Context: an optimization exercise on an open-source flow, tuned for small area, a short achievable clock period and few clock cycles per item. The choices shown serve that exercise and are no tape-out recipe. In this exercise RTL edits were held to simulation tests only and were not proved equivalent to the original. Some runs may be left out. An edit can pass the tests and still lose a function that they never use.

**constraint.sdc**
```tcl
create_clock -name core_clock -period 9.0 [get_ports {clk}]
set_input_delay 1.8000 -clock core_clock [delete_from_list [all_inputs] [get_ports {clk}]]
set_output_delay 1.8000 -clock core_clock [all_outputs]
set_load 0.01 [all_outputs]
```
**design.v**
```verilog
module ctrl(
        input                   clk,
        input                   reset,
        input                   init_en_2,
        input                   init_done,
        input                   for_load_done,
        input                   for_done,
        input                   for_op_done,
        input                   back_load_done,
        input                   back_done,
        output reg              init_en,
        output reg              for_en,
        output reg              for_load_en,
        output reg              back_en,
        output reg              back_load_en,
        output reg              sti_rd,
        output reg              res_wr,
        output reg              res_rd
        );
        parameter IDLE = 3'b000,  INIT = 3'b001, LOAD = 3'b010, FOR = 3'b011, BACK = 3'b100;
        reg [2:0] cstate, nstate;
        always@(posedge clk)begin
                if(!reset)
                        cstate <= 3'b0;
                else
                        cstate <= nstate;
        end
        always@*begin
                case(cstate)
                        IDLE:begin
                                if(!reset) nstate = IDLE;
                                else nstate = INIT;
                        end
                        INIT:begin
                                if(init_done)
                                        nstate = LOAD;
                                else
                                        nstate = INIT;
                        end
                        LOAD:begin
                                if(for_load_done)
                                        nstate = FOR;
                                else if(back_load_done)
                                        nstate = BACK;
                                else
                                        nstate = LOAD;
                        end
                        FOR:begin
                                if(for_done)
                                        nstate = LOAD;
                                else
                                        nstate = FOR;
                        end
                        BACK:begin
                                if(back_done)
                                        nstate = LOAD;
                                else
                                        nstate = BACK;
                        end
                        default: nstate = IDLE;
                endcase
        end
        always@*begin
                case(cstate)
                        IDLE:begin
                                init_en = 1'b0;
                                for_load_en = 1'b0;
                                for_en = 1'b0;
                                back_load_en = 1'b0;
                                back_en = 1'b0;
                                sti_rd = 1'b0;
                                res_wr = 1'b0;
                                res_rd = 1'b0;
                        end
                        INIT:begin
                                init_en = 1'b1;
                                for_load_en = 1'b0;
                                for_en = 1'b0;
                                back_load_en = 1'b0;
                                back_en = 1'b0;
                                sti_rd = 1'b1;   
                                res_wr = init_en_2;
                                res_rd = 1'b0;
                        end
                        LOAD:begin
                                init_en = 1'b0;
                                for_load_en = (!for_op_done);
                                for_en = 1'b0;
                                back_load_en = for_op_done;
                                back_en = 1'b0;
                                sti_rd = 1'b0;
                                res_wr = 1'b0;
                                res_rd = 1'b1;
                        end
                        FOR:begin
                                init_en = 1'b0;
                                for_load_en = 1'b1;
                                for_en = 1'b1;
                                back_load_en = 1'b0;
                                back_en = 1'b0;
                                sti_rd = 1'b0;
                                res_wr = 1'b1;
                                res_rd = 1'b0;
                        end
                        BACK:begin
                                init_en = 1'b0;
                                for_load_en = 1'b0;
                                for_en = 1'b0;
                                back_load_en = 1'b1;
                                back_en = 1'b1;
                                sti_rd = 1'b0;
                                res_wr = 1'b1;
                                res_rd = 1'b0;
                        end
                        default:begin
                                init_en = 1'b0;
                                for_load_en = 1'b0;
                                for_en = 1'b0;
                                back_load_en = 1'b0;
                                back_en = 1'b0;
                                sti_rd = 1'b0;
                                res_wr = 1'b0;
                                res_rd = 1'b0;
                        end
                endcase
        end
endmodule
module init(
        input                   clk,
        input                   reset,
        input                   init_en,
        input                   for_en,
        output  reg             init_en_2,
        output                  init_done,
        output  reg     [9:0]   sti_addr ,
        input           [15:0]  sti_di,
        output  reg     [13:0]  res_addr_init ,
        output  reg     [7:0]   res_do_init
        );
        reg [9:0]       cnt_sti;   
        reg [3:0]       cnt_ini;   
        reg [13:0]      cnt_res;   
        reg [7:0]       sti_tmp15;
        wire [9:0]      sti_addr_tmp;
        assign  init_done = (cnt_res == 14'h3FFF);
        always@(posedge clk)begin
                if(!reset)
                        cnt_ini <= 4'd15;
                else if(init_en)
                        cnt_ini <= cnt_ini - 1;   
        end
        always@(posedge clk)begin
                if(!reset)
                        cnt_sti <= 10'b0;
                else if(init_en && (cnt_ini == 4'd0))
                        cnt_sti <= cnt_sti + 1;
        end
        always@*begin
                if(init_en)
                        sti_addr = cnt_sti;
                else
                        sti_addr = 10'd0;
        end
        always@(posedge clk)begin
                if(init_en)
                        sti_tmp15 <= {6'b0, sti_di[0]};
        end
        always@(posedge clk)begin
                init_en_2 <= init_en;
        end
        always@(posedge clk)begin
                if(!reset)
                        cnt_res <= 14'b0;
                else if(init_en_2)
                        cnt_res <= cnt_res + 1;
        end
        always@*begin
                res_addr_init = cnt_res;
        end
        assign sti_addr_tmp = cnt_ini+1;
        always@*begin
                if(init_en_2)begin
                        if(cnt_ini == 4'hF)
                                res_do_init = 8'h00 | sti_tmp15;   
                        else
                                res_do_init = 8'h00 | {7'b0, sti_di[sti_addr_tmp]};   
                end
                else
                        res_do_init = 8'h00;
        end
endmodule
module forward(
        input                   clk,
        input                   reset,
        input                   for_load_en,
        input                   for_en,
        output                  for_load_done,
        output                  for_done,
        output  reg             for_op_done,
        output  reg     [13:0]  res_addr_for,
        output  reg     [7:0]   res_do_for,
        input           [7:0]   res_di
        );
        reg [13:0]      cur;    
        reg [2:0]       cnt_for;   
        reg [7:0]       pixel_tmp[4:0];
        reg [7:0]      min_tmp0, min_tmp1, for_out;
        assign pass = (cur[6:0] == 7'b0) || (cur[6:0] == 7'h7F) || (cur>= 14'h3F80) || (for_load_en && (cnt_for == 3'd0) && (res_di == 8'd0));
        assign for_load_done = (cnt_for == 4'd4);
        assign for_done = (cnt_for == 3'd5);
        always@(posedge clk)begin
                if(!reset)
                        cur <= 14'd128;   
                else if(pass ||(for_load_en && for_done))
                        cur <= cur + 1;
        end
        always@(posedge clk)begin
                if(!reset)
                        cnt_for <= 3'd0;
                else if(pass || (cnt_for == 3'd6))   
                        cnt_for <= 3'd0;
                else if((!pass) && for_load_en && (!for_op_done))
                        cnt_for <= cnt_for + 1;
        end
        always@(posedge clk)begin
                if(!reset)
                        for_op_done <= 1'b0;
                else if(for_load_en && (cur == 14'h3FFF))
                        for_op_done <= 1'b1;   
        end
        always@*begin
                case(cnt_for)
                        3'd0: res_addr_for = cur;
                        3'd1: res_addr_for = cur - 14'd129;
                        3'd2: res_addr_for = cur - 14'd128;
                        3'd3: res_addr_for = cur - 14'd127;
                        3'd4: res_addr_for = cur - 14'd1;
                        3'd5: res_addr_for = cur;   
                        default: res_addr_for = 14'd0;
                endcase
        end
        always@(posedge clk)begin
                if(!reset)begin
                        pixel_tmp[0] <= 8'hFF;
                        pixel_tmp[1] <= 8'hFF;
                        pixel_tmp[2] <= 8'hFF;
                        pixel_tmp[3] <= 8'hFF;
                        pixel_tmp[4] <= 8'hFF;
                end
                else if(  for_load_en && (!for_op_done))begin
                        pixel_tmp[cnt_for] <= res_di;
                end
        end
        always@*begin
                if(cnt_for == 3'd5)begin
                        min_tmp0 = (pixel_tmp[1] <= pixel_tmp[2])? pixel_tmp[1] : pixel_tmp[2];
                        min_tmp1 = (pixel_tmp[3] <= pixel_tmp[4])? pixel_tmp[3] : pixel_tmp[4];
                        for_out = (min_tmp0 <= min_tmp1)? min_tmp0+1 : min_tmp1+1;
                end
                else begin
                        min_tmp0 = 7'd0;
                        min_tmp1 = 7'd0;
                        for_out = 7'd0;
                end
        end
        always@*begin
                if(cnt_for >= 3'd5)
                        res_do_for = for_out;
                else
                        res_do_for = 7'd0;
        end
endmodule
module backward(
        input                   clk,
        input                   reset,
        input                   back_load_en,
        input                   back_en,
        output                  back_load_done,
        output                  back_done,
        output                  done,
        output  reg     [13:0]  res_addr_back,
        output  reg     [7:0]   res_do_back,
        input           [7:0]   res_di
        );
        reg [13:0]      cur;    
        reg [2:0]       cnt_back;   
        reg [7:0]       pixel_tmp[4:0];
        reg             back_op_done;
        reg [7:0]      min_tmp0, min_tmp1, min_tmp2, back_out;
        assign pass = (cur[6:0] == 7'b0) || (cur[6:0] == 7'h7F);
        assign back_load_done = (cnt_back == 4'd4);
        assign back_done = (cnt_back == 3'd5);
        assign done = back_op_done;
        always@(posedge clk)begin
                if(!reset)
                        cur <= 14'h3F7E;   
                else if(pass || (back_load_en && back_done))
                        cur <= cur - 1;
        end
        always@(posedge clk)begin
                if(!reset)
                        cnt_back <= 3'd0;
                else if(pass || (cnt_back == 3'd6))
                        cnt_back <= 3'd0;
                else if((!pass) && back_load_en && (!back_op_done))
                        cnt_back <= cnt_back + 1;
        end
        always@(posedge clk)begin
                if(!reset)
                        back_op_done <= 1'b0;
                else if(cur == 14'h0001)
                        back_op_done <= 1'b1;
        end
        always@*begin
                case(cnt_back)
                        3'd0: res_addr_back = cur;
                        3'd1: res_addr_back = cur + 1;
                        3'd2: res_addr_back = cur + 127;
                        3'd3: res_addr_back = cur + 128;
                        3'd4: res_addr_back = cur + 129;
                        3'd5: res_addr_back = cur;   
                        default: res_addr_back = 14'd0;
                endcase
        end
        always@(posedge clk)begin
                if(!reset)begin
                        pixel_tmp[0] <= 8'hFF;
                        pixel_tmp[1] <= 8'hFF;
                        pixel_tmp[2] <= 8'hFF;
                        pixel_tmp[3] <= 8'hFF;
                        pixel_tmp[4] <= 8'hFF;
                end
                else if(back_load_en && (!back_op_done))
                        pixel_tmp[cnt_back] <= res_di;
        end
        always@*begin
                if(cnt_back == 3'd5)begin
                        min_tmp0 = (pixel_tmp[0] <= (pixel_tmp[1]+1))? pixel_tmp[0] : (pixel_tmp[1] + 1);
                        min_tmp1 = ((pixel_tmp[2]+1) <= (pixel_tmp[3]+1))? (pixel_tmp[2]+1) : (pixel_tmp[3]+1);
                        min_tmp2 = ((pixel_tmp[4]+1) <= min_tmp1)? (pixel_tmp[4]+1) : min_tmp1;
                        back_out = (min_tmp0 <= min_tmp2)? min_tmp0 : min_tmp2;
                end
                else begin
                        min_tmp0 = 7'd0;
                        min_tmp1 = 7'd0;
                        min_tmp2 = 7'd0;
                        back_out = 7'd0;
                end
        end
        always@*begin
                if(cnt_back >= 3'd5)
                        res_do_back = back_out;
                else
                        res_do_back = 7'd0;
        end
endmodule
module DT(
        input                   clk,
        input                   reset,
        output                  done,
        output                  sti_rd,
        output  [9:0]           sti_addr,
        input   [15:0]          sti_di,
        output                  res_wr,
        output                  res_rd,
        output  reg [13:0]      res_addr,
        output  reg [7:0]       res_do,
        input   [7:0]           res_di
        );
        wire [7:0] res_do_init, res_do_for, res_do_back;
        wire [13:0] res_addr_init, res_addr_for, res_addr_back;
        wire init_en, init_en_2, load_en, for_load_en, for_en, back_load_en, back_en;
        wire init_done, for_load_done, back_load_done, for_done, for_op_done, back_done;
        always@*begin
                case({init_en_2, for_en, back_en})
                        3'b100: res_do = res_do_init;
                        3'b010: res_do = res_do_for;
                        3'b001: res_do = res_do_back;
                        default:res_do = 8'd0;
                endcase
        end
        always@*begin
                case({init_en_2, for_load_en, back_load_en})
                        3'b100: res_addr = res_addr_init;
                        3'b010: res_addr = res_addr_for;
                        3'b001: res_addr = res_addr_back;
                        default:res_addr = 14'b0;
                endcase
        end
        init u_init(.clk(clk),
                    .reset(reset),
                    .init_en(init_en),
                    .for_en(for_en),
                    .init_done(init_done),
                    .init_en_2(init_en_2),
                    .sti_addr(sti_addr),
                    .sti_di(sti_di),
                    .res_addr_init(res_addr_init),
                    .res_do_init(res_do_init)
                    );
        forward u_for(.clk(clk),
                      .reset(reset),
                      .for_load_en(for_load_en),
                      .for_en(for_en),
                      .for_load_done(for_load_done),
                      .for_done(for_done),
                      .for_op_done(for_op_done),
                      .res_addr_for(res_addr_for),
                      .res_do_for(res_do_for),
                      .res_di(res_di)
                      );
        backward u_back(.clk(clk),
                        .reset(reset),
                        .back_load_en(back_load_en),
                        .back_en(back_en),
                        .back_load_done(back_load_done),
                        .back_done(back_done),
                        .done(done),
                        .res_addr_back(res_addr_back),
                        .res_do_back(res_do_back),
                        .res_di(res_di)
                        );
        ctrl u_ctrl(.clk(clk),
                    .reset(reset),
                    .init_en_2(init_en_2),
                    .init_done(init_done),
                    .for_load_done(for_load_done),
                    .for_done(for_done),
                    .for_op_done(for_op_done),
                    .back_load_done(back_load_done),
                    .back_done(back_done),
                    .init_en(init_en),
                    .for_en(for_en),
                    .for_load_en(for_load_en),
                    .back_en(back_en),
                    .back_load_en(back_load_en),
                    .sti_rd(sti_rd),
                    .res_wr(res_wr),
                    .res_rd(res_rd)
                    );
endmodule
```
**config.mk**
```make
export PLATFORM = sky130hd
export DESIGN_NAME = DT
export DESIGN_NICKNAME = DT
export VERILOG_FILES = /design/flow/design.v
export SDC_FILE = /design/flow/constraint.sdc
export NUM_CORES = 4
export LEC_CHECK = 0
export CAP_MARGIN = 20
export CORE_MARGIN = 2
export CORE_UTILIZATION = 40
export SLEW_MARGIN = 20
```
**run.sh**
```bash
#!/bin/bash
# synth_recipe.tcl (not shown) runs the flow's synth.tcl, then flattens the netlist and writes it again
# the make line also repeats each setting of config.mk as NAME=value (left out here)
make -C /OpenROAD-flow-scripts/flow DESIGN_CONFIG=/design/flow/config.mk WORK_HOME=/design/flow/orfs CLKGATE_MAP_FILE= SYNTH_SCRIPT=/design/flow/synth_recipe.tcl finish
```
### Met2 routing, run 1

Scale: 3 px per um.
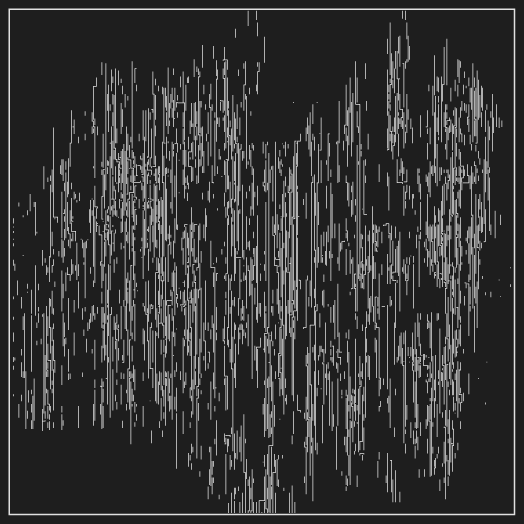
main direction: vertical
nets with wire on the layer: 1130
routed via count: 8969
met2 global-route usage: 32.5%

### Critical path on the layout, run 1

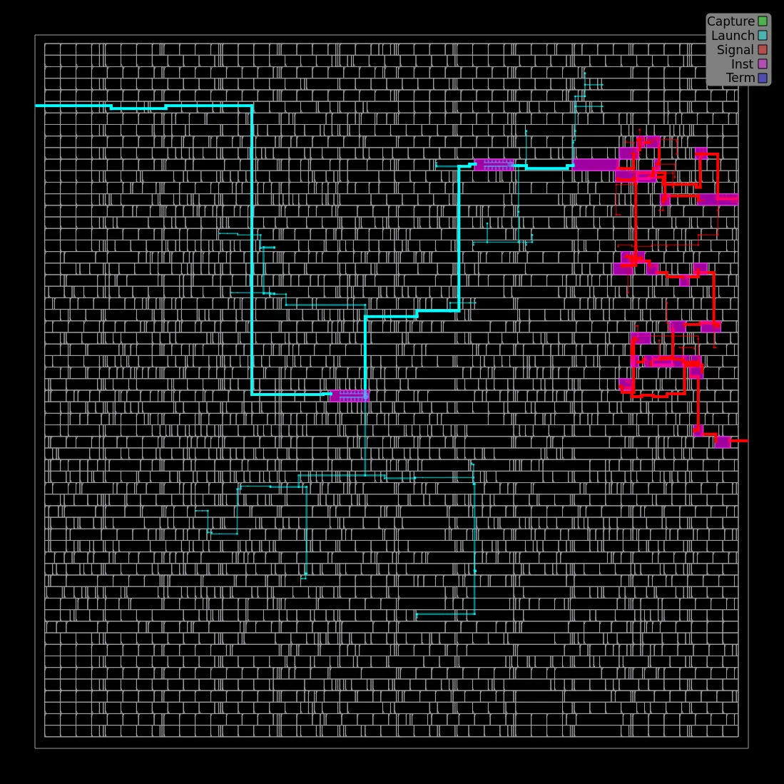
non-filler cells, final: 1623
final core utilization: 46.3%
Min Clock Period, post-route: 8660 ps

### The routed nets, run 1

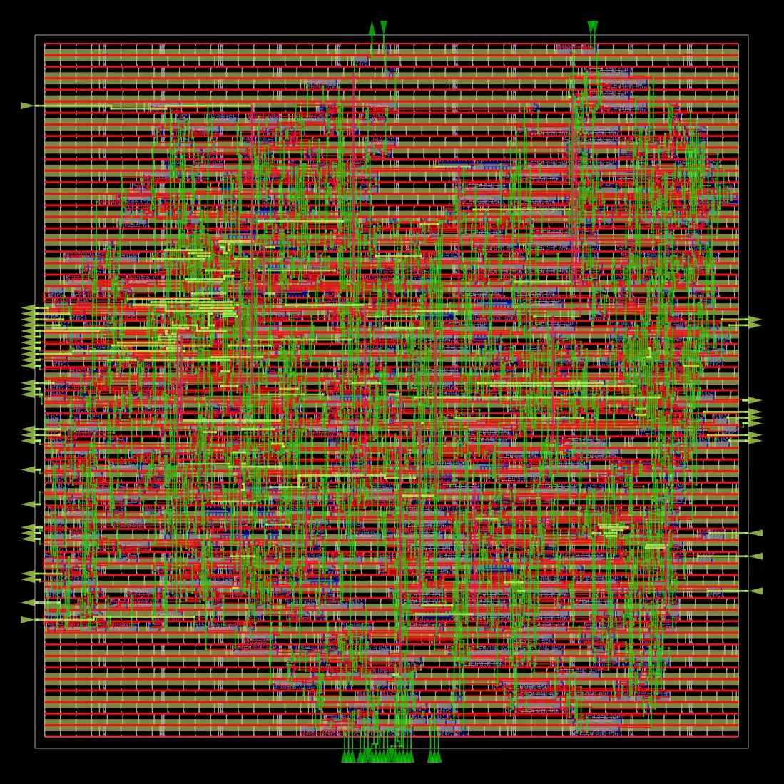
met2 WL: 12600 um
top sig layer: met4

==> notes.md, run 1 <==
* Gpl congestion at about 0.87
* Antenna violations before repair at 0
* Worst hold slack at 501 ps
* Hold Crit Class: flip-flop to flip-flop
* Inverter count at between 70 and 80
* DIE AREA at 28200 um2
* Top register by number of flip-flops: u_back.pixel_tmp
* Clk_buf instances at 17
* Drc violations at 0
* Critical path peak fanout at 5
* Layout area overhead at 14.8%
* Resize count post-CTS at 0
* Reg2reg path depth at 11
* Mux contribution to synthesized area at 5.31%
* Fillers at 2547
* Clock sinks at between 100 and 150
* Top Registers: u_back.pixel_tmp x40, u_for.pixel_tmp x32
* WL per Instance at 16.8 um
* Final #Nets at roughly 1400
* Worst slew slack as a fraction of its limit at 24.8%
* Setup bufs post-CTS at 0
* CTS Buf Count at 17
* Largest net degree at the start of global routing at 75
* CP peak stage delay at between 400 and 500 ps
* Status: no timing/DRC/antenna violations
* Worst r2r src: u_for.cnt_for[0]$_SDFFE_PP0P_
* Setup crit start kind: flip-flop
* Top delay family on crit path: compound AO/OA/AOI/OAI gates
* CTS tree: done
* Pre-CTS setup slack at 618 ps
* Synth Area in Simple Gates at 24.0%
* Reg clk slew, reported paths at roughly 70 ps
* Synth unique cells at 78
* FF+latch count at 141
* Post-synthesis compound-gate area fraction at 14.0%
* Register area at 3550 um2
* Final WL at ~27000 um
* First-pass iteration count of the detailed router at 6
* Cell area after synthesis at 10800 um2
* R2r endpoint: u_for.cur[13]$_SDFFE_PN0P_
* TNS Setup at 0 ps
* Max Cap Viol at 0
* WS Path Type: flip-flop to output pin
* Hold path start: u_init.cnt_sti[9]$_SDFFE_PN0P_
* Post-synthesis xor/xnor area fraction at under 10%
* Grt total ovfl at 0
* Core Footprint at 26700 um2
* Slew @ Worst Pin at 1120 ps
* Syn Area/Cell at 8.80 um2
Testbench counts for the RTL of run 1, summed over its fixed seeds: cycles 4,519,458, images 24.
run 1: through the flow:
step | utilization [%] | cells
floorplan | - | 1222
global placement | 43.8 | 1586
detailed placement | 43.8 | 1586
CTS | 46.0 | 1618
global route | 46.3 | 1623
finish | 46.3 | 1623
run 1: metal layers:
layer  part of all wire (%)  global-route usage, %  wire length [um]
met5                      0                      0                 0
met4                    2.4                   6.58               651
met3                    4.3                   3.20              1170
met2                     46                   32.5             12600
met1                     47                   26.2             12800
run 1: synthesized netlist by cell type (7+ instances only):
master and instances:
ha_1 100, xor2_1 28, nor4_1 9, xnor2_1 59, a21boi_0 10, nor3_1 22, o21ai_0 51, nor2b_1 18
clkbuf_1 44, nand2b_1 29, a31oi_1 10, mux2_2 7, nand2_1 108, a21oi_1 50, a21o_1 12, a211oi_1 11
and2_1 40, nand3_1 33, nand4_1 29, inv_1 76, o21a_1 7, dfxtp_1 68, a22oi_1 12, nor2_1 78
edfxtp_1 73, or2_2 40, and3_1 15, mux2i_1 39, or3_1 37
==> run 2: a larger rewrite; changed files in full <==
==> design.v <==
module DT(
        input                   clk,
        input                   reset,
        output reg              done,
        output reg              sti_rd,
        output reg [9:0]        sti_addr,
        input      [15:0]       sti_di,
        output reg              res_wr,
        output reg              res_rd,
        output reg [13:0]       res_addr,
        output reg [7:0]        res_do,
        input      [7:0]        res_di
        );
        localparam S_W0 = 2'd0, S_W1 = 2'd1, S_RUN = 2'd2, S_END = 2'd3;
        reg        bwd;           
        reg [1:0]  st;
        reg [6:0]  r, ra;         
        reg [2:0]  q;             
        reg [15:0] rem;           
        reg [15:0] acur, bcur;    
        reg [1:0]  ah, bh;        
        reg        la, la_ok;     
        reg [5:0]  u0, u1, u2;    
        reg [2:0]  v;
        reg [5:0]  fo;            
        reg        fv;
        reg [1:0]  rtgt;          
        reg        pend;          
        reg [6:0]  lastp;         
        wire [15:0] di_rev;
        genvar gi;
        generate for (gi = 0; gi < 16; gi = gi + 1) begin : g_rev
                assign di_rev[gi] = sti_di[15-gi];
        end endgenerate
        wire [15:0] di_scan = bwd ? sti_di : di_rev;
        reg  [15:0] cur;
        wire [15:0] oh  = cur;
        wire        pv  = |cur;
        wire [15:0] oh2 = rem & (~rem + 16'd1);
        wire        pv2 = |rem;
        function [3:0] enc;
                input [15:0] x;
                begin
                        enc[0] = |(x & 16'hAAAA);
                        enc[1] = |(x & 16'hCCCC);
                        enc[2] = |(x & 16'hF0F0);
                        enc[3] = |(x & 16'hFF00);
                end
        endfunction
        wire [3:0]  s   = enc(oh);
        wire [3:0]  s2  = enc(oh2);
        wire [6:0]  p   = {q, s};
        wire [2:0]  qm = q - 3'd1;
        wire [2:0]  qp = q + 3'd1;
        wire [6:0]  pm1  = {oh[0]  ? qm : q, enc({oh[0], oh[15:1]})};
        wire [6:0]  pp1  = {oh[15] ? qp : q, enc({oh[14:0], oh[15]})};
        wire [6:0]  p2   = {q, s2};
        wire [6:0]  p2m1 = {oh2[0]  ? qm : q, enc({oh2[0], oh2[15:1]})};
        wire [6:0]  p2p1 = {oh2[15] ? qp : q, enc({oh2[14:0], oh2[15]})};
        wire [18:0] ea = {la, acur, ah[1], ah[0]};
        wire [17:0] eb = {bcur, bh[1], bh[0]};
        wire [15:0] t1v, lt1v;
        generate for (gi = 0; gi < 16; gi = gi + 1) begin : g_fl
                assign t1v[gi]  = ~(eb[gi+1] & ea[gi+1] & ea[gi+2] & ea[gi+3]);
                assign lt1v[gi] = ~(eb[gi] & ea[gi] & ea[gi+1] & ea[gi+2]);
        end endgenerate
        wire t1  = |(t1v & oh);
        wire lt1 = |(lt1v & oh);
        wire bg  = ~|(bcur & oh);
        wire t1b  = |(t1v & oh2);
        wire lt1b = |(lt1v & oh2);
        wire bgb  = ~|(bcur & oh2);
        wire run    = (st == S_RUN);
        wire pready = run & pv & ~(oh[15] & ~la_ok);
        wire needf = bwd & ~bg & ~t1;
        wire needu = bwd ? (needf & ~lt1) : (~t1 & ~lt1);
        wire needfb = bwd & ~bgb & ~t1b;
        wire needub = bwd ? (needfb & ~lt1b) : (~t1b & ~lt1b);
        wire [2:0] vn  = v | ({3{res_rd}} & {rtgt == 2'd2, rtgt == 2'd1, rtgt == 2'd0});
        wire       fvn = fv | (res_rd & (rtgt == 2'd3));
        wire missf  = needf & ~fvn;
        wire [2:0] missu = {3{needu}} & ~vn;
        wire compute = pready & ~res_rd & ~missf & ~(|missu);
        wire [1:0] tgta = missf ? 2'd3 : missu[0] ? 2'd0 : missu[1] ? 2'd1 : 2'd2;
        wire [6:0] rposa = (tgta == 2'd0) ? pm1 : (tgta == 2'd2) ? pp1 : p;
        wire rda = pready & (missf | (|missu));
        wire       nxc = |(rem & {oh[14:0], 1'b0});        
        wire [2:0] vsh = nxc ? {1'b0, v[2], v[1]} : 3'b000;
        wire [2:0] missub = {3{needub}} & ~vsh;
        wire [1:0] tgtb = needfb ? 2'd3 : missub[0] ? 2'd0 : missub[1] ? 2'd1 : 2'd2;
        wire [6:0] rposb = (tgtb == 2'd0) ? p2m1 : (tgtb == 2'd2) ? p2p1 : p2;
        wire rdb = pv2 & (needfb | (|missub));
        wire rd_next = compute ? rdb : rda;
        wire [1:0] tgt_next = compute ? tgtb : tgta;
        wire [6:0] rpos = compute ? rposb : rposa;
        wire [6:0] rrow = (tgt_next == 2'd3) ? r : ra;
        wire [6:0] rcol = bwd ? ~rpos : rpos;
        wire [6:0] pcol = bwd ? ~p : p;
        wire [6:0] lcol = bwd ? ~lastp : lastp;
        wire [5:0] um0 = needu ? u0 : 6'h3F;
        wire [5:0] um1 = needu ? u1 : 6'h3F;
        wire [5:0] um2 = needu ? u2 : 6'h3F;
        wire [5:0] fm1 = bwd ? fo - 6'd1 : 6'h3F;
        wire [5:0] prev = res_do[5:0];
        wire [5:0] a01 = (um0 < um1) ? um0 : um1;
        wire [5:0] a2p = (um2 < prev) ? um2 : prev;
        wire [5:0] a   = (a01 < a2p) ? a01 : a2p;
        wire [5:0] af  = (a < fm1) ? a : fm1;
        wire [5:0] m   = af + 6'd1;
        wire [5:0] val = (bwd & bg) ? 6'd0 : t1 ? 6'd1 : m;
                wire word_end = run & (compute ? ~pv2 : ~pv);
        wire row_end  = word_end & (q == 3'd7);
        wire last_row = bwd ? (r == 7'd0) : (r == 7'd126);
        wire newpend = compute | pend;
        always @(posedge clk) begin
                if (!reset) begin
                        bwd <= 1'b0;
                        st <= S_W0;
                        r <= 7'd1;
                        ra <= 7'd0;
                        q <= 3'd0;
                        rem <= 16'd0;
                        cur <= 16'd0;
                        ah <= 2'b00;
                        bh <= 2'b00;
                        la_ok <= 1'b0;
                        v <= 3'b000;
                        fv <= 1'b0;
                        pend <= 1'b0;
                        done <= 1'b0;
                        res_wr <= 1'b0;
                        res_rd <= 1'b0;
                        sti_rd <= 1'b0;
                end else begin
                        if (res_rd) begin
                                case (rtgt)
                                2'd0: u0 <= res_di[5:0];
                                2'd1: u1 <= res_di[5:0];
                                2'd2: u2 <= res_di[5:0];
                                default: fo <= res_di[5:0];
                                endcase
                        end
                        v <= vn;
                        fv <= fvn;
                        if (compute) begin
                                res_do <= {2'b00, val};
                                u0 <= u1;
                                u1 <= u2;
                                v <= (nxc | (oh[15] & ~pv2)) ? {1'b0, v[2], v[1]} : 3'b000;
                                fv <= 1'b0;
                                lastp <= p;
                                cur <= oh2;
                                rem <= rem & ~oh2;
                        end
                        res_rd <= rd_next;
                        rtgt <= tgt_next;
                        if (rd_next) begin
                                res_wr <= 1'b0;
                                res_addr <= {rrow, rcol};
                                pend <= newpend;
                        end else if (newpend) begin
                                res_wr <= 1'b1;
                                res_addr <= compute ? {r, pcol} : {r, lcol};
                                pend <= 1'b0;
                        end else begin
                                res_wr <= 1'b0;
                        end
                        sti_rd <= 1'b0;
                        case (st)
                        S_W0: begin
                                if (!sti_rd) begin
                                        sti_rd <= 1'b1;
                                        sti_addr <= {ra, bwd ? 3'd7 : 3'd0};
                                end else begin
                                        acur <= di_scan;
                                        sti_rd <= 1'b1;
                                        sti_addr <= {r, bwd ? 3'd7 : 3'd0};
                                        st <= S_W1;
                                end
                        end
                        S_W1: begin
                                bcur <= di_scan;
                                cur <= bwd ? 16'h0001 : (di_scan & (~di_scan + 16'd1));
                                rem <= bwd ? 16'hFFFE : (di_scan & (di_scan - 16'd1));
                                if (!di_scan[0]) v <= 3'b000;
                                sti_rd <= 1'b1;
                                sti_addr <= {ra, bwd ? ~(q + 3'd1) : (q + 3'd1)};
                                la_ok <= 1'b0;
                                st <= S_RUN;
                        end
                        S_RUN: begin
                                if (!la_ok) begin
                                        la <= di_scan[0];
                                        la_ok <= 1'b1;
                                end
                                if (word_end) begin
                                        la_ok <= 1'b0;
                                        ah <= acur[15:14];
                                        bh <= bcur[15:14];
                                        acur <= di_scan;
                                        if (!row_end) begin
                                                q <= q + 3'd1;
                                                sti_rd <= 1'b1;
                                                sti_addr <= {r, bwd ? ~(q + 3'd1) : (q + 3'd1)};
                                                st <= S_W1;
                                        end else begin
                                                q <= 3'd0;
                                                ah <= 2'b00;
                                                bh <= 2'b00;
                                                v <= 3'b000;
                                                if (last_row) begin
                                                        if (bwd) begin
                                                                st <= S_END;
                                                        end else begin
                                                                bwd <= 1'b1;
                                                                r <= 7'd127;
                                                                ra <= 7'd0;
                                                                sti_rd <= 1'b1;
                                                                sti_addr <= {7'd0, 3'd7};
                                                                st <= S_W0;
                                                        end
                                                end else begin
                                                        r <= bwd ? r - 7'd1 : r + 7'd1;
                                                        ra <= bwd ? r : r;
                                                        sti_rd <= 1'b1;
                                                        sti_addr <= {bwd ? r : r, bwd ? 3'd7 : 3'd0};
                                                        st <= S_W0;
                                                end
                                        end
                                end
                        end
                        S_END: begin
                                if (!newpend)
                                        done <= 1'b1;
                        end
                        endcase
                end
        end
endmodule
==> config.mk <==
export PLATFORM = sky130hd
export DESIGN_NAME = DT
export DESIGN_NICKNAME = DT
export VERILOG_FILES = /design/flow/design.v
export SDC_FILE = /design/flow/constraint.sdc
export NUM_CORES = 4
export LEC_CHECK = 0
export ABC_CLOCK_PERIOD_IN_PS = 3000
export CAP_MARGIN = 20
export CORE_MARGIN = 2
export CORE_UTILIZATION = 40
export SLEW_MARGIN = 20
### The routed nets, run 2

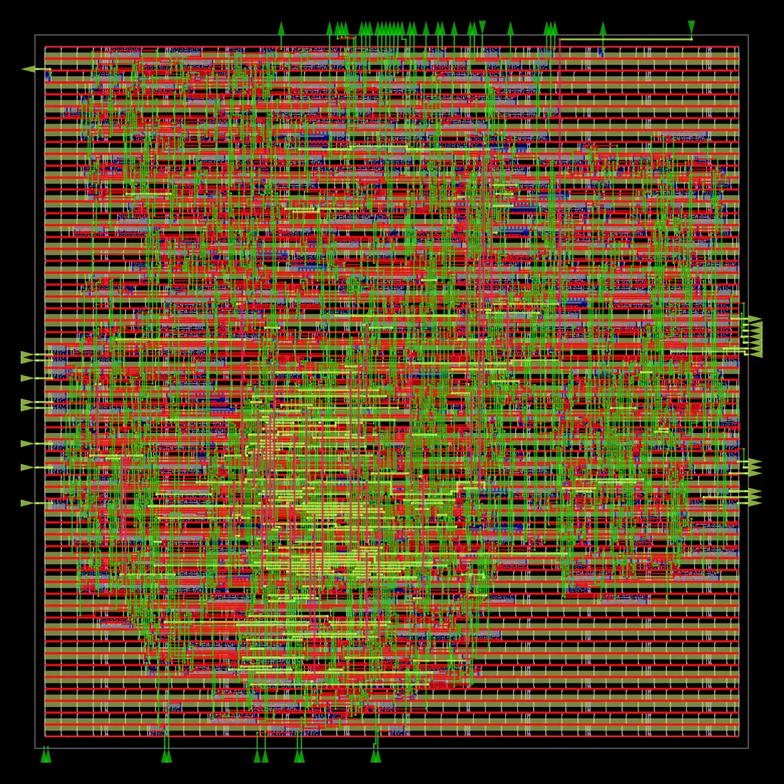
met1 WL: 13800 um
final WL: 31200 um
met2 WL: 14500 um
GRT Overall Usage: 23.9%

### Where the registers sit, run 2

Scale: 2 px per um. Other sequential cells in the stronger grey, the rest of the logic in the fainter grey.
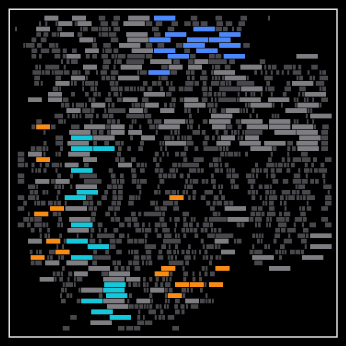
legend:
  rem:
    colour: orange
    placed_flops: 15
  bcur:
    colour: cyan
    placed_flops: 16
  res_addr:
    colour: blue
    placed_flops: 14
    where: top middle
register area: 4190 um2
Seq/total area: 36.3%
final core utilization: 46.1%

==> run 2 against run 1 <==
Against the previous run: area after synthesis shrank 5.7%; non-clock buffer count shrank 5; clock-buffer cell count grew 2; maximum frequency grew 6.4%; global-route usage grew 4.2 points; die area shrank 5.6%.
==> notes.md, run 2 <==
* Mux contribution to synthesized area at 4.31%
* Gpl congestion at between 1 and 1.5
* Fillers at 2466
* DIE AREA at 26600 um2
* Post-synthesis compound-gate area fraction at 20.7%
* Setup crit start kind: flip-flop
* Synth top cells by count: 149 x nand2_1, 108 x nor2_1, 96 x edfxtp_1
* Grt total ovfl at 0
* WL per Instance at 20.5 um
* Max Cap Viol at 0
* WL met3 at about 1800 um
* First DRT Iteration DRCs at 877
* Status: no timing/DRC/antenna violations
* Slew @ Worst Pin at 867 ps
* Setup bufs post-CTS at 0
* Share of cells above drive strength 1 at 8.17%
* WS Path Type: flip-flop to flip-flop
* Reg2reg path depth at 33
* CP peak stage delay at 520 ps
* Routed via count at 9053
* CTS Buf Count at 17
* Hold path start: done$_SDFFE_PN0P_
* IO Count at 62
* Critical path peak fanout at 16
* Antenna violations before repair at 0
* Top Registers: acur x16, bcur x16, cur x16
* Synth Area in Simple Gates at a little under a quarter
* Count leader, synth: nand2_1
* Post-route worst setup slack at 864 ps
* Final #Nets at 1236
* Worst hold slack at 468 ps
* Top sig layer: met4
* Met1 GRT Util at 32.0%
* GR Util met3 at 3.73%
* Min Clock Period, post-route at 8140 ps
* Met2 global-route usage at 38.7%
* First-pass iteration count of the detailed router at 7
* TNS Setup at 0 ps
* Worst r2r src: bcur[5]$_DFFE_PP_
* R2r endpoint: res_do[4]$_SDFFCE_PP0P_
* Worst slew slack as a fraction of its limit at around two fifths
* CTS tree: done
* Reg clk slew, reported paths at 70 ps
* Drc violations at 0
* Largest net degree at the start of global routing at between 40 and 50
* Clock sinks at 161
* Cell area after synthesis at 10100 um2
* Synth unique cells at 82
* Hold Crit Class: flip-flop to flip-flop
* Syn Area/Cell at 8.78 um2
Testbench counts for the RTL of run 2, summed over its fixed seeds: cycles 992,090, images 24.
### Cells coloured by class, run 2

Scale: 2 px per um.
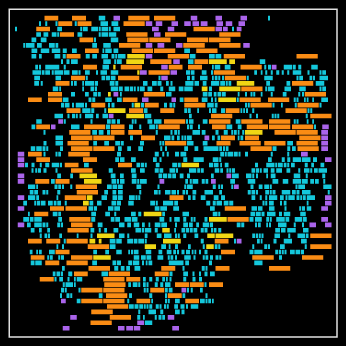
legend:
  clock drivers and dummy loads:
    colour: yellow
    cells: 32
  other buffers and delay cells:
    colour: purple
    cells: 73
  all other logic:
    colour: cyan
    cells: 921
  flip-flops:
    colour: orange
    cells: 161
Design Area, Final: 11500 um2
Core Footprint: 25000 um2
Row Count: 58

### Layout detail, run 2

Region (62, 62) to (102, 102) um. Cells in grey, sequential cells in the stronger grey; small squares are vias.
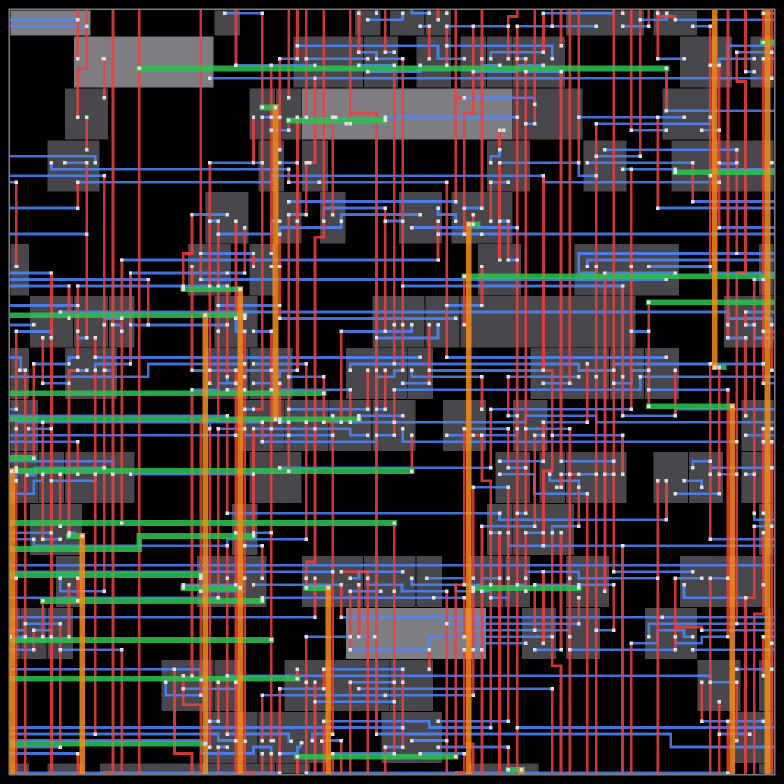
legend:
  met1:
    colour: blue
  met3:
    colour: green
  met2:
    colour: red
  met4:
    colour: orange
cells with their middle in the window: 93
sequential cells in the window: 3
most frequent: nand2_1 (13), nor4_1 (10)

[run 2: layout make-up]
| cell class | count | area, um2 | share of cell area (%) |
|---|---|---|---|
| clock buffer | 19 | 433 | 3.75 |
| tap | 330 | 413 | 3.58 |
| timing repair buffer | 73 | 691 | 5.98 |
| sequential | 161 | 4190 | 36.3 |
| inverter | 41 | 154 | 1.33 |
| clock inverter | 13 | 143 | 1.24 |
| multi-input combinational | 880 | 5520 | 47.9 |
[run 2: worst max-delay path: cells and delay by family (launching register included)]
kind,cells,cell delay [ps]
fa+ha+maj,4,1040
mux,1,240
flops,1,430
compound gates,13,3140
simple gates,12,2960
buf+inv,3,190
[run 2: what timing repair did]
item / in CTS / in global routing
setup endpoints to repair: 0 / 2
endpoints found under the hold margin: 0 / 0
gates resized for setup: 0 / 2
[run 2: metrics by stage]
step                      utilization (%)  std cells  cell area, um2
after global placement               43.7       1485           11000
after floorplan                         -       1156           10100
after CTS                            46.1       1517           11500
after detailed placement             43.8       1485           11000
final                                46.1       1517           11500
after global routing                 46.1       1517           11500
==> run 3: changes to the inputs <==
--- a/config.mk
+++ b/config.mk
@@ -9,4 +9,5 @@
 export CAP_MARGIN = 20
 export CORE_MARGIN = 2
 export CORE_UTILIZATION = 40
+export SETUP_SLACK_MARGIN = 4.5
 export SLEW_MARGIN = 20
### Layout detail, run 3

Region (62, 62) to (102, 102) um. Cells in grey, sequential cells in the stronger grey; small squares are vias.
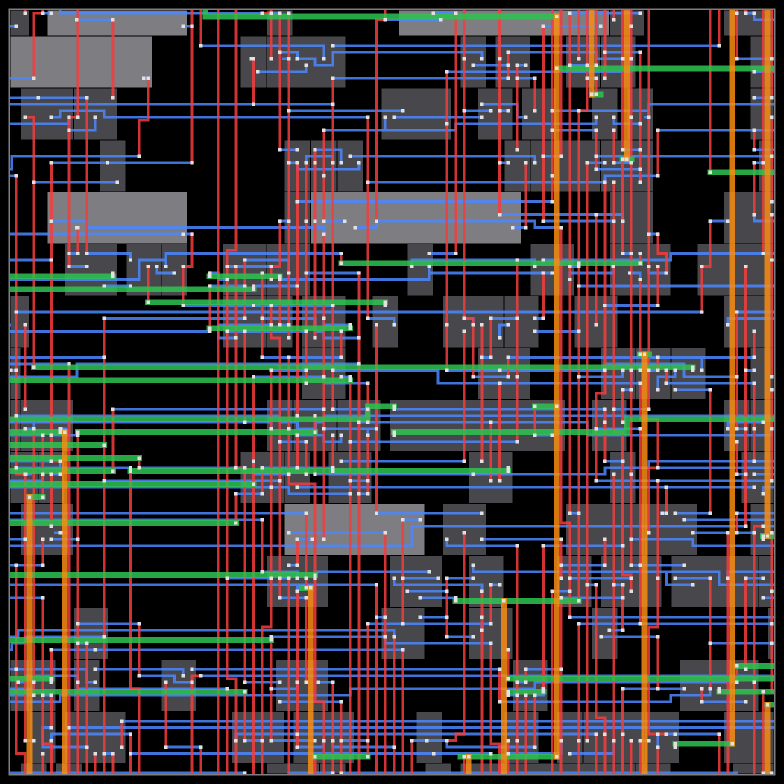
legend:
  met2:
    colour: red
  met4:
    colour: orange
  met1:
    colour: blue
  met3:
    colour: green
most frequent: nand2_1 (18), nor4_1 (10), nor3_1 (7)
cells with their middle in the window: 95
sequential cells in the window: 4

### Critical path on the layout, run 3

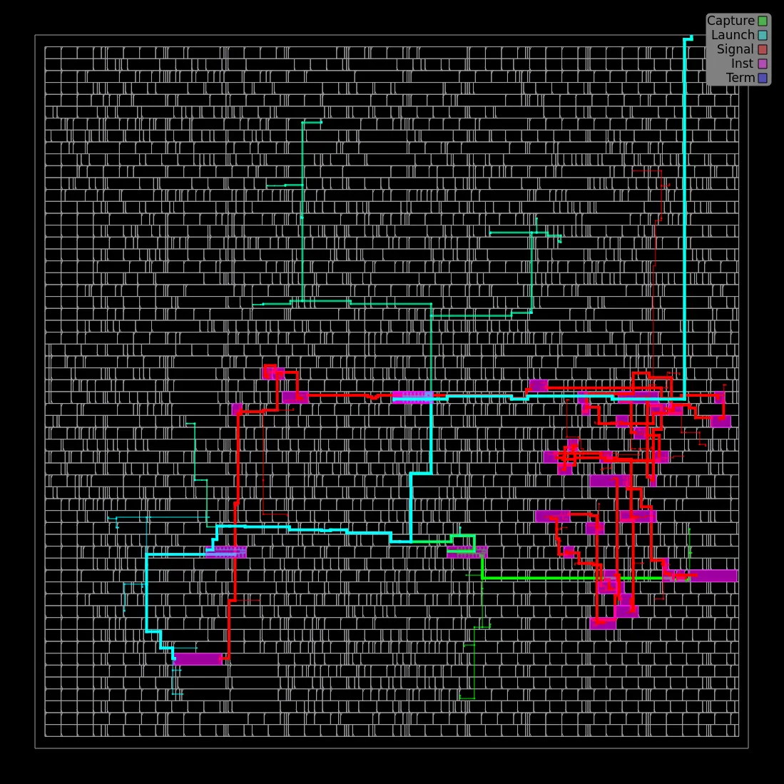
Min Clock Period, post-route: 7010 ps
final core utilization: 49.4%
TNS Setup: 0 ps
post-route worst setup slack: 1990 ps
non-filler cells, final: 1565

==> run 3 against run 2 <==
Against the previous run: synthesized cell count unchanged; register-to-register slack better by 1100 ps; largest cell class unchanged; die area unchanged; critical path depth unchanged; still clean on timing, DRC and antenna.
==> notes.md, run 3 <==
* Fillers at around 2400
* FF+latch count at 161
* Cell area after synthesis at 10100 um2
* Antenna violations before repair at 0
* Clk_buf instances at 19
* CTS tree: done
* Post-synthesis xor/xnor area fraction at 1.21%
* Largest net degree at the start of global routing at 51
* First-pass iteration count of the detailed router at 6
* Top delay family on crit path: compound AO/OA/AOI/OAI gates
* Critical path peak fanout at 7
* Slew @ Worst Pin at around 1100 ps
* CP peak stage delay at 500 ps
* WL per Instance at between 20 and 25 um
* Top Registers: acur x16, bcur x16, cur x16
* Mux contribution to synthesized area at 4.31%
* Share of cells above drive strength 1 at 16.8%
* Hold path start: done$_SDFFE_PN0P_
* Comb_multi_in at about 880
* Gpl congestion at 1.03
* Design Area, Final at 12400 um2
* Inverter count at 41
* DIE AREA at 26600 um2
* Grt total ovfl at 0
* Routed via count at 9387
* Max Cap Viol at 0
* Worst r2r src: acur[4]$_DFFE_PP_
* Worst hold slack at 486 ps
* Final #Nets at 1284
* Biggest Area Class: multi-input combinational cells
* Synth top cells by count: 149 x nand2_1, 108 x nor2_1, 96 x edfxtp_1
* Pre-CTS setup slack at 1120 ps
* Placed cells at 1486
* Syn Area/Cell at a little under 9 um2
* Synth Area in Simple Gates at 23.4%
* Bufs and invs on worst path at 3
* Clock sinks at 161
* Met1 WL at approximately 14000 um
* Core Footprint at 25000 um2
* CTS Buf Count at 17
* Setup crit start kind: flip-flop
* Multi-input gate share of total cell area at 47.9%
* Worst slew slack as a fraction of its limit at 28.8%
* Placed Area at 11000 um2
* Global routing's busiest layer: met2
* IO Count at between 60 and 70
* Count leader, synth: nand2_1
* Drc violations at 0
* Post-synthesis compound-gate area fraction at roughly a fifth
* NonClk Buf Share at about 8.8%
* # Taps at 330
* Status: no timing/DRC/antenna violations
* Hold Crit Class: flip-flop to flip-flop
* Row Count at 58
* Met1 GRT Util at 32.5%
* First DRT Iteration DRCs at between 900 and 1000
* WS Path Type: flip-flop to flip-flop
### Where the registers sit, run 3

Scale: 2 px per um. Other sequential cells in the stronger grey, the rest of the logic in the fainter grey.
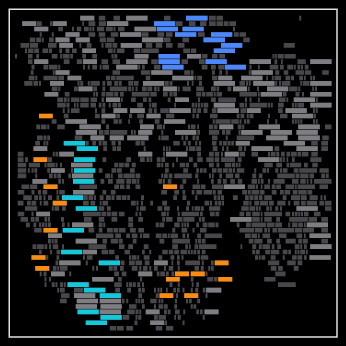
legend:
  rem:
    colour: orange
    placed_flops: 15
  res_addr:
    colour: blue
    placed_flops: 14
    where: top middle
  bcur:
    colour: cyan
    placed_flops: 16
not coloured: 116
register area: 4190 um2
Seq/total area: 33.9%

### The routed nets, run 3

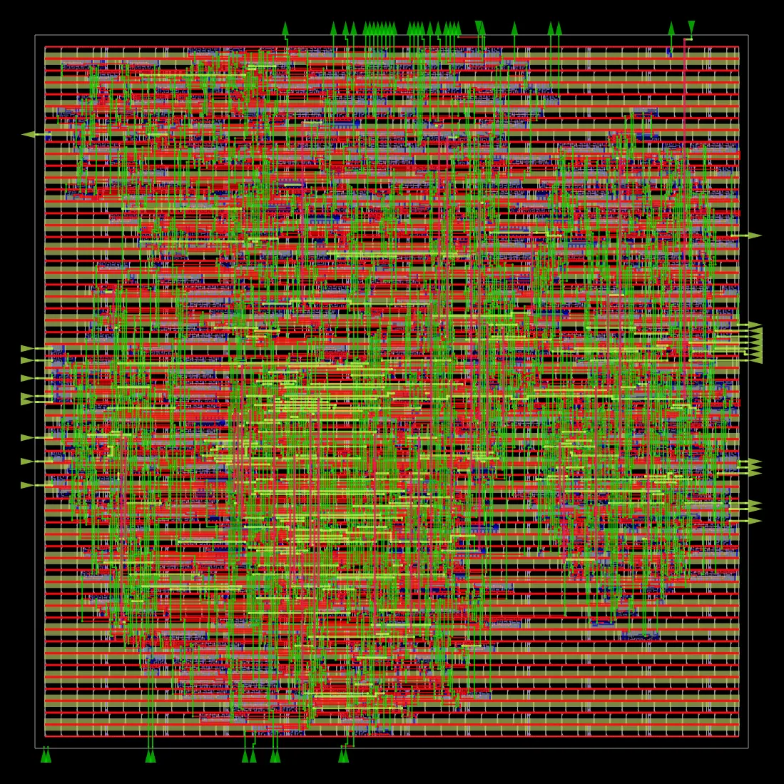
WL met3: 1990 um
GRT Overall Usage: 24.7%
final WL: 33000 um
met2 WL: 15400 um

-- run 3: cell count changes in the layout (fill, tap and decap cells not counted), sizes merged --
| cell | change |
|---|---|
| inv | +1 |
| dlygate4sd2 | +3 |
| dlymetal6s2s | +4 |
| buf | +47 |
| and3 | +1 |
| bufinv | -1 |
| clkdlybuf4s50 | -7 |
-- run 3: timing repair --
action | 4_1_cts | 5_1_grt
hold buffers | 0 | 0
resized for setup | 52 | 36
cloned | 1 | 0
endpoints found under the setup margin | 14 | 11
buffers inserted | 30 | 16
pin swaps | 38 | 31
-- run 3: kinds of logic after synthesis --
logic type | count (synthesis)
DFF | 161
adders and majority gates | 36
AOI/OAI and AO/OA | 312
xor gates and xnor gates | 14
other | 1
and+or+nand+nor | 475
buffers and inverters | 115
muxes | 41
-- run 3: path summary, 6_finish.rpt --
path	slack [ps]	end	cells past startpoint
max	1990	res_do[4]$_SDFFCE_PP0P_	33
min	490	done$_SDFFE_PN0P_	2
max reg2reg	1990	res_do[4]$_SDFFCE_PP0P_	33
min reg2reg	490	done$_SDFFE_PN0P_	2
==> run 4: changes to the inputs <==
==> config.mk (replaced) <==
export PLATFORM = sky130hd
export DESIGN_NAME = DT
export DESIGN_NICKNAME = DT
export VERILOG_FILES = /design/flow/design.v
export SDC_FILE = /design/flow/constraint.sdc
export NUM_CORES = 4
export LEC_CHECK = 0
export CAP_MARGIN = 20
export CORE_MARGIN = 2
export CORE_UTILIZATION = 40
export SLEW_MARGIN = 20
### Met2 routing, run 4

Scale: 3 px per um.
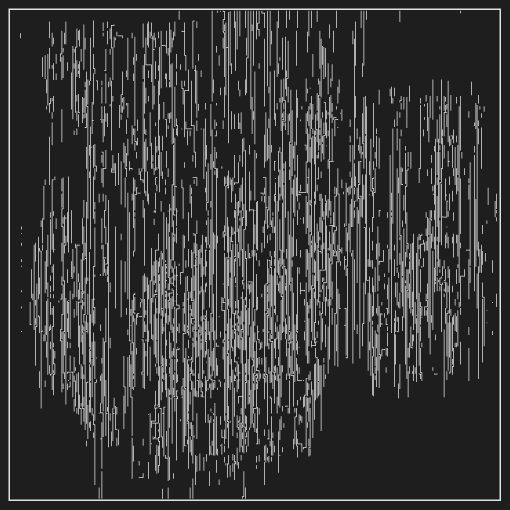
share of all routed wire: 47%
wire length on this layer: 14500 um
met2 global-route usage: 38.7%
routed via count: 9053
final WL: 31200 um

==> run 4 against run 3 <==
Against the previous run: utilization shrank 3.3 points; clock skew shrank 3.3 ps; register-to-register slack worse by 1100 ps; synthesized cell count stayed put; sequential share of layout area up 2.4 points; still clean on timing, DRC and antenna; critical path depth stayed put.
==> notes.md, run 4 <==
* # Taps at 330
* Post-synthesis compound-gate area fraction at 20.7%
* Top sig layer: met4
* Hold path cells at 2
* Hold path start: done$_SDFFE_PN0P_
* End of the critical path: res_do[4]$_SDFFCE_PP0P_
* Row Count at 58
* Count leader, synth: nand2_1
* Post-synthesis xor/xnor area fraction at 1.21%
* WS Path Type: flip-flop to flip-flop
* Setup bufs post-CTS at 0
* Comb_multi_in at 880
* First-pass iteration count of the detailed router at 7
* Drc violations at 0
* Hold Crit Class: flip-flop to flip-flop
* CTS tree: done
* Synth unique cells at 82
* Critical path peak fanout at 16
* Final #Nets at 1236
* Synth Area in Simple Gates at between 20% and 30%
* Layout area overhead at 13.9%
* Register area at ~4200 um2
* First DRT Iteration DRCs at 877
* IO Count at 62
* Inverter count at 41
* Antenna violations before repair at 0
* TNS Setup at 0 ps
* Largest net degree at the start of global routing at 48
* Grt total ovfl at 0
* FF+latch count at approximately 160
* Worst slew slack as a fraction of its limit at 41.4%
* Area of the multi-input gates at 5520 um2
* Met2 WL at 14500 um
* Min Clock Period, post-route at 8140 ps
* Mux contribution to synthesized area at 4.31%
* Worst r2r src: bcur[5]$_DFFE_PP_
* WL per Instance at 20.5 um
* Syn Area/Cell at 8.78 um2
* CP peak stage delay at 520 ps
* Status: no timing/DRC/antenna violations
### Critical path on the layout, run 4

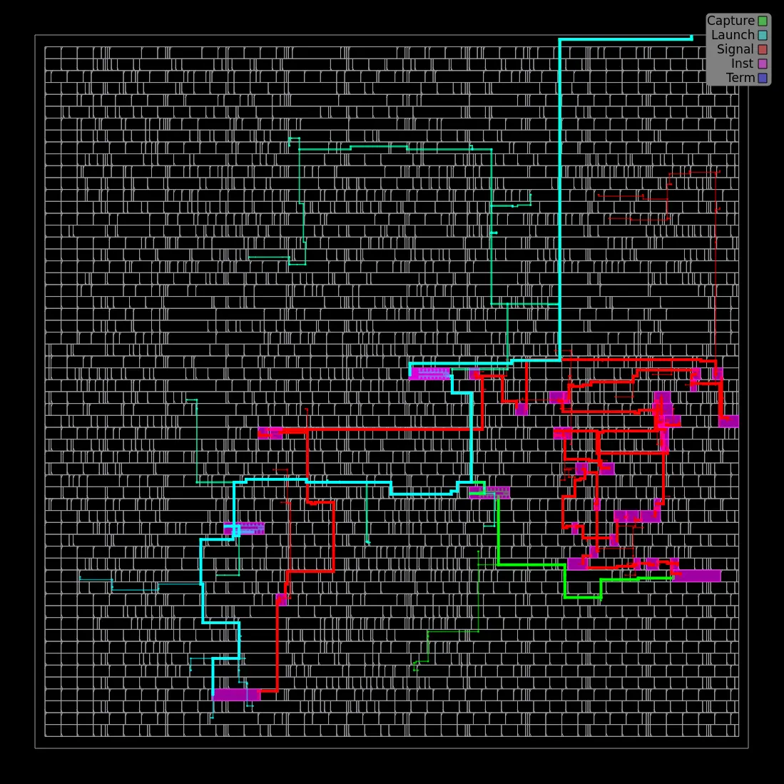
post-route worst setup slack: 864 ps
final core utilization: 46.1%
non-filler cells, final: 1517

run 4: kinds of logic after synthesis:
logic type | after synthesis
compound gates | 312
xor+xnor | 14
fa+ha+maj | 36
buf+inv | 115
flops | 161
mux | 41
other cells | 1
simple gates | 475
run 4: metrics by stage:
stage	area (um2)	hold slack, ps	util [%]	cells	setup WS (ps)
after detailed placement	11000	459	43.8	1485	686
after CTS	11500	473	46.1	1517	661
final	11500	468	46.1	1517	864
after global placement	11000	449	43.7	1485	856
after floorplan	10100	455	-	1156	1880
after global routing	11500	505	46.1	1517	146
run 4: timing repair:
item | 4_1_cts | 5_1_grt
setup endpoints to repair | 0 | 2
hold endpoints to repair | 0 | 0
resized for setup | 0 | 2
hold buffers | 0 | 0
run 4: worst max-delay path, delay by kind of cell (launching register included):
kind                     cells  cell delay [ps]
AO/OA/AOI/OAI               13             3140
multiplexers                 1              240
flip-flops                   1              430
buffers and inverters        3              190
AND/OR/NAND/NOR             12             2960
adder cells (fa/ha/maj)      4             1040
run 4: routing by layer:
layer | vias to the layer above | track usage (%)
met1 | 4338 | 32.0
li1 | 4332 | -
met2 | 308 | 38.7
met3 | 75 | 3.73
met5 | - | 0
met4 | 0 | 9.25
==> run 5: changes to the inputs <==
--- a/design.v
+++ b/design.v
@@ -85,30 +85,35 @@
         wire [6:0] rposa = (tgta == 2'd0) ? pm1 : (tgta == 2'd2) ? pp1 : p;
         wire rda = pready & (missf | (|missu));
         wire       nxc = |(rem & {oh[14:0], 1'b0});        
-        wire [2:0] vsh = nxc ? {1'b0, v[2], v[1]} : 3'b000;
+        wire [2:0] vsh = ~compute ? v : nxc ? {1'b0, v[2], v[1]} : 3'b000;
         wire [2:0] missub = {3{needub}} & ~vsh;
         wire [1:0] tgtb = needfb ? 2'd3 : missub[0] ? 2'd0 : missub[1] ? 2'd1 : 2'd2;
         wire [6:0] rposb = (tgtb == 2'd0) ? p2m1 : (tgtb == 2'd2) ? p2p1 : p2;
         wire rdb = pv2 & (needfb | (|missub));
-        wire rd_next = compute ? rdb : rda;
-        wire [1:0] tgt_next = compute ? tgtb : tgta;
-        wire [6:0] rpos = compute ? rposb : rposa;
+        wire adv = compute | (run & ~pv & pv2);
+        wire rd_next = adv ? rdb : rda;
+        wire [1:0] tgt_next = adv ? tgtb : tgta;
+        wire [6:0] rpos = adv ? rposb : rposa;
         wire [6:0] rrow = (tgt_next == 2'd3) ? r : ra;
         wire [6:0] rcol = bwd ? ~rpos : rpos;
         wire [6:0] pcol = bwd ? ~p : p;
         wire [6:0] lcol = bwd ? ~lastp : lastp;
-        wire [5:0] um0 = needu ? u0 : 6'h3F;
-        wire [5:0] um1 = needu ? u1 : 6'h3F;
-        wire [5:0] um2 = needu ? u2 : 6'h3F;
-        wire [5:0] fm1 = bwd ? fo - 6'd1 : 6'h3F;
-        wire [5:0] prev = res_do[5:0];
-        wire [5:0] a01 = (um0 < um1) ? um0 : um1;
-        wire [5:0] a2p = (um2 < prev) ? um2 : prev;
-        wire [5:0] a   = (a01 < a2p) ? a01 : a2p;
-        wire [5:0] af  = (a < fm1) ? a : fm1;
-        wire [5:0] m   = af + 6'd1;
-        wire [5:0] val = (bwd & bg) ? 6'd0 : t1 ? 6'd1 : m;
-                wire word_end = run & (compute ? ~pv2 : ~pv);
+        reg  [5:0] lm1;                   
+        wire [5:0] L   = res_do[5:0];
+        wire [5:0] Lp1 = L + 6'd1;
+        wire [5:0] u2p1 = u2 + 6'd1;
+        wire [5:0] fom1 = fo - 6'd1;
+        wire e   = needu & ((u0 == lm1) | (u1 == lm1));
+        wire yl  = needu & (e ? (u2 < lm1) : (u2 < L));
+        wire zx  = e ? (fo <= lm1) : (fo <= L);
+        wire zy  = (fo <= u2);
+        wire zl  = bwd & (yl ? zy : zx);
+        wire [5:0] vmin = zl ? fo : yl ? u2p1 : e ? L : Lp1;
+        wire [5:0] lmin = zl ? fom1 : yl ? u2 : e ? lm1 : L;
+        wire force0 = bwd & bg;
+        wire [5:0] val  = force0 ? 6'd0 : t1 ? 6'd1 : vmin;
+        wire [5:0] lval = (force0 | t1) ? 6'd0 : lmin;
+        wire word_end = run & (compute ? ~pv2 : ~pv & ~pv2);
         wire row_end  = word_end & (q == 3'd7);
         wire last_row = bwd ? (r == 7'd0) : (r == 7'd126);
         wire newpend = compute | pend;
@@ -144,11 +149,14 @@
                         fv <= fvn;
                         if (compute) begin
                                 res_do <= {2'b00, val};
+                                lm1 <= lval;
                                 u0 <= u1;
                                 u1 <= u2;
                                 v <= (nxc | (oh[15] & ~pv2)) ? {1'b0, v[2], v[1]} : 3'b000;
                                 fv <= 1'b0;
                                 lastp <= p;
+                        end
+                        if (adv) begin
                                 cur <= oh2;
                                 rem <= rem & ~oh2;
                         end
@@ -180,8 +188,8 @@
                         end
                         S_W1: begin
                                 bcur <= di_scan;
-                                cur <= bwd ? 16'h0001 : (di_scan & (~di_scan + 16'd1));
-                                rem <= bwd ? 16'hFFFE : (di_scan & (di_scan - 16'd1));
+                                cur <= bwd ? 16'h0001 : 16'h0000;
+                                rem <= bwd ? 16'hFFFE : di_scan;
                                 if (!di_scan[0]) v <= 3'b000;
                                 sti_rd <= 1'b1;
                                 sti_addr <= {ra, bwd ? ~(q + 3'd1) : (q + 3'd1)};
--- a/config.mk
+++ b/config.mk
@@ -8,4 +8,5 @@
 export CAP_MARGIN = 20
 export CORE_MARGIN = 2
 export CORE_UTILIZATION = 40
+export SETUP_SLACK_MARGIN = 4.5
 export SLEW_MARGIN = 20
### Met2 routing, run 5

Scale: 3 px per um.
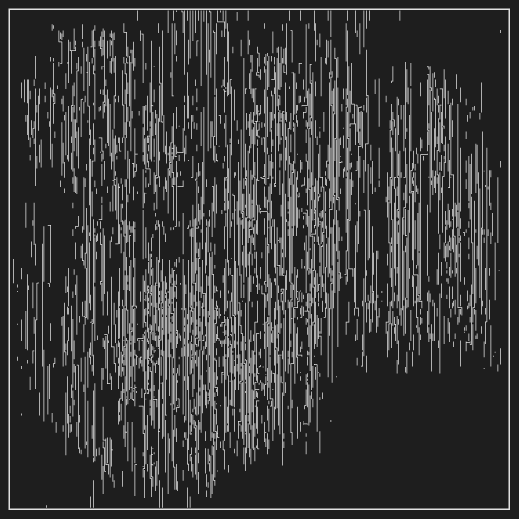
main direction: vertical
longest straight run: 61.2 um
routed via count: 9216
final WL: 32900 um
met2 global-route usage: 38.8%

### Layout detail, run 5

Region (63, 63) to (103, 103) um. Cells in grey, sequential cells in the stronger grey; small squares are vias.
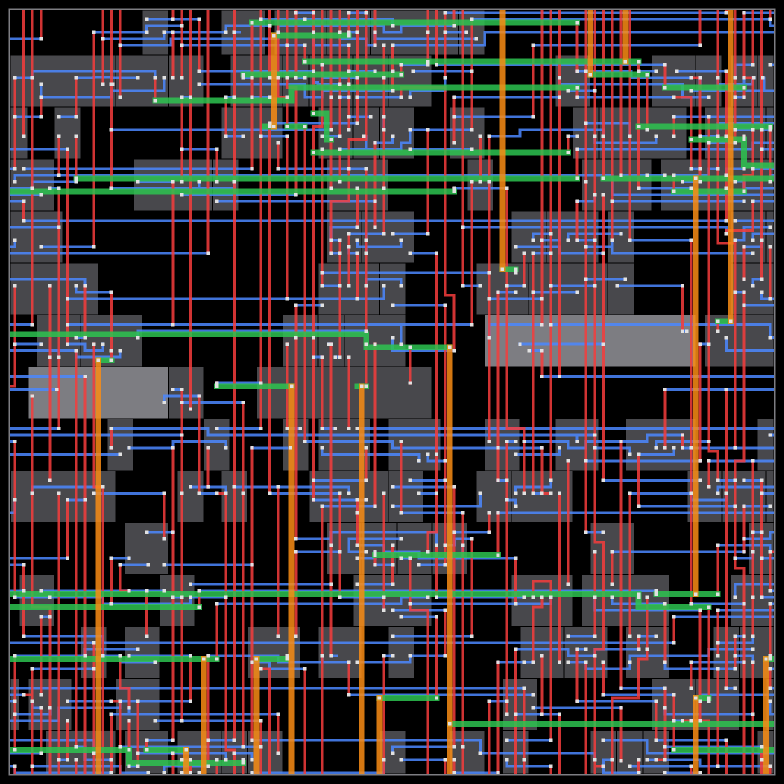
legend:
  met1:
    colour: blue
  met3:
    colour: green
  met2:
    colour: red
  met4:
    colour: orange
netlist names of flops here include: lastp (1), rem (1)
sequential cells in the window: 2
most frequent: nor2_1 (16), nand2_1 (9), nor3_1 (8)
cells with their middle in the window: 117

==> run 5 against run 4 <==
Against the previous run: still clean; design area up 3.8%; critical path depth shrank 22; critical path type unchanged; largest cell class unchanged.
==> notes.md, run 5 <==
* Global routing's busiest layer: met2
* Share of cells above drive strength 1 at 8.98%
* GRT Overall Usage at 23.5%
* First DRT Iteration DRCs at 985
* Synth unique cells at 95
* CP peak stage delay at 590 ps
* WL met3 at 2120 um
* Count leader, synth: nor2_1
* Met2 WL at 15400 um
* CTS Buf Count at 17
* Bufs and invs on worst path at 1
* Design Area, Final at 12000 um2
* Synth top cells by count: 104 x nor2_1, 102 x edfxtp_1, 95 x nand2_1
* Cell area after synthesis at about 11000 um2
* Drc violations at 0
* Antenna violations before repair at 0
* Grt total ovfl at 0
* Status: no timing/DRC/antenna violations
* Worst slew slack as a fraction of its limit at 30.8%
* Hold Crit Class: flip-flop to flip-flop
* Slew @ Worst Pin at 1030 ps
* Hold endpoint: done$_SDFFE_PN0P_
* Layout area overhead at 13.9%
* Hold_buf cts at 0
* Fillers at 2480
* CTS tree: done
* Resize count post-CTS at 1
* Reg clk slew, reported paths at roughly 80 ps
Testbench counts for the RTL of run 5, summed over its fixed seeds: cycles 1,003,161, images 24.
### Critical path on the layout, run 5

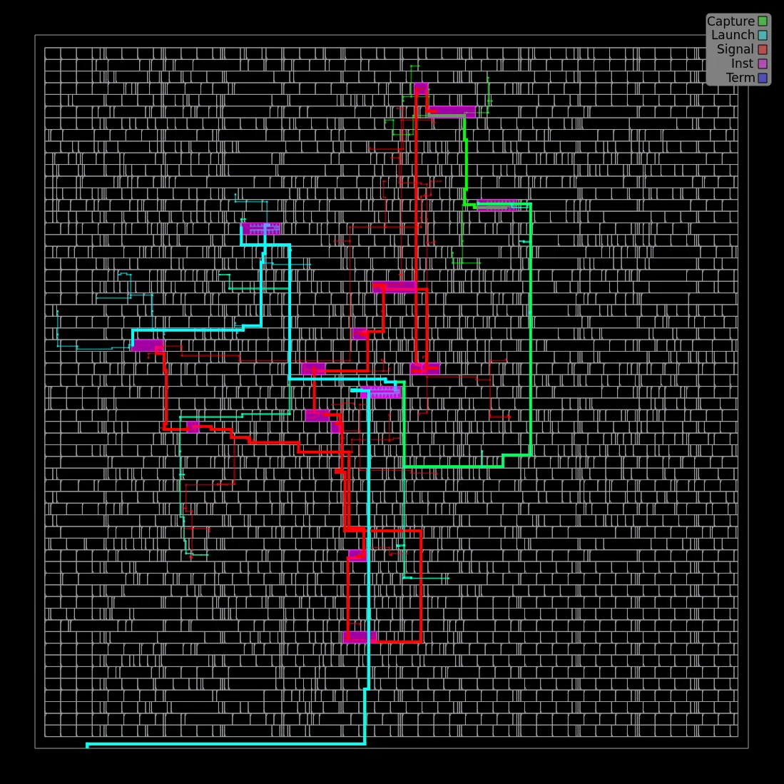
non-filler cells, final: 1504
Min Clock Period, post-route: 4380 ps
post-route worst setup slack: 4620 ps
final core utilization: 46.3%

### Cells coloured by class, run 5

Scale: 2 px per um.
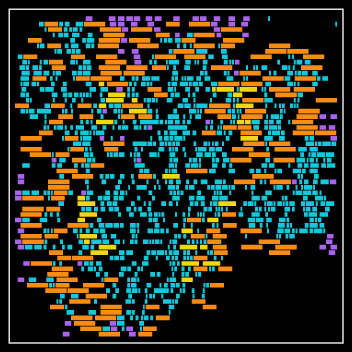
legend:
  clock drivers and dummy loads:
    colour: yellow
    cells: 32
  flip-flops:
    colour: orange
    cells: 168
  other buffers and delay cells:
    colour: purple
    cells: 71
  all other logic:
    colour: cyan
    cells: 898
Core Footprint: 25900 um2
Row Count: 59

run 5: cell count changes after synthesis, sizes merged, moves of 10 or more:
cell	delta
buf	+13
a211oi	+17
xnor2	+17
clkbuf	-23
nand2	-52
o31ai	-10
run 5: kinds of logic after synthesis:
logic type      count (synthesis)  synth area share (%)
compound gates                332                  22.3
xor+xnor                       35                  2.91
fa+ha+maj                      44                  5.30
buf+inv                       112                  4.50
flops                         168                  41.7
mux                            41                  4.21
other cells                     1                0.0356
simple gates                  395                  19.1
run 5: layout make-up:
class,instances,area (um2),share of cell area (%)
Multi-Input combinational cell,850,5720,47.7
Sequential cell,168,4390,36.6
Timing Repair Buffer,71,676,5.64
Clock buffer,19,464,3.87
Tap cell,335,419,3.50
Inverter,48,180,1.50
Clock inverter,13,146,1.22
==> run 6: changes to the inputs <==
--- a/config.mk
+++ b/config.mk
@@ -8,5 +8,4 @@
 export CAP_MARGIN = 20
 export CORE_MARGIN = 2
 export CORE_UTILIZATION = 40
-export SETUP_SLACK_MARGIN = 4.5
 export SLEW_MARGIN = 20
### Critical path on the layout, run 6

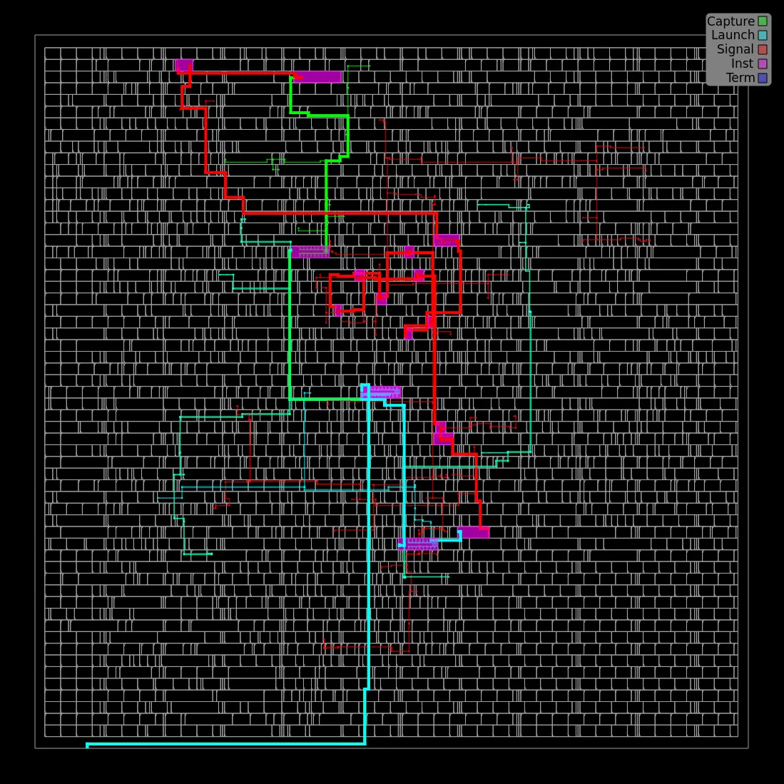
final core utilization: 46.1%
non-filler cells, final: 1503
post-route worst setup slack: 4330 ps

### The routed nets, run 6

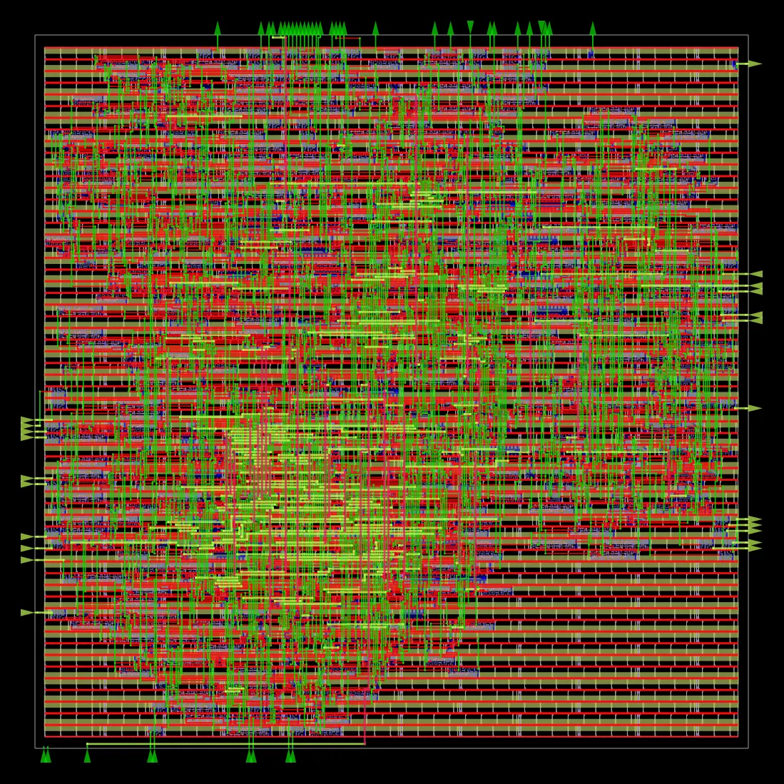
met2 WL: 15200 um
routed via count: 9159
WL per Instance: 21.7 um

==> run 6 against run 5 <==
Against the previous run: area after synthesis did not move; wire length down 0.90%; still clean on timing, DRC and antenna; first-iteration DRC count rose by 0.51%; register-to-register slack worse by 290 ps; non-clock buffer count unchanged; synthesized cell count stayed put; die area unchanged; sequential cell count unchanged; utilization decreased by 0.13 points; sequential share of layout area grew 0.099 points.
==> notes.md, run 6 <==
* Status: no timing/DRC/antenna violations
* Max Cap Viol at 0
* Final #Nets at 1225
* Placed Area at 11300 um2
* Count leader, synth: nor2_1
* Grt total ovfl at 0
* First-pass iteration count of the detailed router at 6
* Hold_buf cts at 0
* Worst slew slack as a fraction of its limit at 31.4%
* Resize count post-CTS at 0
* Reg2reg path depth at 11
* Hold Crit Class: flip-flop to flip-flop
* TNS Setup at 0 ps
* Reg clk slew, reported paths at 70 ps
* Design Area, Final at 12000 um2
* Core Footprint at between 20000 and 30000 um2
* Row Count at 59
* Hold path start: done$_SDFFE_PN0P_
* Share of cells above drive strength 1 at 8.90%
* CTS Buf Count at 17
* End of the critical path: res_addr[11]$_DFFE_PP_
* Largest net degree at the start of global routing at 34
* Hold endpoint: done$_SDFFE_PN0P_
* Cell area after synthesis at 10500 um2
* Syn Area/Cell at 9.33 um2
### Wires at chosen ports, followed through buffers, run 6

Scale: 2 px per um.
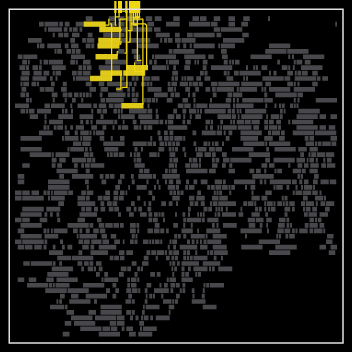
legend:
  sti_addr:
    colour: yellow
    direction: output
    end_cells: 10
    buffers: 10
    wire: 306 um
IO Count: 62
number of port buffers: 57

### Layout detail, run 6

Region (63, 63) to (103, 103) um. Cells in grey, sequential cells in the stronger grey; small squares are vias.
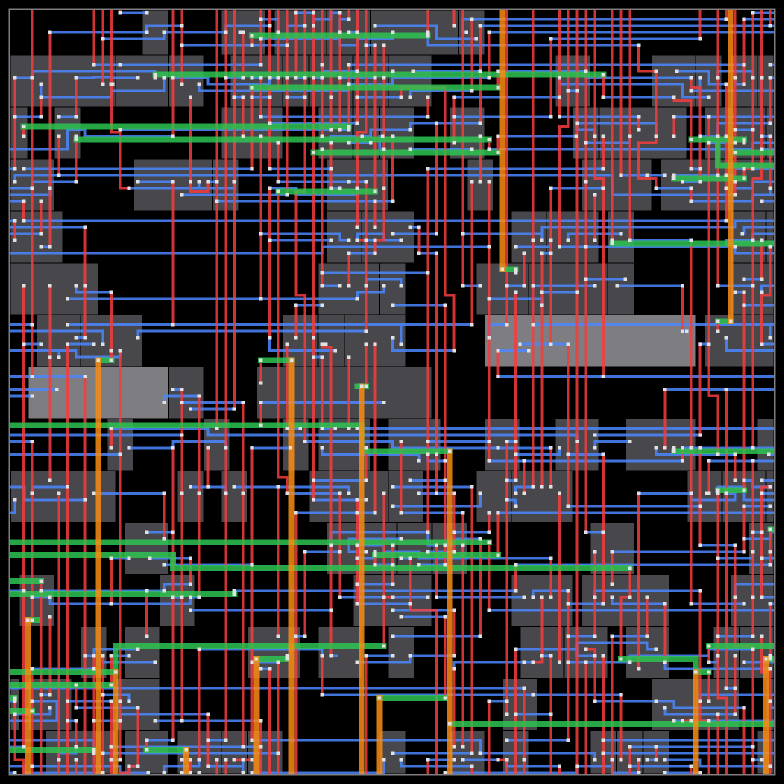
legend:
  met4:
    colour: orange
  met1:
    colour: blue
  met3:
    colour: green
  met2:
    colour: red
most frequent: nor2_1 (16), nand2_1 (9), nor3_1 (8)
sequential cells in the window: 2
cells with their middle in the window: 117
netlist names of flops here include: lastp (1), rem (1)

[run 6: worst register-to-register path: stages, from the launching register on]
cell     delay, ps
dfxtp_1        450
nor4_2         520
nand2_2        160
nor2_2         270
or3_1          300
nor2_1         200
nor2_2         700
nand2_2        590
nor3_1         350
a21oi_1        140
a21oi_4        340
mux2_2         400
[run 6: area by class of cell]
| class | count | area (um2) |
|---|---|---|
| timing repair buffer | 71 | 676 |
| sequential | 168 | 4390 |
| clock inverter | 13 | 146 |
| inverter | 48 | 180 |
| tap | 335 | 419 |
| fill | 2487 | 14000 |
| clock buffer | 19 | 464 |
| multi-input combinational | 849 | 5680 |
[run 6: kinds of logic after synthesis]
family / after synthesis / share of synthesized area, %
AO/OA/AOI/OAI: 332 / 22.3
buffers and inverters: 112 / 4.50
AND/OR/NAND/NOR: 395 / 19.1
XOR/XNOR: 35 / 2.91
adder cells (fa/ha/maj): 44 / 5.30
flip-flops: 168 / 41.7
other: 1 / 0.0356
multiplexers: 41 / 4.21
[run 6: layer usage]
layer	up-vias	routed length [um]	track usage, %
li1	4319	-	-
met1	4390	14400	31.2
met2	375	15200	38.8
met3	75	2050	3.34
met4	0	978	8.92
met5	-	0	0
==> run 7: changes to the inputs <==
--- a/config.mk
+++ b/config.mk
@@ -8,4 +8,6 @@
 export CAP_MARGIN = 20
 export CORE_MARGIN = 2
 export CORE_UTILIZATION = 40
+export SETUP_SLACK_MARGIN = 5
 export SLEW_MARGIN = 20
+export TNS_END_PERCENT = 100
### Cells coloured by class, run 7

Scale: 2 px per um.
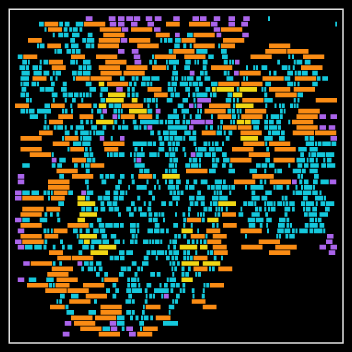
legend:
  all other logic:
    colour: cyan
    cells: 898
  flip-flops:
    colour: orange
    cells: 168
  clock drivers and dummy loads:
    colour: yellow
    cells: 32
  other buffers and delay cells:
    colour: purple
    cells: 81
final core utilization: 46.9%
Seq/total area: 36.2%

### The routed nets, run 7

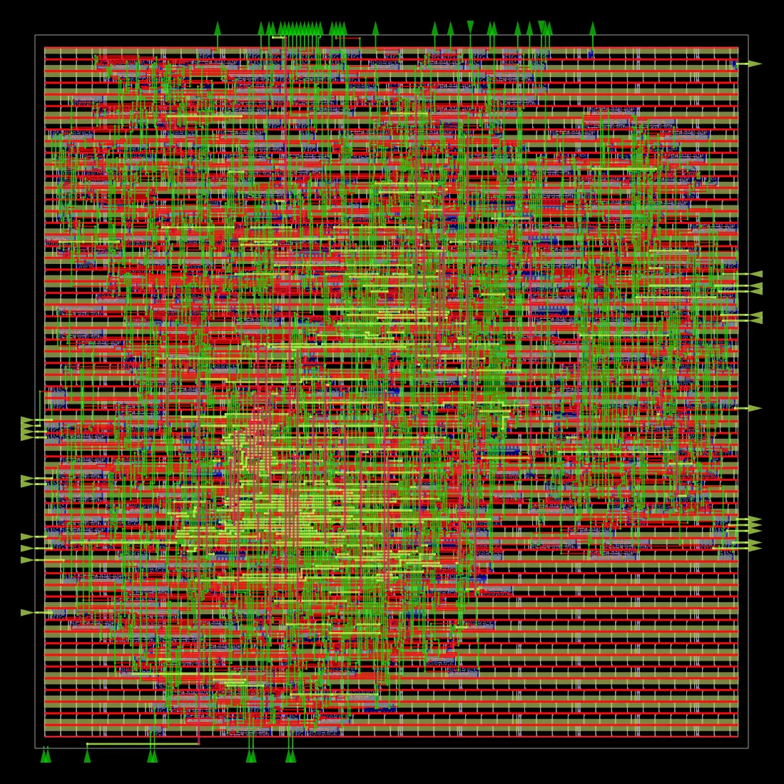
WL met3: 2170 um
routed via count: 9325
met1 WL: 14300 um
met2 WL: 15700 um

==> run 7 against run 6 <==
Against the previous run: sequential cell count unchanged; wire length increased by 1.9%; die area unchanged.
==> notes.md, run 7 <==
* Setup crit start kind: flip-flop
* Post-Synth Adder-Cell Area at around 5.3%
* Status: no timing/DRC/antenna violations
* Largest net degree at the start of global routing at 34
* Antenna violations before repair at 0
* Reg clk slew, reported paths at 70 ps
* Worst hold slack at ~480 ps
* Post-synthesis xor/xnor area fraction at 2.91%
* Biggest Area Class: multi-input combinational cells
* Top sig layer: met4
* Placed cells at 1471
* Row Count at 59
* # Taps at 335
* TNS Setup at 0 ps
* Max Cap Viol at 0
* Share of cells above drive strength 1 at 11.1%
* Clk tree area frac at 5.02%
* DIE AREA at roughly 28000 um2
* WS Path Type: flip-flop to flip-flop
* IO Count at 62
* Met2 global-route usage at 39.9%
* Clk_buf instances at 19
* Cell area after synthesis at 10500 um2
* Count leader, synth: nor2_1
* Syn Area/Cell at roughly 9.3 um2
* Grt total ovfl at 0
* Register area at 4400 um2
* Critical path peak fanout at 13
* Worst slew slack as a fraction of its limit at 38.4%
* R2r endpoint: res_addr[3]$_DFFE_PP_
* Synth unique cells at 95
* Number of port buffers at 57
* Hold Crit Class: flip-flop to flip-flop
* Clock sinks at 168
* FF+latch count at ~170
* Gpl congestion at 0.979
* Non-filler cells, final at roughly 1500
* Hold path start: done$_SDFFE_PN0P_
* Buffers, non-clock at 81
* Met1 GRT Util at between 30% and 40%
* Worst r2r src: rem[4]$_SDFFE_PN0P_
* Synth top cells by count: 104 x nor2_1, 102 x edfxtp_1, 95 x nand2_1
### Wires at chosen ports, followed through buffers, run 7

Scale: 2 px per um.
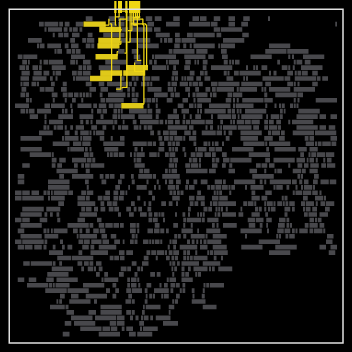
legend:
  sti_addr:
    colour: yellow
    direction: output
    end_cells: 10
    buffers: 10
    wire: 307 um

### Layout detail, run 7

Region (63, 63) to (103, 103) um. Cells in grey, sequential cells in the stronger grey; small squares are vias.
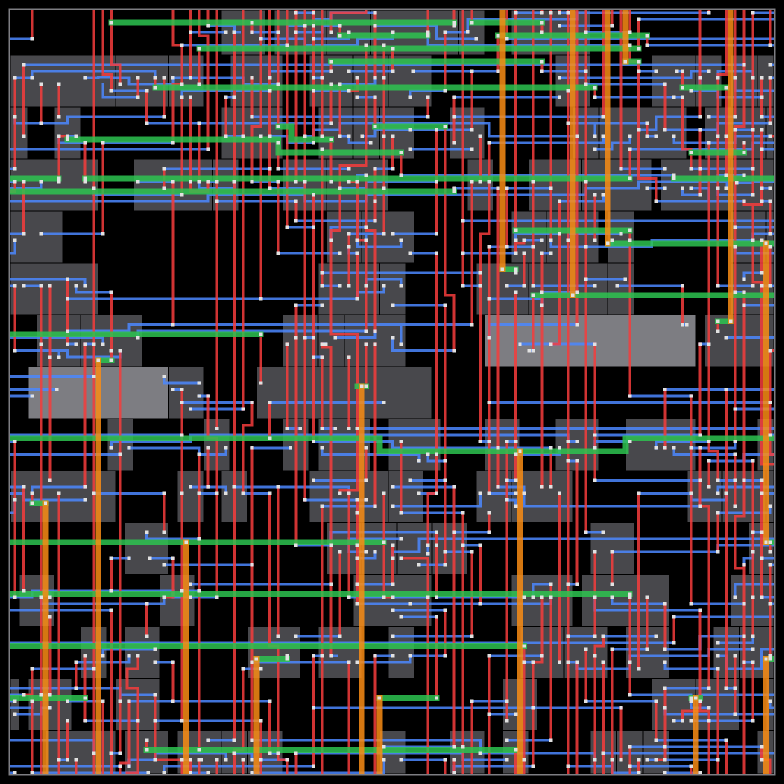
legend:
  met2:
    colour: red
  met3:
    colour: green
  met4:
    colour: orange
  met1:
    colour: blue
netlist names of flops here include: lastp (1), rem (1)
most frequent: nor2_1 (14), nand2_1 (9), nor3_1 (8)
sequential cells in the window: 2
cells with their middle in the window: 118

run 7: cell types whose count changed in the layout (fill, tap and decap cells not counted), sizes merged:
| cell | before | now |
|---|---|---|
| buf | 14 | 24 |
| a32oi | 5 | 6 |
run 7: worst max-delay path by stage:
| stage | cells past startpoint | endpoint | slack (ps) |
|---|---|---|---|
| after floorplan | 3 | acur[0]$_DFFE_PP_ | 5170 |
| after global placement | 11 | res_addr[9]$_DFFE_PP_ | 4460 |
| after detailed placement | 11 | res_addr[9]$_DFFE_PP_ | 4430 |
| after CTS | 12 | res_addr[3]$_DFFE_PP_ | 5000 |
| after global routing | 12 | res_addr[2]$_DFFE_PP_ | 5000 |
| final | 12 | res_addr[3]$_DFFE_PP_ | 5080 |
run 7: worst register-to-register path: cells and delay by family (launching register included):
family                 cells  cell delay, ps
flip-flops                 1             670
AND/OR/NAND/NOR            5            1090
AO/OA/AOI/OAI              5            1550
buffers and inverters      1             160
XOR/XNOR                   1             170
run 7: repair_timing:
action,CTS,global route
pin swaps,3,3
buffers inserted,7,3
resized for setup,11,15
endpoints found under the setup margin,40,64
gates cloned,1,0
## Run 8: files that changed since run 7, shown whole
==> design.v <==
module DT(
        input                   clk,
        input                   reset,
        output reg              done,
        output reg              sti_rd,
        output reg [9:0]        sti_addr,
        input      [15:0]       sti_di,
        output reg              res_wr,
        output reg              res_rd,
        output reg [13:0]       res_addr,
        output reg [7:0]        res_do,
        input      [7:0]        res_di
        );
        localparam S_W0 = 2'd0, S_W1 = 2'd1, S_RUN = 2'd2, S_END = 2'd3;
        reg        bwd;           
        reg [1:0]  st;
        reg [6:0]  r, ra;         
        reg [2:0]  q;             
        reg [15:0] acur, bcur;    
        reg [1:0]  ah, bh;        
        reg        la, la_ok;     
        reg [15:0] cur, nxt;      
        reg        pvc, pvn;      
        reg [15:0] rem;           
        reg        c_t1, c_lt1, c_bg;    
        reg        n_t1, n_lt1, n_bg;    
        reg        n_adj;         
        reg [5:0]  u0, u1, u2;    
        reg [2:0]  v;
        reg [5:0]  fo;            
        reg        fv;
        reg [1:0]  rtgt;          
        reg        pend;          
        reg [6:0]  lastp;         
        reg [5:0]  lm1;           
        wire [15:0] di_rev;
        genvar gi;
        generate for (gi = 0; gi < 16; gi = gi + 1) begin : g_rev
                assign di_rev[gi] = sti_di[15-gi];
        end endgenerate
        wire [15:0] di_scan = bwd ? sti_di : di_rev;
        function [3:0] enc;
                input [15:0] x;
                begin
                        enc[0] = |(x & 16'hAAAA);
                        enc[1] = |(x & 16'hCCCC);
                        enc[2] = |(x & 16'hF0F0);
                        enc[3] = |(x & 16'hFF00);
                end
        endfunction
        wire [18:0] ea = {1'b1, acur, ah[1], ah[0]};
        wire [17:0] eb = {bcur, bh[1], bh[0]};
        wire [15:0] t1v, lt1v;
        generate for (gi = 0; gi < 16; gi = gi + 1) begin : g_fl
                assign t1v[gi]  = ~(eb[gi+1] & ea[gi+1] & ea[gi+2] & ea[gi+3]);
                assign lt1v[gi] = ~(eb[gi] & ea[gi] & ea[gi+1] & ea[gi+2]);
        end endgenerate
        wire [15:0] oh3  = rem & (~rem + 16'd1);
        wire        pv3  = |rem;
        wire        f3_t1  = |(t1v & oh3);
        wire        f3_lt1 = |(lt1v & oh3);
        wire        f3_bg  = ~|(bcur & oh3);
        wire run    = (st == S_RUN);
        wire pready = run & pvc & ~(cur[15] & ~la_ok);
        wire t1    = c_t1 | (cur[15] & ~la);
        wire needf = bwd & ~c_bg & ~t1;
        wire needu = bwd ? (needf & ~c_lt1) : (~t1 & ~c_lt1);
        wire t1n    = n_t1 | (nxt[15] & ~la);
        wire needfn = bwd & ~n_bg & ~t1n;
        wire needun = bwd ? (needfn & ~n_lt1) : (~t1n & ~n_lt1);
        wire [2:0]  qm = q - 3'd1;
        wire [2:0]  qp = q + 3'd1;
        wire [6:0]  p    = {q, enc(cur)};
        wire [6:0]  pm1  = {cur[0]  ? qm : q, enc({cur[0], cur[15:1]})};
        wire [6:0]  pp1  = {cur[15] ? qp : q, enc({cur[14:0], cur[15]})};
        wire [6:0]  p2   = {q, enc(nxt)};
        wire [6:0]  p2m1 = {nxt[0]  ? qm : q, enc({nxt[0], nxt[15:1]})};
        wire [6:0]  p2p1 = {nxt[15] ? qp : q, enc({nxt[14:0], nxt[15]})};
        wire [2:0] vn  = v | ({3{res_rd}} & {rtgt == 2'd2, rtgt == 2'd1, rtgt == 2'd0});
        wire       fvn = fv | (res_rd & (rtgt == 2'd3));
        wire missf  = needf & ~fvn;
        wire [2:0] missu = {3{needu}} & ~vn;
        wire compute = pready & ~res_rd & ~(needf & ~fv) & ~(needu & ~(&v));
        wire [1:0] tgta = missf ? 2'd3 : missu[0] ? 2'd0 : missu[1] ? 2'd1 : 2'd2;
        wire [6:0] rposa = (missu[0] & ~missf) ? pm1 : (missf | missu[1]) ? p : pp1;
        wire rda = pready & (missf | (|missu));
        wire adv = compute | (run & ~pvc & pvn);
        wire [2:0] vsh = ~compute ? v : n_adj ? {1'b0, v[2], v[1]} : 3'b000;
        wire [2:0] missub = {3{needun}} & ~vsh;
        wire [1:0] tgtb = needfn ? 2'd3 : missub[0] ? 2'd0 : missub[1] ? 2'd1 : 2'd2;
        wire [6:0] rposb = missub[0] & ~needfn ? p2m1 : (needfn | missub[1]) ? p2 : p2p1;
        wire rdb = pvn & (needfn | (|missub));
        wire rd_next = adv ? rdb : rda;
        wire [1:0] tgt_next = adv ? tgtb : tgta;
        wire [6:0] rpos = adv ? rposb : rposa;
        wire [6:0] rrow = (tgt_next == 2'd3) ? r : ra;
        wire [6:0] rcol = bwd ? ~rpos : rpos;
        wire [6:0] wpos = compute ? p : lastp;
        wire [6:0] wcol = bwd ? ~wpos : wpos;
        wire [5:0] L   = res_do[5:0];
        wire [5:0] Lp1 = L + 6'd1;
        wire [5:0] u2p1 = u2 + 6'd1;
        wire [5:0] fom1 = fo - 6'd1;
        wire e   = needu & ((u0 == lm1) | (u1 == lm1));
        wire yl  = needu & (e ? (u2 < lm1) : (u2 < L));
        wire zx  = e ? (fo <= lm1) : (fo <= L);
        wire zy  = (fo <= u2);
        wire zl  = bwd & (yl ? zy : zx);
        wire [5:0] vmin = zl ? fo : yl ? u2p1 : e ? L : Lp1;
        wire [5:0] lmin = zl ? fom1 : yl ? u2 : e ? lm1 : L;
        wire force0 = bwd & c_bg;
        wire [5:0] val  = force0 ? 6'd0 : t1 ? 6'd1 : vmin;
        wire [5:0] lval = (force0 | t1) ? 6'd0 : lmin;
        wire word_end = run & ~pvn & ~pv3 & (compute | ~pvc);
        wire row_end  = word_end & (q == 3'd7);
        wire last_row = bwd ? (r == 7'd0) : (r == 7'd126);
        wire newpend  = compute | pend;
        always @(posedge clk) begin
                if (!reset) begin
                        bwd <= 1'b0;
                        st <= S_W0;
                        r <= 7'd1;
                        ra <= 7'd0;
                        q <= 3'd0;
                        rem <= 16'd0;
                        pvc <= 1'b0;
                        pvn <= 1'b0;
                        ah <= 2'b00;
                        bh <= 2'b00;
                        la_ok <= 1'b0;
                        v <= 3'b000;
                        fv <= 1'b0;
                        pend <= 1'b0;
                        done <= 1'b0;
                        res_wr <= 1'b0;
                        res_rd <= 1'b0;
                        sti_rd <= 1'b0;
                end else begin
                        if (res_rd) begin
                                case (rtgt)
                                2'd0: u0 <= res_di[5:0];
                                2'd1: u1 <= res_di[5:0];
                                2'd2: u2 <= res_di[5:0];
                                default: fo <= res_di[5:0];
                                endcase
                        end
                        v <= vn;
                        fv <= fvn;
                        if (compute) begin
                                res_do <= {2'b00, val};
                                lm1 <= lval;
                                u0 <= u1;
                                u1 <= u2;
                                v <= (n_adj | (cur[15] & ~pvn)) ? {1'b0, v[2], v[1]} : 3'b000;
                                fv <= 1'b0;
                                lastp <= p;
                        end
                        if (adv) begin
                                cur <= nxt;
                                pvc <= pvn;
                                c_t1 <= n_t1;
                                c_lt1 <= n_lt1;
                                c_bg <= n_bg;
                        end
                        if (adv | ~pvn) begin
                                nxt <= oh3;
                                pvn <= pv3;
                                n_t1 <= f3_t1;
                                n_lt1 <= f3_lt1;
                                n_bg <= f3_bg;
                                n_adj <= adv & |(rem & {nxt[14:0], 1'b0});
                                rem <= rem & ~oh3;
                        end
                        res_rd <= rd_next;
                        rtgt <= tgt_next;
                        res_addr <= rd_next ? {rrow, rcol} : {r, wcol};
                        if (rd_next) begin
                                res_wr <= 1'b0;
                                pend <= newpend;
                        end else begin
                                res_wr <= newpend;
                                pend <= 1'b0;
                        end
                        sti_rd <= 1'b0;
                        case (st)
                        S_W0: begin
                                if (!sti_rd) begin
                                        sti_rd <= 1'b1;
                                        sti_addr <= {ra, bwd ? 3'd7 : 3'd0};
                                end else begin
                                        acur <= di_scan;
                                        sti_rd <= 1'b1;
                                        sti_addr <= {r, bwd ? 3'd7 : 3'd0};
                                        st <= S_W1;
                                end
                        end
                        S_W1: begin
                                bcur <= di_scan;
                                if (bwd) begin
                                        cur <= 16'h0001;
                                        nxt <= 16'h0002;
                                        pvc <= 1'b1;
                                        pvn <= 1'b1;
                                        rem <= 16'hFFFC;
                                        n_adj <= 1'b1;
                                        c_t1  <= ~(bh[1] & ah[1] & acur[0] & acur[1]);
                                        c_lt1 <= ~(bh[0] & ah[0] & ah[1] & acur[0]);
                                        c_bg  <= ~di_scan[0];
                                        n_t1  <= ~(di_scan[0] & acur[0] & acur[1] & acur[2]);
                                        n_lt1 <= ~(bh[1] & ah[1] & acur[0] & acur[1]);
                                        n_bg  <= ~di_scan[1];
                                end else begin
                                        pvc <= 1'b0;
                                        pvn <= 1'b0;
                                        rem <= di_scan;
                                        if (!di_scan[0]) v <= 3'b000;
                                end
                                sti_rd <= 1'b1;
                                sti_addr <= {ra, bwd ? ~(q + 3'd1) : (q + 3'd1)};
                                la_ok <= 1'b0;
                                st <= S_RUN;
                        end
                        S_RUN: begin
                                if (!la_ok) begin
                                        la <= di_scan[0];
                                        la_ok <= 1'b1;
                                end
                                if (word_end) begin
                                        la_ok <= 1'b0;
                                        ah <= acur[15:14];
                                        bh <= bcur[15:14];
                                        acur <= di_scan;
                                        if (!row_end) begin
                                                q <= q + 3'd1;
                                                sti_rd <= 1'b1;
                                                sti_addr <= {r, bwd ? ~(q + 3'd1) : (q + 3'd1)};
                                                st <= S_W1;
                                        end else begin
                                                q <= 3'd0;
                                                ah <= 2'b00;
                                                bh <= 2'b00;
                                                v <= 3'b000;
                                                if (last_row) begin
                                                        if (bwd) begin
                                                                st <= S_END;
                                                        end else begin
                                                                bwd <= 1'b1;
                                                                r <= 7'd127;
                                                                ra <= 7'd0;
                                                                sti_rd <= 1'b1;
                                                                sti_addr <= {7'd0, 3'd7};
                                                                st <= S_W0;
                                                        end
                                                end else begin
                                                        r <= bwd ? r - 7'd1 : r + 7'd1;
                                                        ra <= r;
                                                        sti_rd <= 1'b1;
                                                        sti_addr <= {r, bwd ? 3'd7 : 3'd0};
                                                        st <= S_W0;
                                                end
                                        end
                                end
                        end
                        S_END: begin
                                if (!newpend)
                                        done <= 1'b1;
                        end
                        endcase
                end
        end
endmodule
==> config.mk <==
export PLATFORM = sky130hd
export DESIGN_NAME = DT
export DESIGN_NICKNAME = DT
export VERILOG_FILES = /design/flow/design.v
export SDC_FILE = /design/flow/constraint.sdc
export NUM_CORES = 4
export LEC_CHECK = 0
export CAP_MARGIN = 20
export CORE_MARGIN = 2
export CORE_UTILIZATION = 40
export CTS_BUF_LIST = sky130_fd_sc_hd__clkbuf_8
export SETUP_SLACK_MARGIN = 5
export SLEW_MARGIN = 20
export TNS_END_PERCENT = 100
### Layout detail, run 8

Region (65, 65) to (105, 105) um. Cells in grey, sequential cells in the stronger grey; small squares are vias.
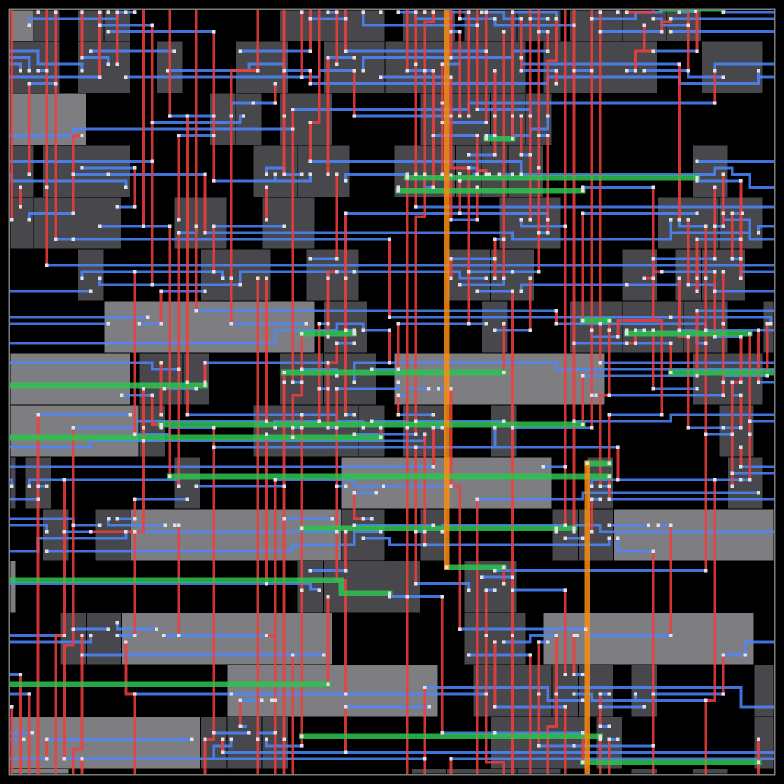
legend:
  met1:
    colour: blue
  met3:
    colour: green
  met2:
    colour: red
  met4:
    colour: orange
netlist names of flops here include: nxt (4), cur (3)
cells with their middle in the window: 101
most frequent: nand2_1 (22), edfxtp_1 (11), a21oi_1 (7)
sequential cells in the window: 12

### Critical path on the layout, run 8

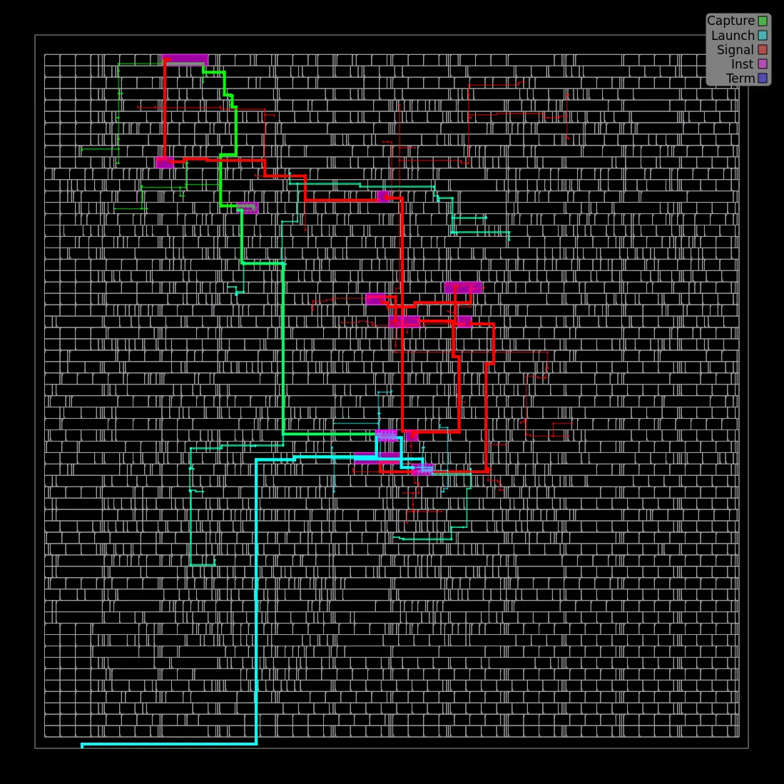
non-filler cells, final: 1564
post-route worst setup slack: 5290 ps

==> run 8 against run 7 <==
Against the previous run: clock-buffer cell count down 2; sequential share of layout area up 6.5 points; setup slack better by 210 ps; first-iteration DRC count down 16%; worst hold slack worse by 13 ps; die area up 5.4%.
==> notes.md, run 8 <==
* Met1 GRT Util at 29.4%
* Met2 WL at 13500 um
* Clk tree area frac at 3.07%
* Share of cells above drive strength 1 at 6.88%
* Layout area overhead at 11.4%
* Syn Area/Cell at between 9 and 10 um2
* Top delay family on crit path: compound AO/OA/AOI/OAI gates
* CP peak stage delay at 600 ps
* Design Area, Final at roughly 12000 um2
* Setup bufs post-CTS at 0
* FF+latch count at about 190
* Global routing's busiest layer: met2
* Top sig layer: met4
* Comb_multi_in at between 800 and 900
* Final core utilization at 45.6%
* TNS Setup at 0 ps
* Worst hold slack at 465 ps
* Number of port buffers at 57
* Fillers at 2645
* Inverter count at 41
* Hold Crit Class: flip-flop to flip-flop
* Status: no timing/DRC/antenna violations
* Placed Area at about 12000 um2
* Worst r2r src: cur[15]$_DFFE_PP_
* Reg-to-reg slack, setup at between 5000 and 6000 ps
* Slew @ Worst Pin at around 1000 ps
* Seq/total area at 42.7%
* CTS Buf Count at 17
* Largest net degree at the start of global routing at 47
* Antenna violations before repair at 0
* WS Path Type: flip-flop to flip-flop
* Count leader, synth: nand2_1
* Clk_buf instances at 17
* Gpl congestion at ~0.89
* Placed cells at 1531
* Buffers, non-clock at 70
* DIE AREA at 29100 um2
* Resize count post-CTS at 1
* Min Clock Period, post-route at between 3000 and 4000 ps
* Synth top cells by count: 147 x nand2_1, 141 x edfxtp_1, 103 x a21oi_1
* Multi-input gate share of total cell area at 43.9%
* Area of the multi-input gates at 5420 um2
* NonClk Buf Share at 5.38%
* Hold path start: bh[0]$_SDFFE_PN0P_
* Met2 global-route usage at between 30% and 40%
* Core Footprint at 27100 um2
* Drc violations at 0
* IO Count at 62
* Synth unique cells at 74
* GR Util met3 at 2.71%
* Clock sinks at 193
* GRT Overall Usage at 20.5%
Testbench counts for the RTL of run 8, summed over its fixed seeds: cycles 1,019,793, images 24.
### Met2 routing, run 8

Scale: 3 px per um.
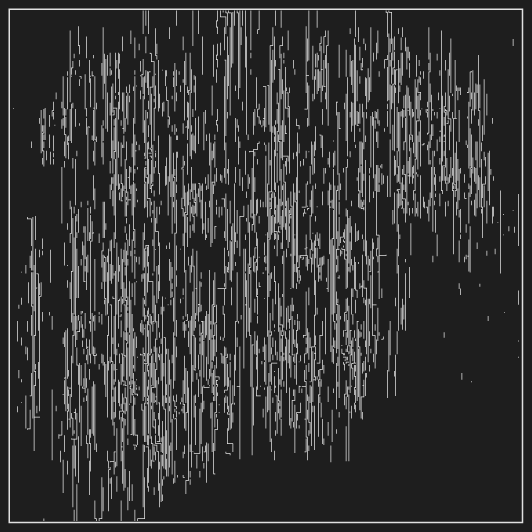
nets with wire on the layer: 961
main direction: vertical
longest straight run: 53.3 um
final WL: 29100 um
routed via count: 8993

### Wires at chosen ports, followed through buffers, run 8

Scale: 2 px per um.
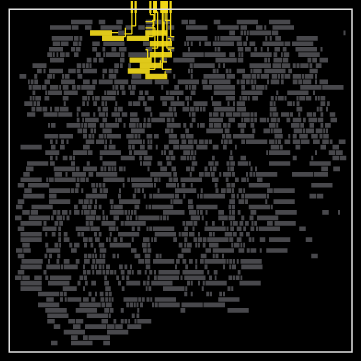
legend:
  sti_addr:
    colour: yellow
    direction: output
    end_cells: 10
    buffers: 10
    wire: 249 um

-- run 8: metrics by stage --
stage                     worst slack [ps]
after CTS                             5060
final                                 5290
after global placement                4880
after global routing                  5020
after floorplan                       5580
after detailed placement              4760
-- run 8: cell families after synthesis --
family	count (synthesis)	share of synthesized area, %
compound gates	305	17.8
xor+xnor	34	2.68
fa+ha+maj	44	5.03
buf+inv	106	3.82
flops	193	47.5
mux	44	4.25
other cells	1	0.0338
simple gates	427	18.8
-- run 8: worst paths after layout --
path                                          endpoint  depth (start not counted)
worst max-delay path            res_addr[10]$_DFFE_PP_                          7
worst min-delay path                bh[0]$_SDFFE_PN0P_                          2
worst max register to register  res_addr[10]$_DFFE_PP_                          7
worst min register to register      bh[0]$_SDFFE_PN0P_                          2
-- run 8: worst min-delay path: cells and delay by family, from the launching register on --
kind	cells	cell delay, ps
AND/OR/NAND/NOR	1	50
AO/OA/AOI/OAI	1	50
flip-flops	1	330
==> run 9: changes to the inputs <==
--- a/config.mk
+++ b/config.mk
@@ -8,7 +8,6 @@
 export CAP_MARGIN = 20
 export CORE_MARGIN = 2
 export CORE_UTILIZATION = 40
-export CTS_BUF_LIST = sky130_fd_sc_hd__clkbuf_8
 export SETUP_SLACK_MARGIN = 5
 export SLEW_MARGIN = 20
 export TNS_END_PERCENT = 100
### Met2 routing, run 9

Scale: 3 px per um.
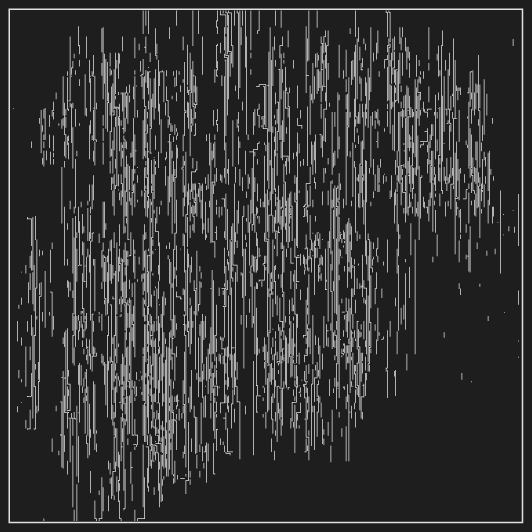
nets with wire on the layer: 963
longest straight run: 52.5 um
wire length on this layer: 13600 um
share of all routed wire: 47%
routed via count: 8996
final WL: 29000 um
met2 global-route usage: 32.9%

### Critical path on the layout, run 9

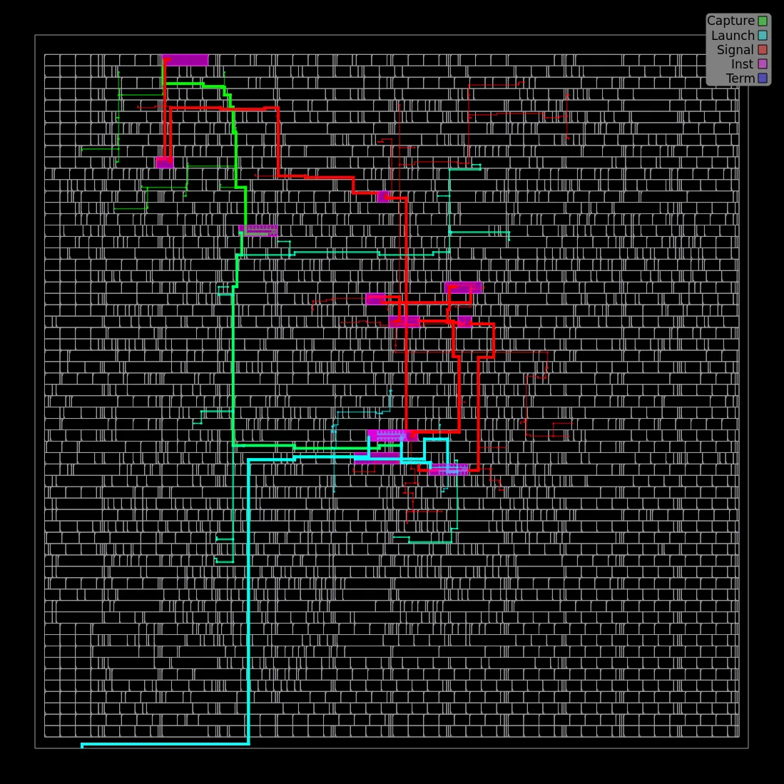
Min Clock Period, post-route: 3690 ps
post-route worst setup slack: 5310 ps

==> run 9 against run 8 <==
Against the previous run: critical endpoint unchanged; die area is the same; via count about the same; design area up 1.5%; setup slack better by 22 ps; non-clock buffer count unchanged; critical path type unchanged.
==> notes.md, run 9 <==
* Syn Area/Cell at 9.62 um2
* Antenna violations before repair at 0
* Clock sinks at 193
* WL met3 at 1180 um
* Layout area overhead at 13.1%
* First DRT Iteration DRCs at about 800
* Clk tree area frac at 4.51%
* Synth Area in Simple Gates at 18.8%
* Hold_buf cts at 0
* Global routing's busiest layer: met2
* Placed cells at 1531
* Post-synthesis compound-gate area fraction at 17.8%
* Cell area after synthesis at 11100 um2
* Hold path start: bh[0]$_SDFFE_PN0P_
* Synth top cells by count: 147 x nand2_1, 141 x edfxtp_1, 103 x a21oi_1
* Gpl congestion at 0.889
* Comb_multi_in at ~860
* Met1 WL at 13900 um
* Top delay family on crit path: compound AO/OA/AOI/OAI gates
* Area of the multi-input gates at 5420 um2
* Reg-to-reg slack, setup at 5310 ps
* Final core utilization at about 46%
* Worst hold slack at 461 ps
* Hold Crit Class: flip-flop to flip-flop
* Grt total ovfl at 0
* Largest net degree at the start of global routing at 47
* Clk_buf instances at 19
* WL per Instance at 18.6 um
* Pre-CTS setup slack at 4760 ps
* Top sig layer: met4
* Hold endpoint: bh[0]$_SDFFE_PN0P_
* Number of port buffers at 57
* Largest family of logic cells by synthesized area: simple AND/OR/NAND/NOR gates
* Share of cells above drive strength 1 at 6.88%
* FF+latch count at 193
* Status: no timing/DRC/antenna violations
* GR Util met3 at 2.75%
* Biggest Area Class: multi-input combinational cells
* Post-synthesis xor/xnor area fraction at 2.68%
* Mux contribution to synthesized area at 4.25%
* Count leader, synth: nand2_1
* CP peak stage delay at just under 600 ps
* First-pass iteration count of the detailed router at 6
### Wires at chosen ports, followed through buffers, run 9

Scale: 2 px per um.
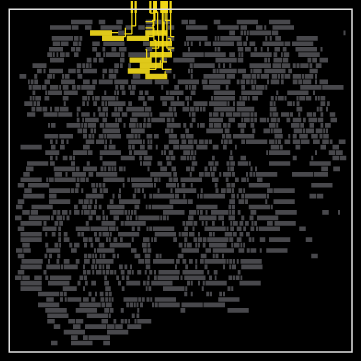
legend:
  sti_addr:
    colour: yellow
    direction: output
    end_cells: 10
    buffers: 10
    wire: 251 um

### Cells coloured by class, run 9

Scale: 2 px per um.
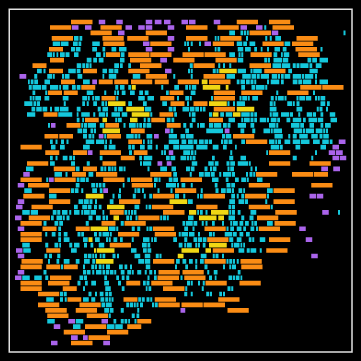
legend:
  other buffers and delay cells:
    colour: purple
    cells: 70
  flip-flops:
    colour: orange
    cells: 193
  clock drivers and dummy loads:
    colour: yellow
    cells: 32
  all other logic:
    colour: cyan
    cells: 897
Seq/total area: 42.0%
Row Count: 60

-- run 9: how the worst max path moves through the flow --
stage | from | endpoint | slack [ps] | depth (start not counted)
finish | cur[15]$_DFFE_PP_ | res_addr[10]$_DFFE_PP_ | 5310 | 7
global placement | cur[15]$_DFFE_PP_ | res_addr[10]$_DFFE_PP_ | 4880 | 7
floorplan | bwd$_SDFFE_PN0P_ | acur[0]$_DFFE_PP_ | 5580 | 9
CTS | cur[15]$_DFFE_PP_ | res_addr[10]$_DFFE_PP_ | 5060 | 7
detailed placement | cur[15]$_DFFE_PP_ | res_addr[10]$_DFFE_PP_ | 4760 | 7
global route | lm1[3]$_SDFFCE_PP0P_ | res_do[4]$_SDFFCE_PP0P_ | 5030 | 15
-- run 9: timing repair --
action | CTS | global route
resized for setup | 1 | 0
endpoints found under the setup margin | 9 | 11
buffers inserted | 0 | 1
pin swaps | 0 | 1
## Run 10: large edit since run 9, in outline
design.v: 271 -> 281 lines; modules unchanged: 0
  DT: edited, 271 -> 281 lines
### Wires at chosen ports, followed through buffers, run 10

Scale: 2 px per um.
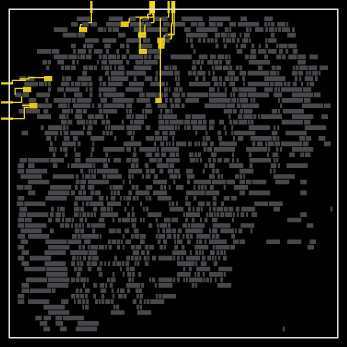
legend:
  sti_addr:
    colour: yellow
    direction: output
    end_cells: 10
    buffers: 10
    wire: 208 um

### Layout detail, run 10

Region (62, 62) to (102, 102) um. Cells in grey, sequential cells in the stronger grey; small squares are vias.
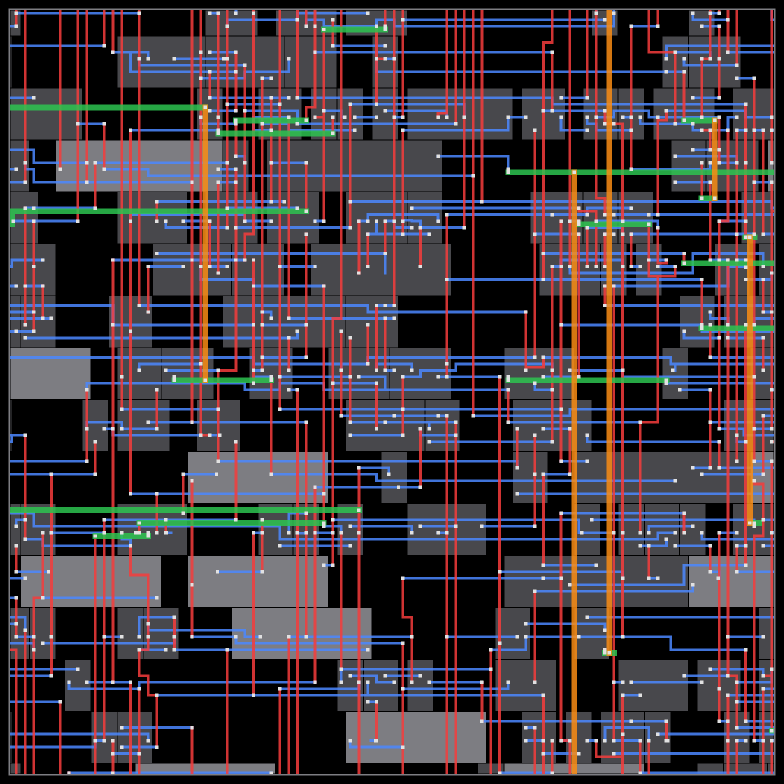
legend:
  met2:
    colour: red
  met1:
    colour: blue
  met3:
    colour: green
  met4:
    colour: orange
cells with their middle in the window: 104
netlist names of flops here include: cur (3), nxt (3)
sequential cells in the window: 8
most frequent: nand2_1 (19), a21oi_1 (9), dfxtp_1 (7)

==> run 10 against run 9 <==
Against the previous run: first-iteration DRC count decreased by 5.6%; area after synthesis decreased by 8.3%; largest cell class unchanged; maximum frequency decreased by 5.0%; non-clock buffer count decreased by 1; design area decreased by 7.8%; wire length decreased by 4.0%; still clean; die area decreased by 8.1%.
==> notes.md, run 10 <==
* Grt total ovfl at 0
* Layout area overhead at 13.7%
* CTS Buf Count at 17
* Worst hold slack at 452 ps
* Post-Synth Adder-Cell Area at 5.48%
* Slew @ Worst Pin at 887 ps
* Placed Area at 10900 um2
* Final core utilization at 46.1%
* Worst slew slack as a fraction of its limit at 40.7%
* TNS Setup at 0 ps
* CTS tree: done
* Reg clk slew, reported paths at 70 ps
* Largest net degree at the start of global routing at 73
* Post-synthesis xor/xnor area fraction at 3.44%
* CP peak stage delay at ~480 ps
* IO Count at 62
* Resize count post-CTS at 17
* Status: no timing/DRC/antenna violations
* Non-filler cells, final at 1483
* Critical path peak fanout at 13
* Bufs and invs on worst path at 2
* Pre-CTS setup slack at 4920 ps
* Min Clock Period, post-route at 3880 ps
* Clock sinks at 168
* Hold Crit Class: flip-flop to flip-flop
* GRT Overall Usage at 21.1%
* Post-route worst setup slack at just over 5000 ps
* Post-synthesis compound-gate area fraction at a little under a fifth
* Largest family of logic cells by synthesized area: simple AND/OR/NAND/NOR gates
* Final #Nets at approximately 1200
* Drc violations at 0
* Mux contribution to synthesized area at slightly above 5%
* Row Count at 58
Testbench counts for the RTL of run 10, summed over its fixed seeds: cycles 1,019,793, images 24.
### Met2 routing, run 10

Scale: 3 px per um.
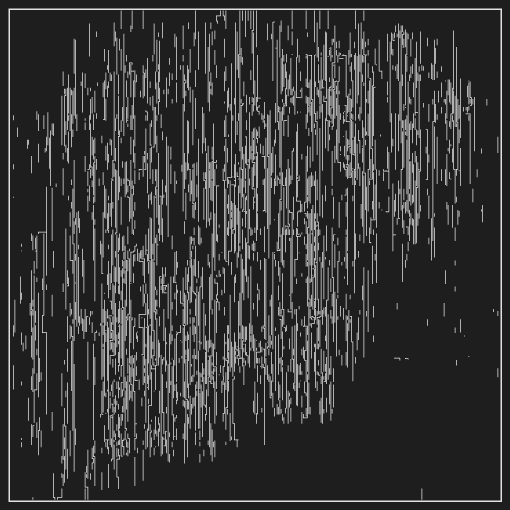
wire length on this layer: 12800 um
main direction: vertical
share of all routed wire: 46%
longest straight run: 46.6 um
met2 global-route usage: 32.7%
routed via count: 8617
final WL: 27900 um

### The routed nets, run 10

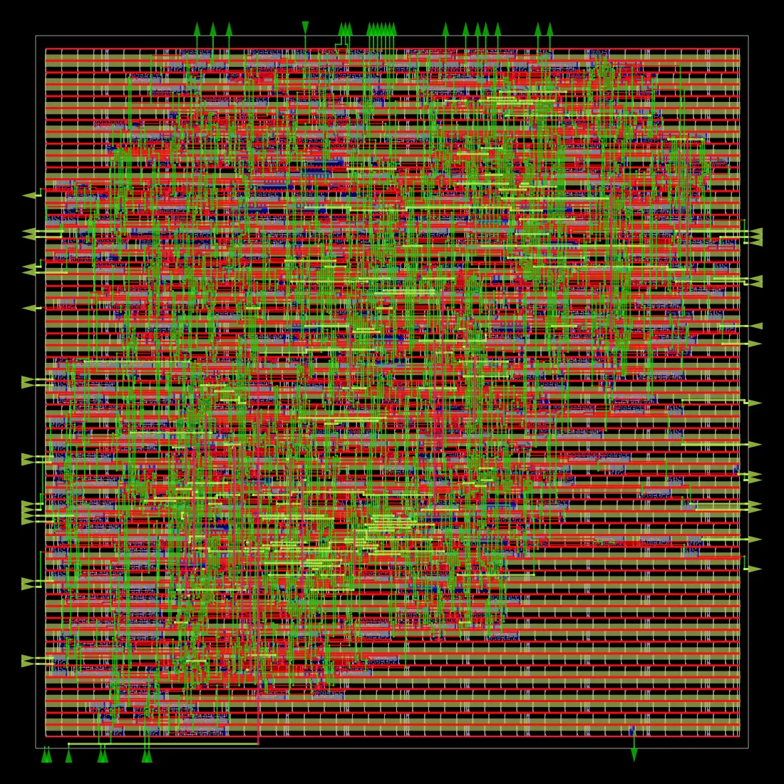
met1 WL: 13200 um
WL met3: 1300 um

==> run 10: metal layers <==
metal  track usage (%)  vias up  part of all wire [%]
li1                  -     4178                     -
met1              30.1     4125                    47
met2              32.7      274                    46
met3              3.33       40                   4.7
met4              6.38        0                   1.9
met5                 0        -                     0
==> run 10: final timing paths <==
check | slack, ps | startpoint | to | cells after the start
hold / removal | 450 | lastp[6]$_DFF_P_ | lastp[6]$_DFF_P_ | 2
setup reg to reg | 5340 | st[0]$_SDFFE_PN0P_ | ra[0]$_SDFFE_PN0P_ | 11
setup / recovery | 5120 | st[1]$_SDFFE_PN0P_ | sti_addr[7] | 4
hold reg to reg | 450 | lastp[6]$_DFF_P_ | lastp[6]$_DFF_P_ | 2
==> run 10: final cells by class <==
type	count	area (um2)
Clock inverter	14	100
Clock buffer	18	439
Fill cell	2485	13500
Sequential cell	168	4120
Inverter	45	173
Multi-Input combinational cell	839	5620
Tap cell	330	413
Timing Repair Buffer	69	701
==> run 10: logic make-up after synthesis <==
group / count (synthesis)
xor gates and xnor gates: 40
muxes: 48
DFF: 168
and+or+nand+nor: 432
AOI/OAI and AO/OA: 273
buffers and inverters: 109
adders and majority gates: 44
other: 1

[separate check: timing with driven ports]
The results above use ideal ports. As a check the final layouts listed here were re-extracted and re-timed, cells and wires unchanged. Step 1 assumes that a clkbuf_16 drives the clock port and a buf_2 every other input. Step 2 moves the port delays by t, midway between the first and last clock arrival at a register: inputs arrive t later, outputs are due t later. That takes back most of the time a late clock gives input paths. Slacks: ideal / step 1 / step 2; pairs: ideal / step 1.
| run | t (ns) | slack for setup (ns) | slew at the worst register clock pin (ns) |
|---|---|---|---|
| run 1 | 0.469 | 0.343 / 0.296 / 0.765 | 0.07 / 0.07 |
| run 2 | 0.478 | 0.864 / 0.864 / 0.864 | 0.07 / 0.07 |
| run 3 | 0.480 | 1.985 / 1.985 / 1.985 | 0.08 / 0.08 |
| run 4 | 0.478 | 0.864 / 0.864 / 0.864 | 0.07 / 0.07 |
| run 5 | 0.479 | 4.622 / 4.622 / 4.622 | 0.08 / 0.08 |
| run 6 | 0.477 | 4.330 / 4.330 / 4.330 | 0.08 / 0.08 |
| run 7 | 0.485 | 5.077 / 5.077 / 4.846 | 0.08 / 0.08 |
| run 8 | 0.511 | 5.289 / 5.289 / 5.002 | 0.13 / 0.13 |
| run 9 | 0.478 | 5.311 / 5.311 / 4.989 | 0.08 / 0.08 |
| run 10 | 0.475 | 5.116 / 5.068 / 5.336 | 0.07 / 0.07 |
After both steps setup and hold are still met in every run listed. For run 9, which loses most, drivers alone change the setup slack by 0.000 ns; drivers and shift together by -0.322 ns.
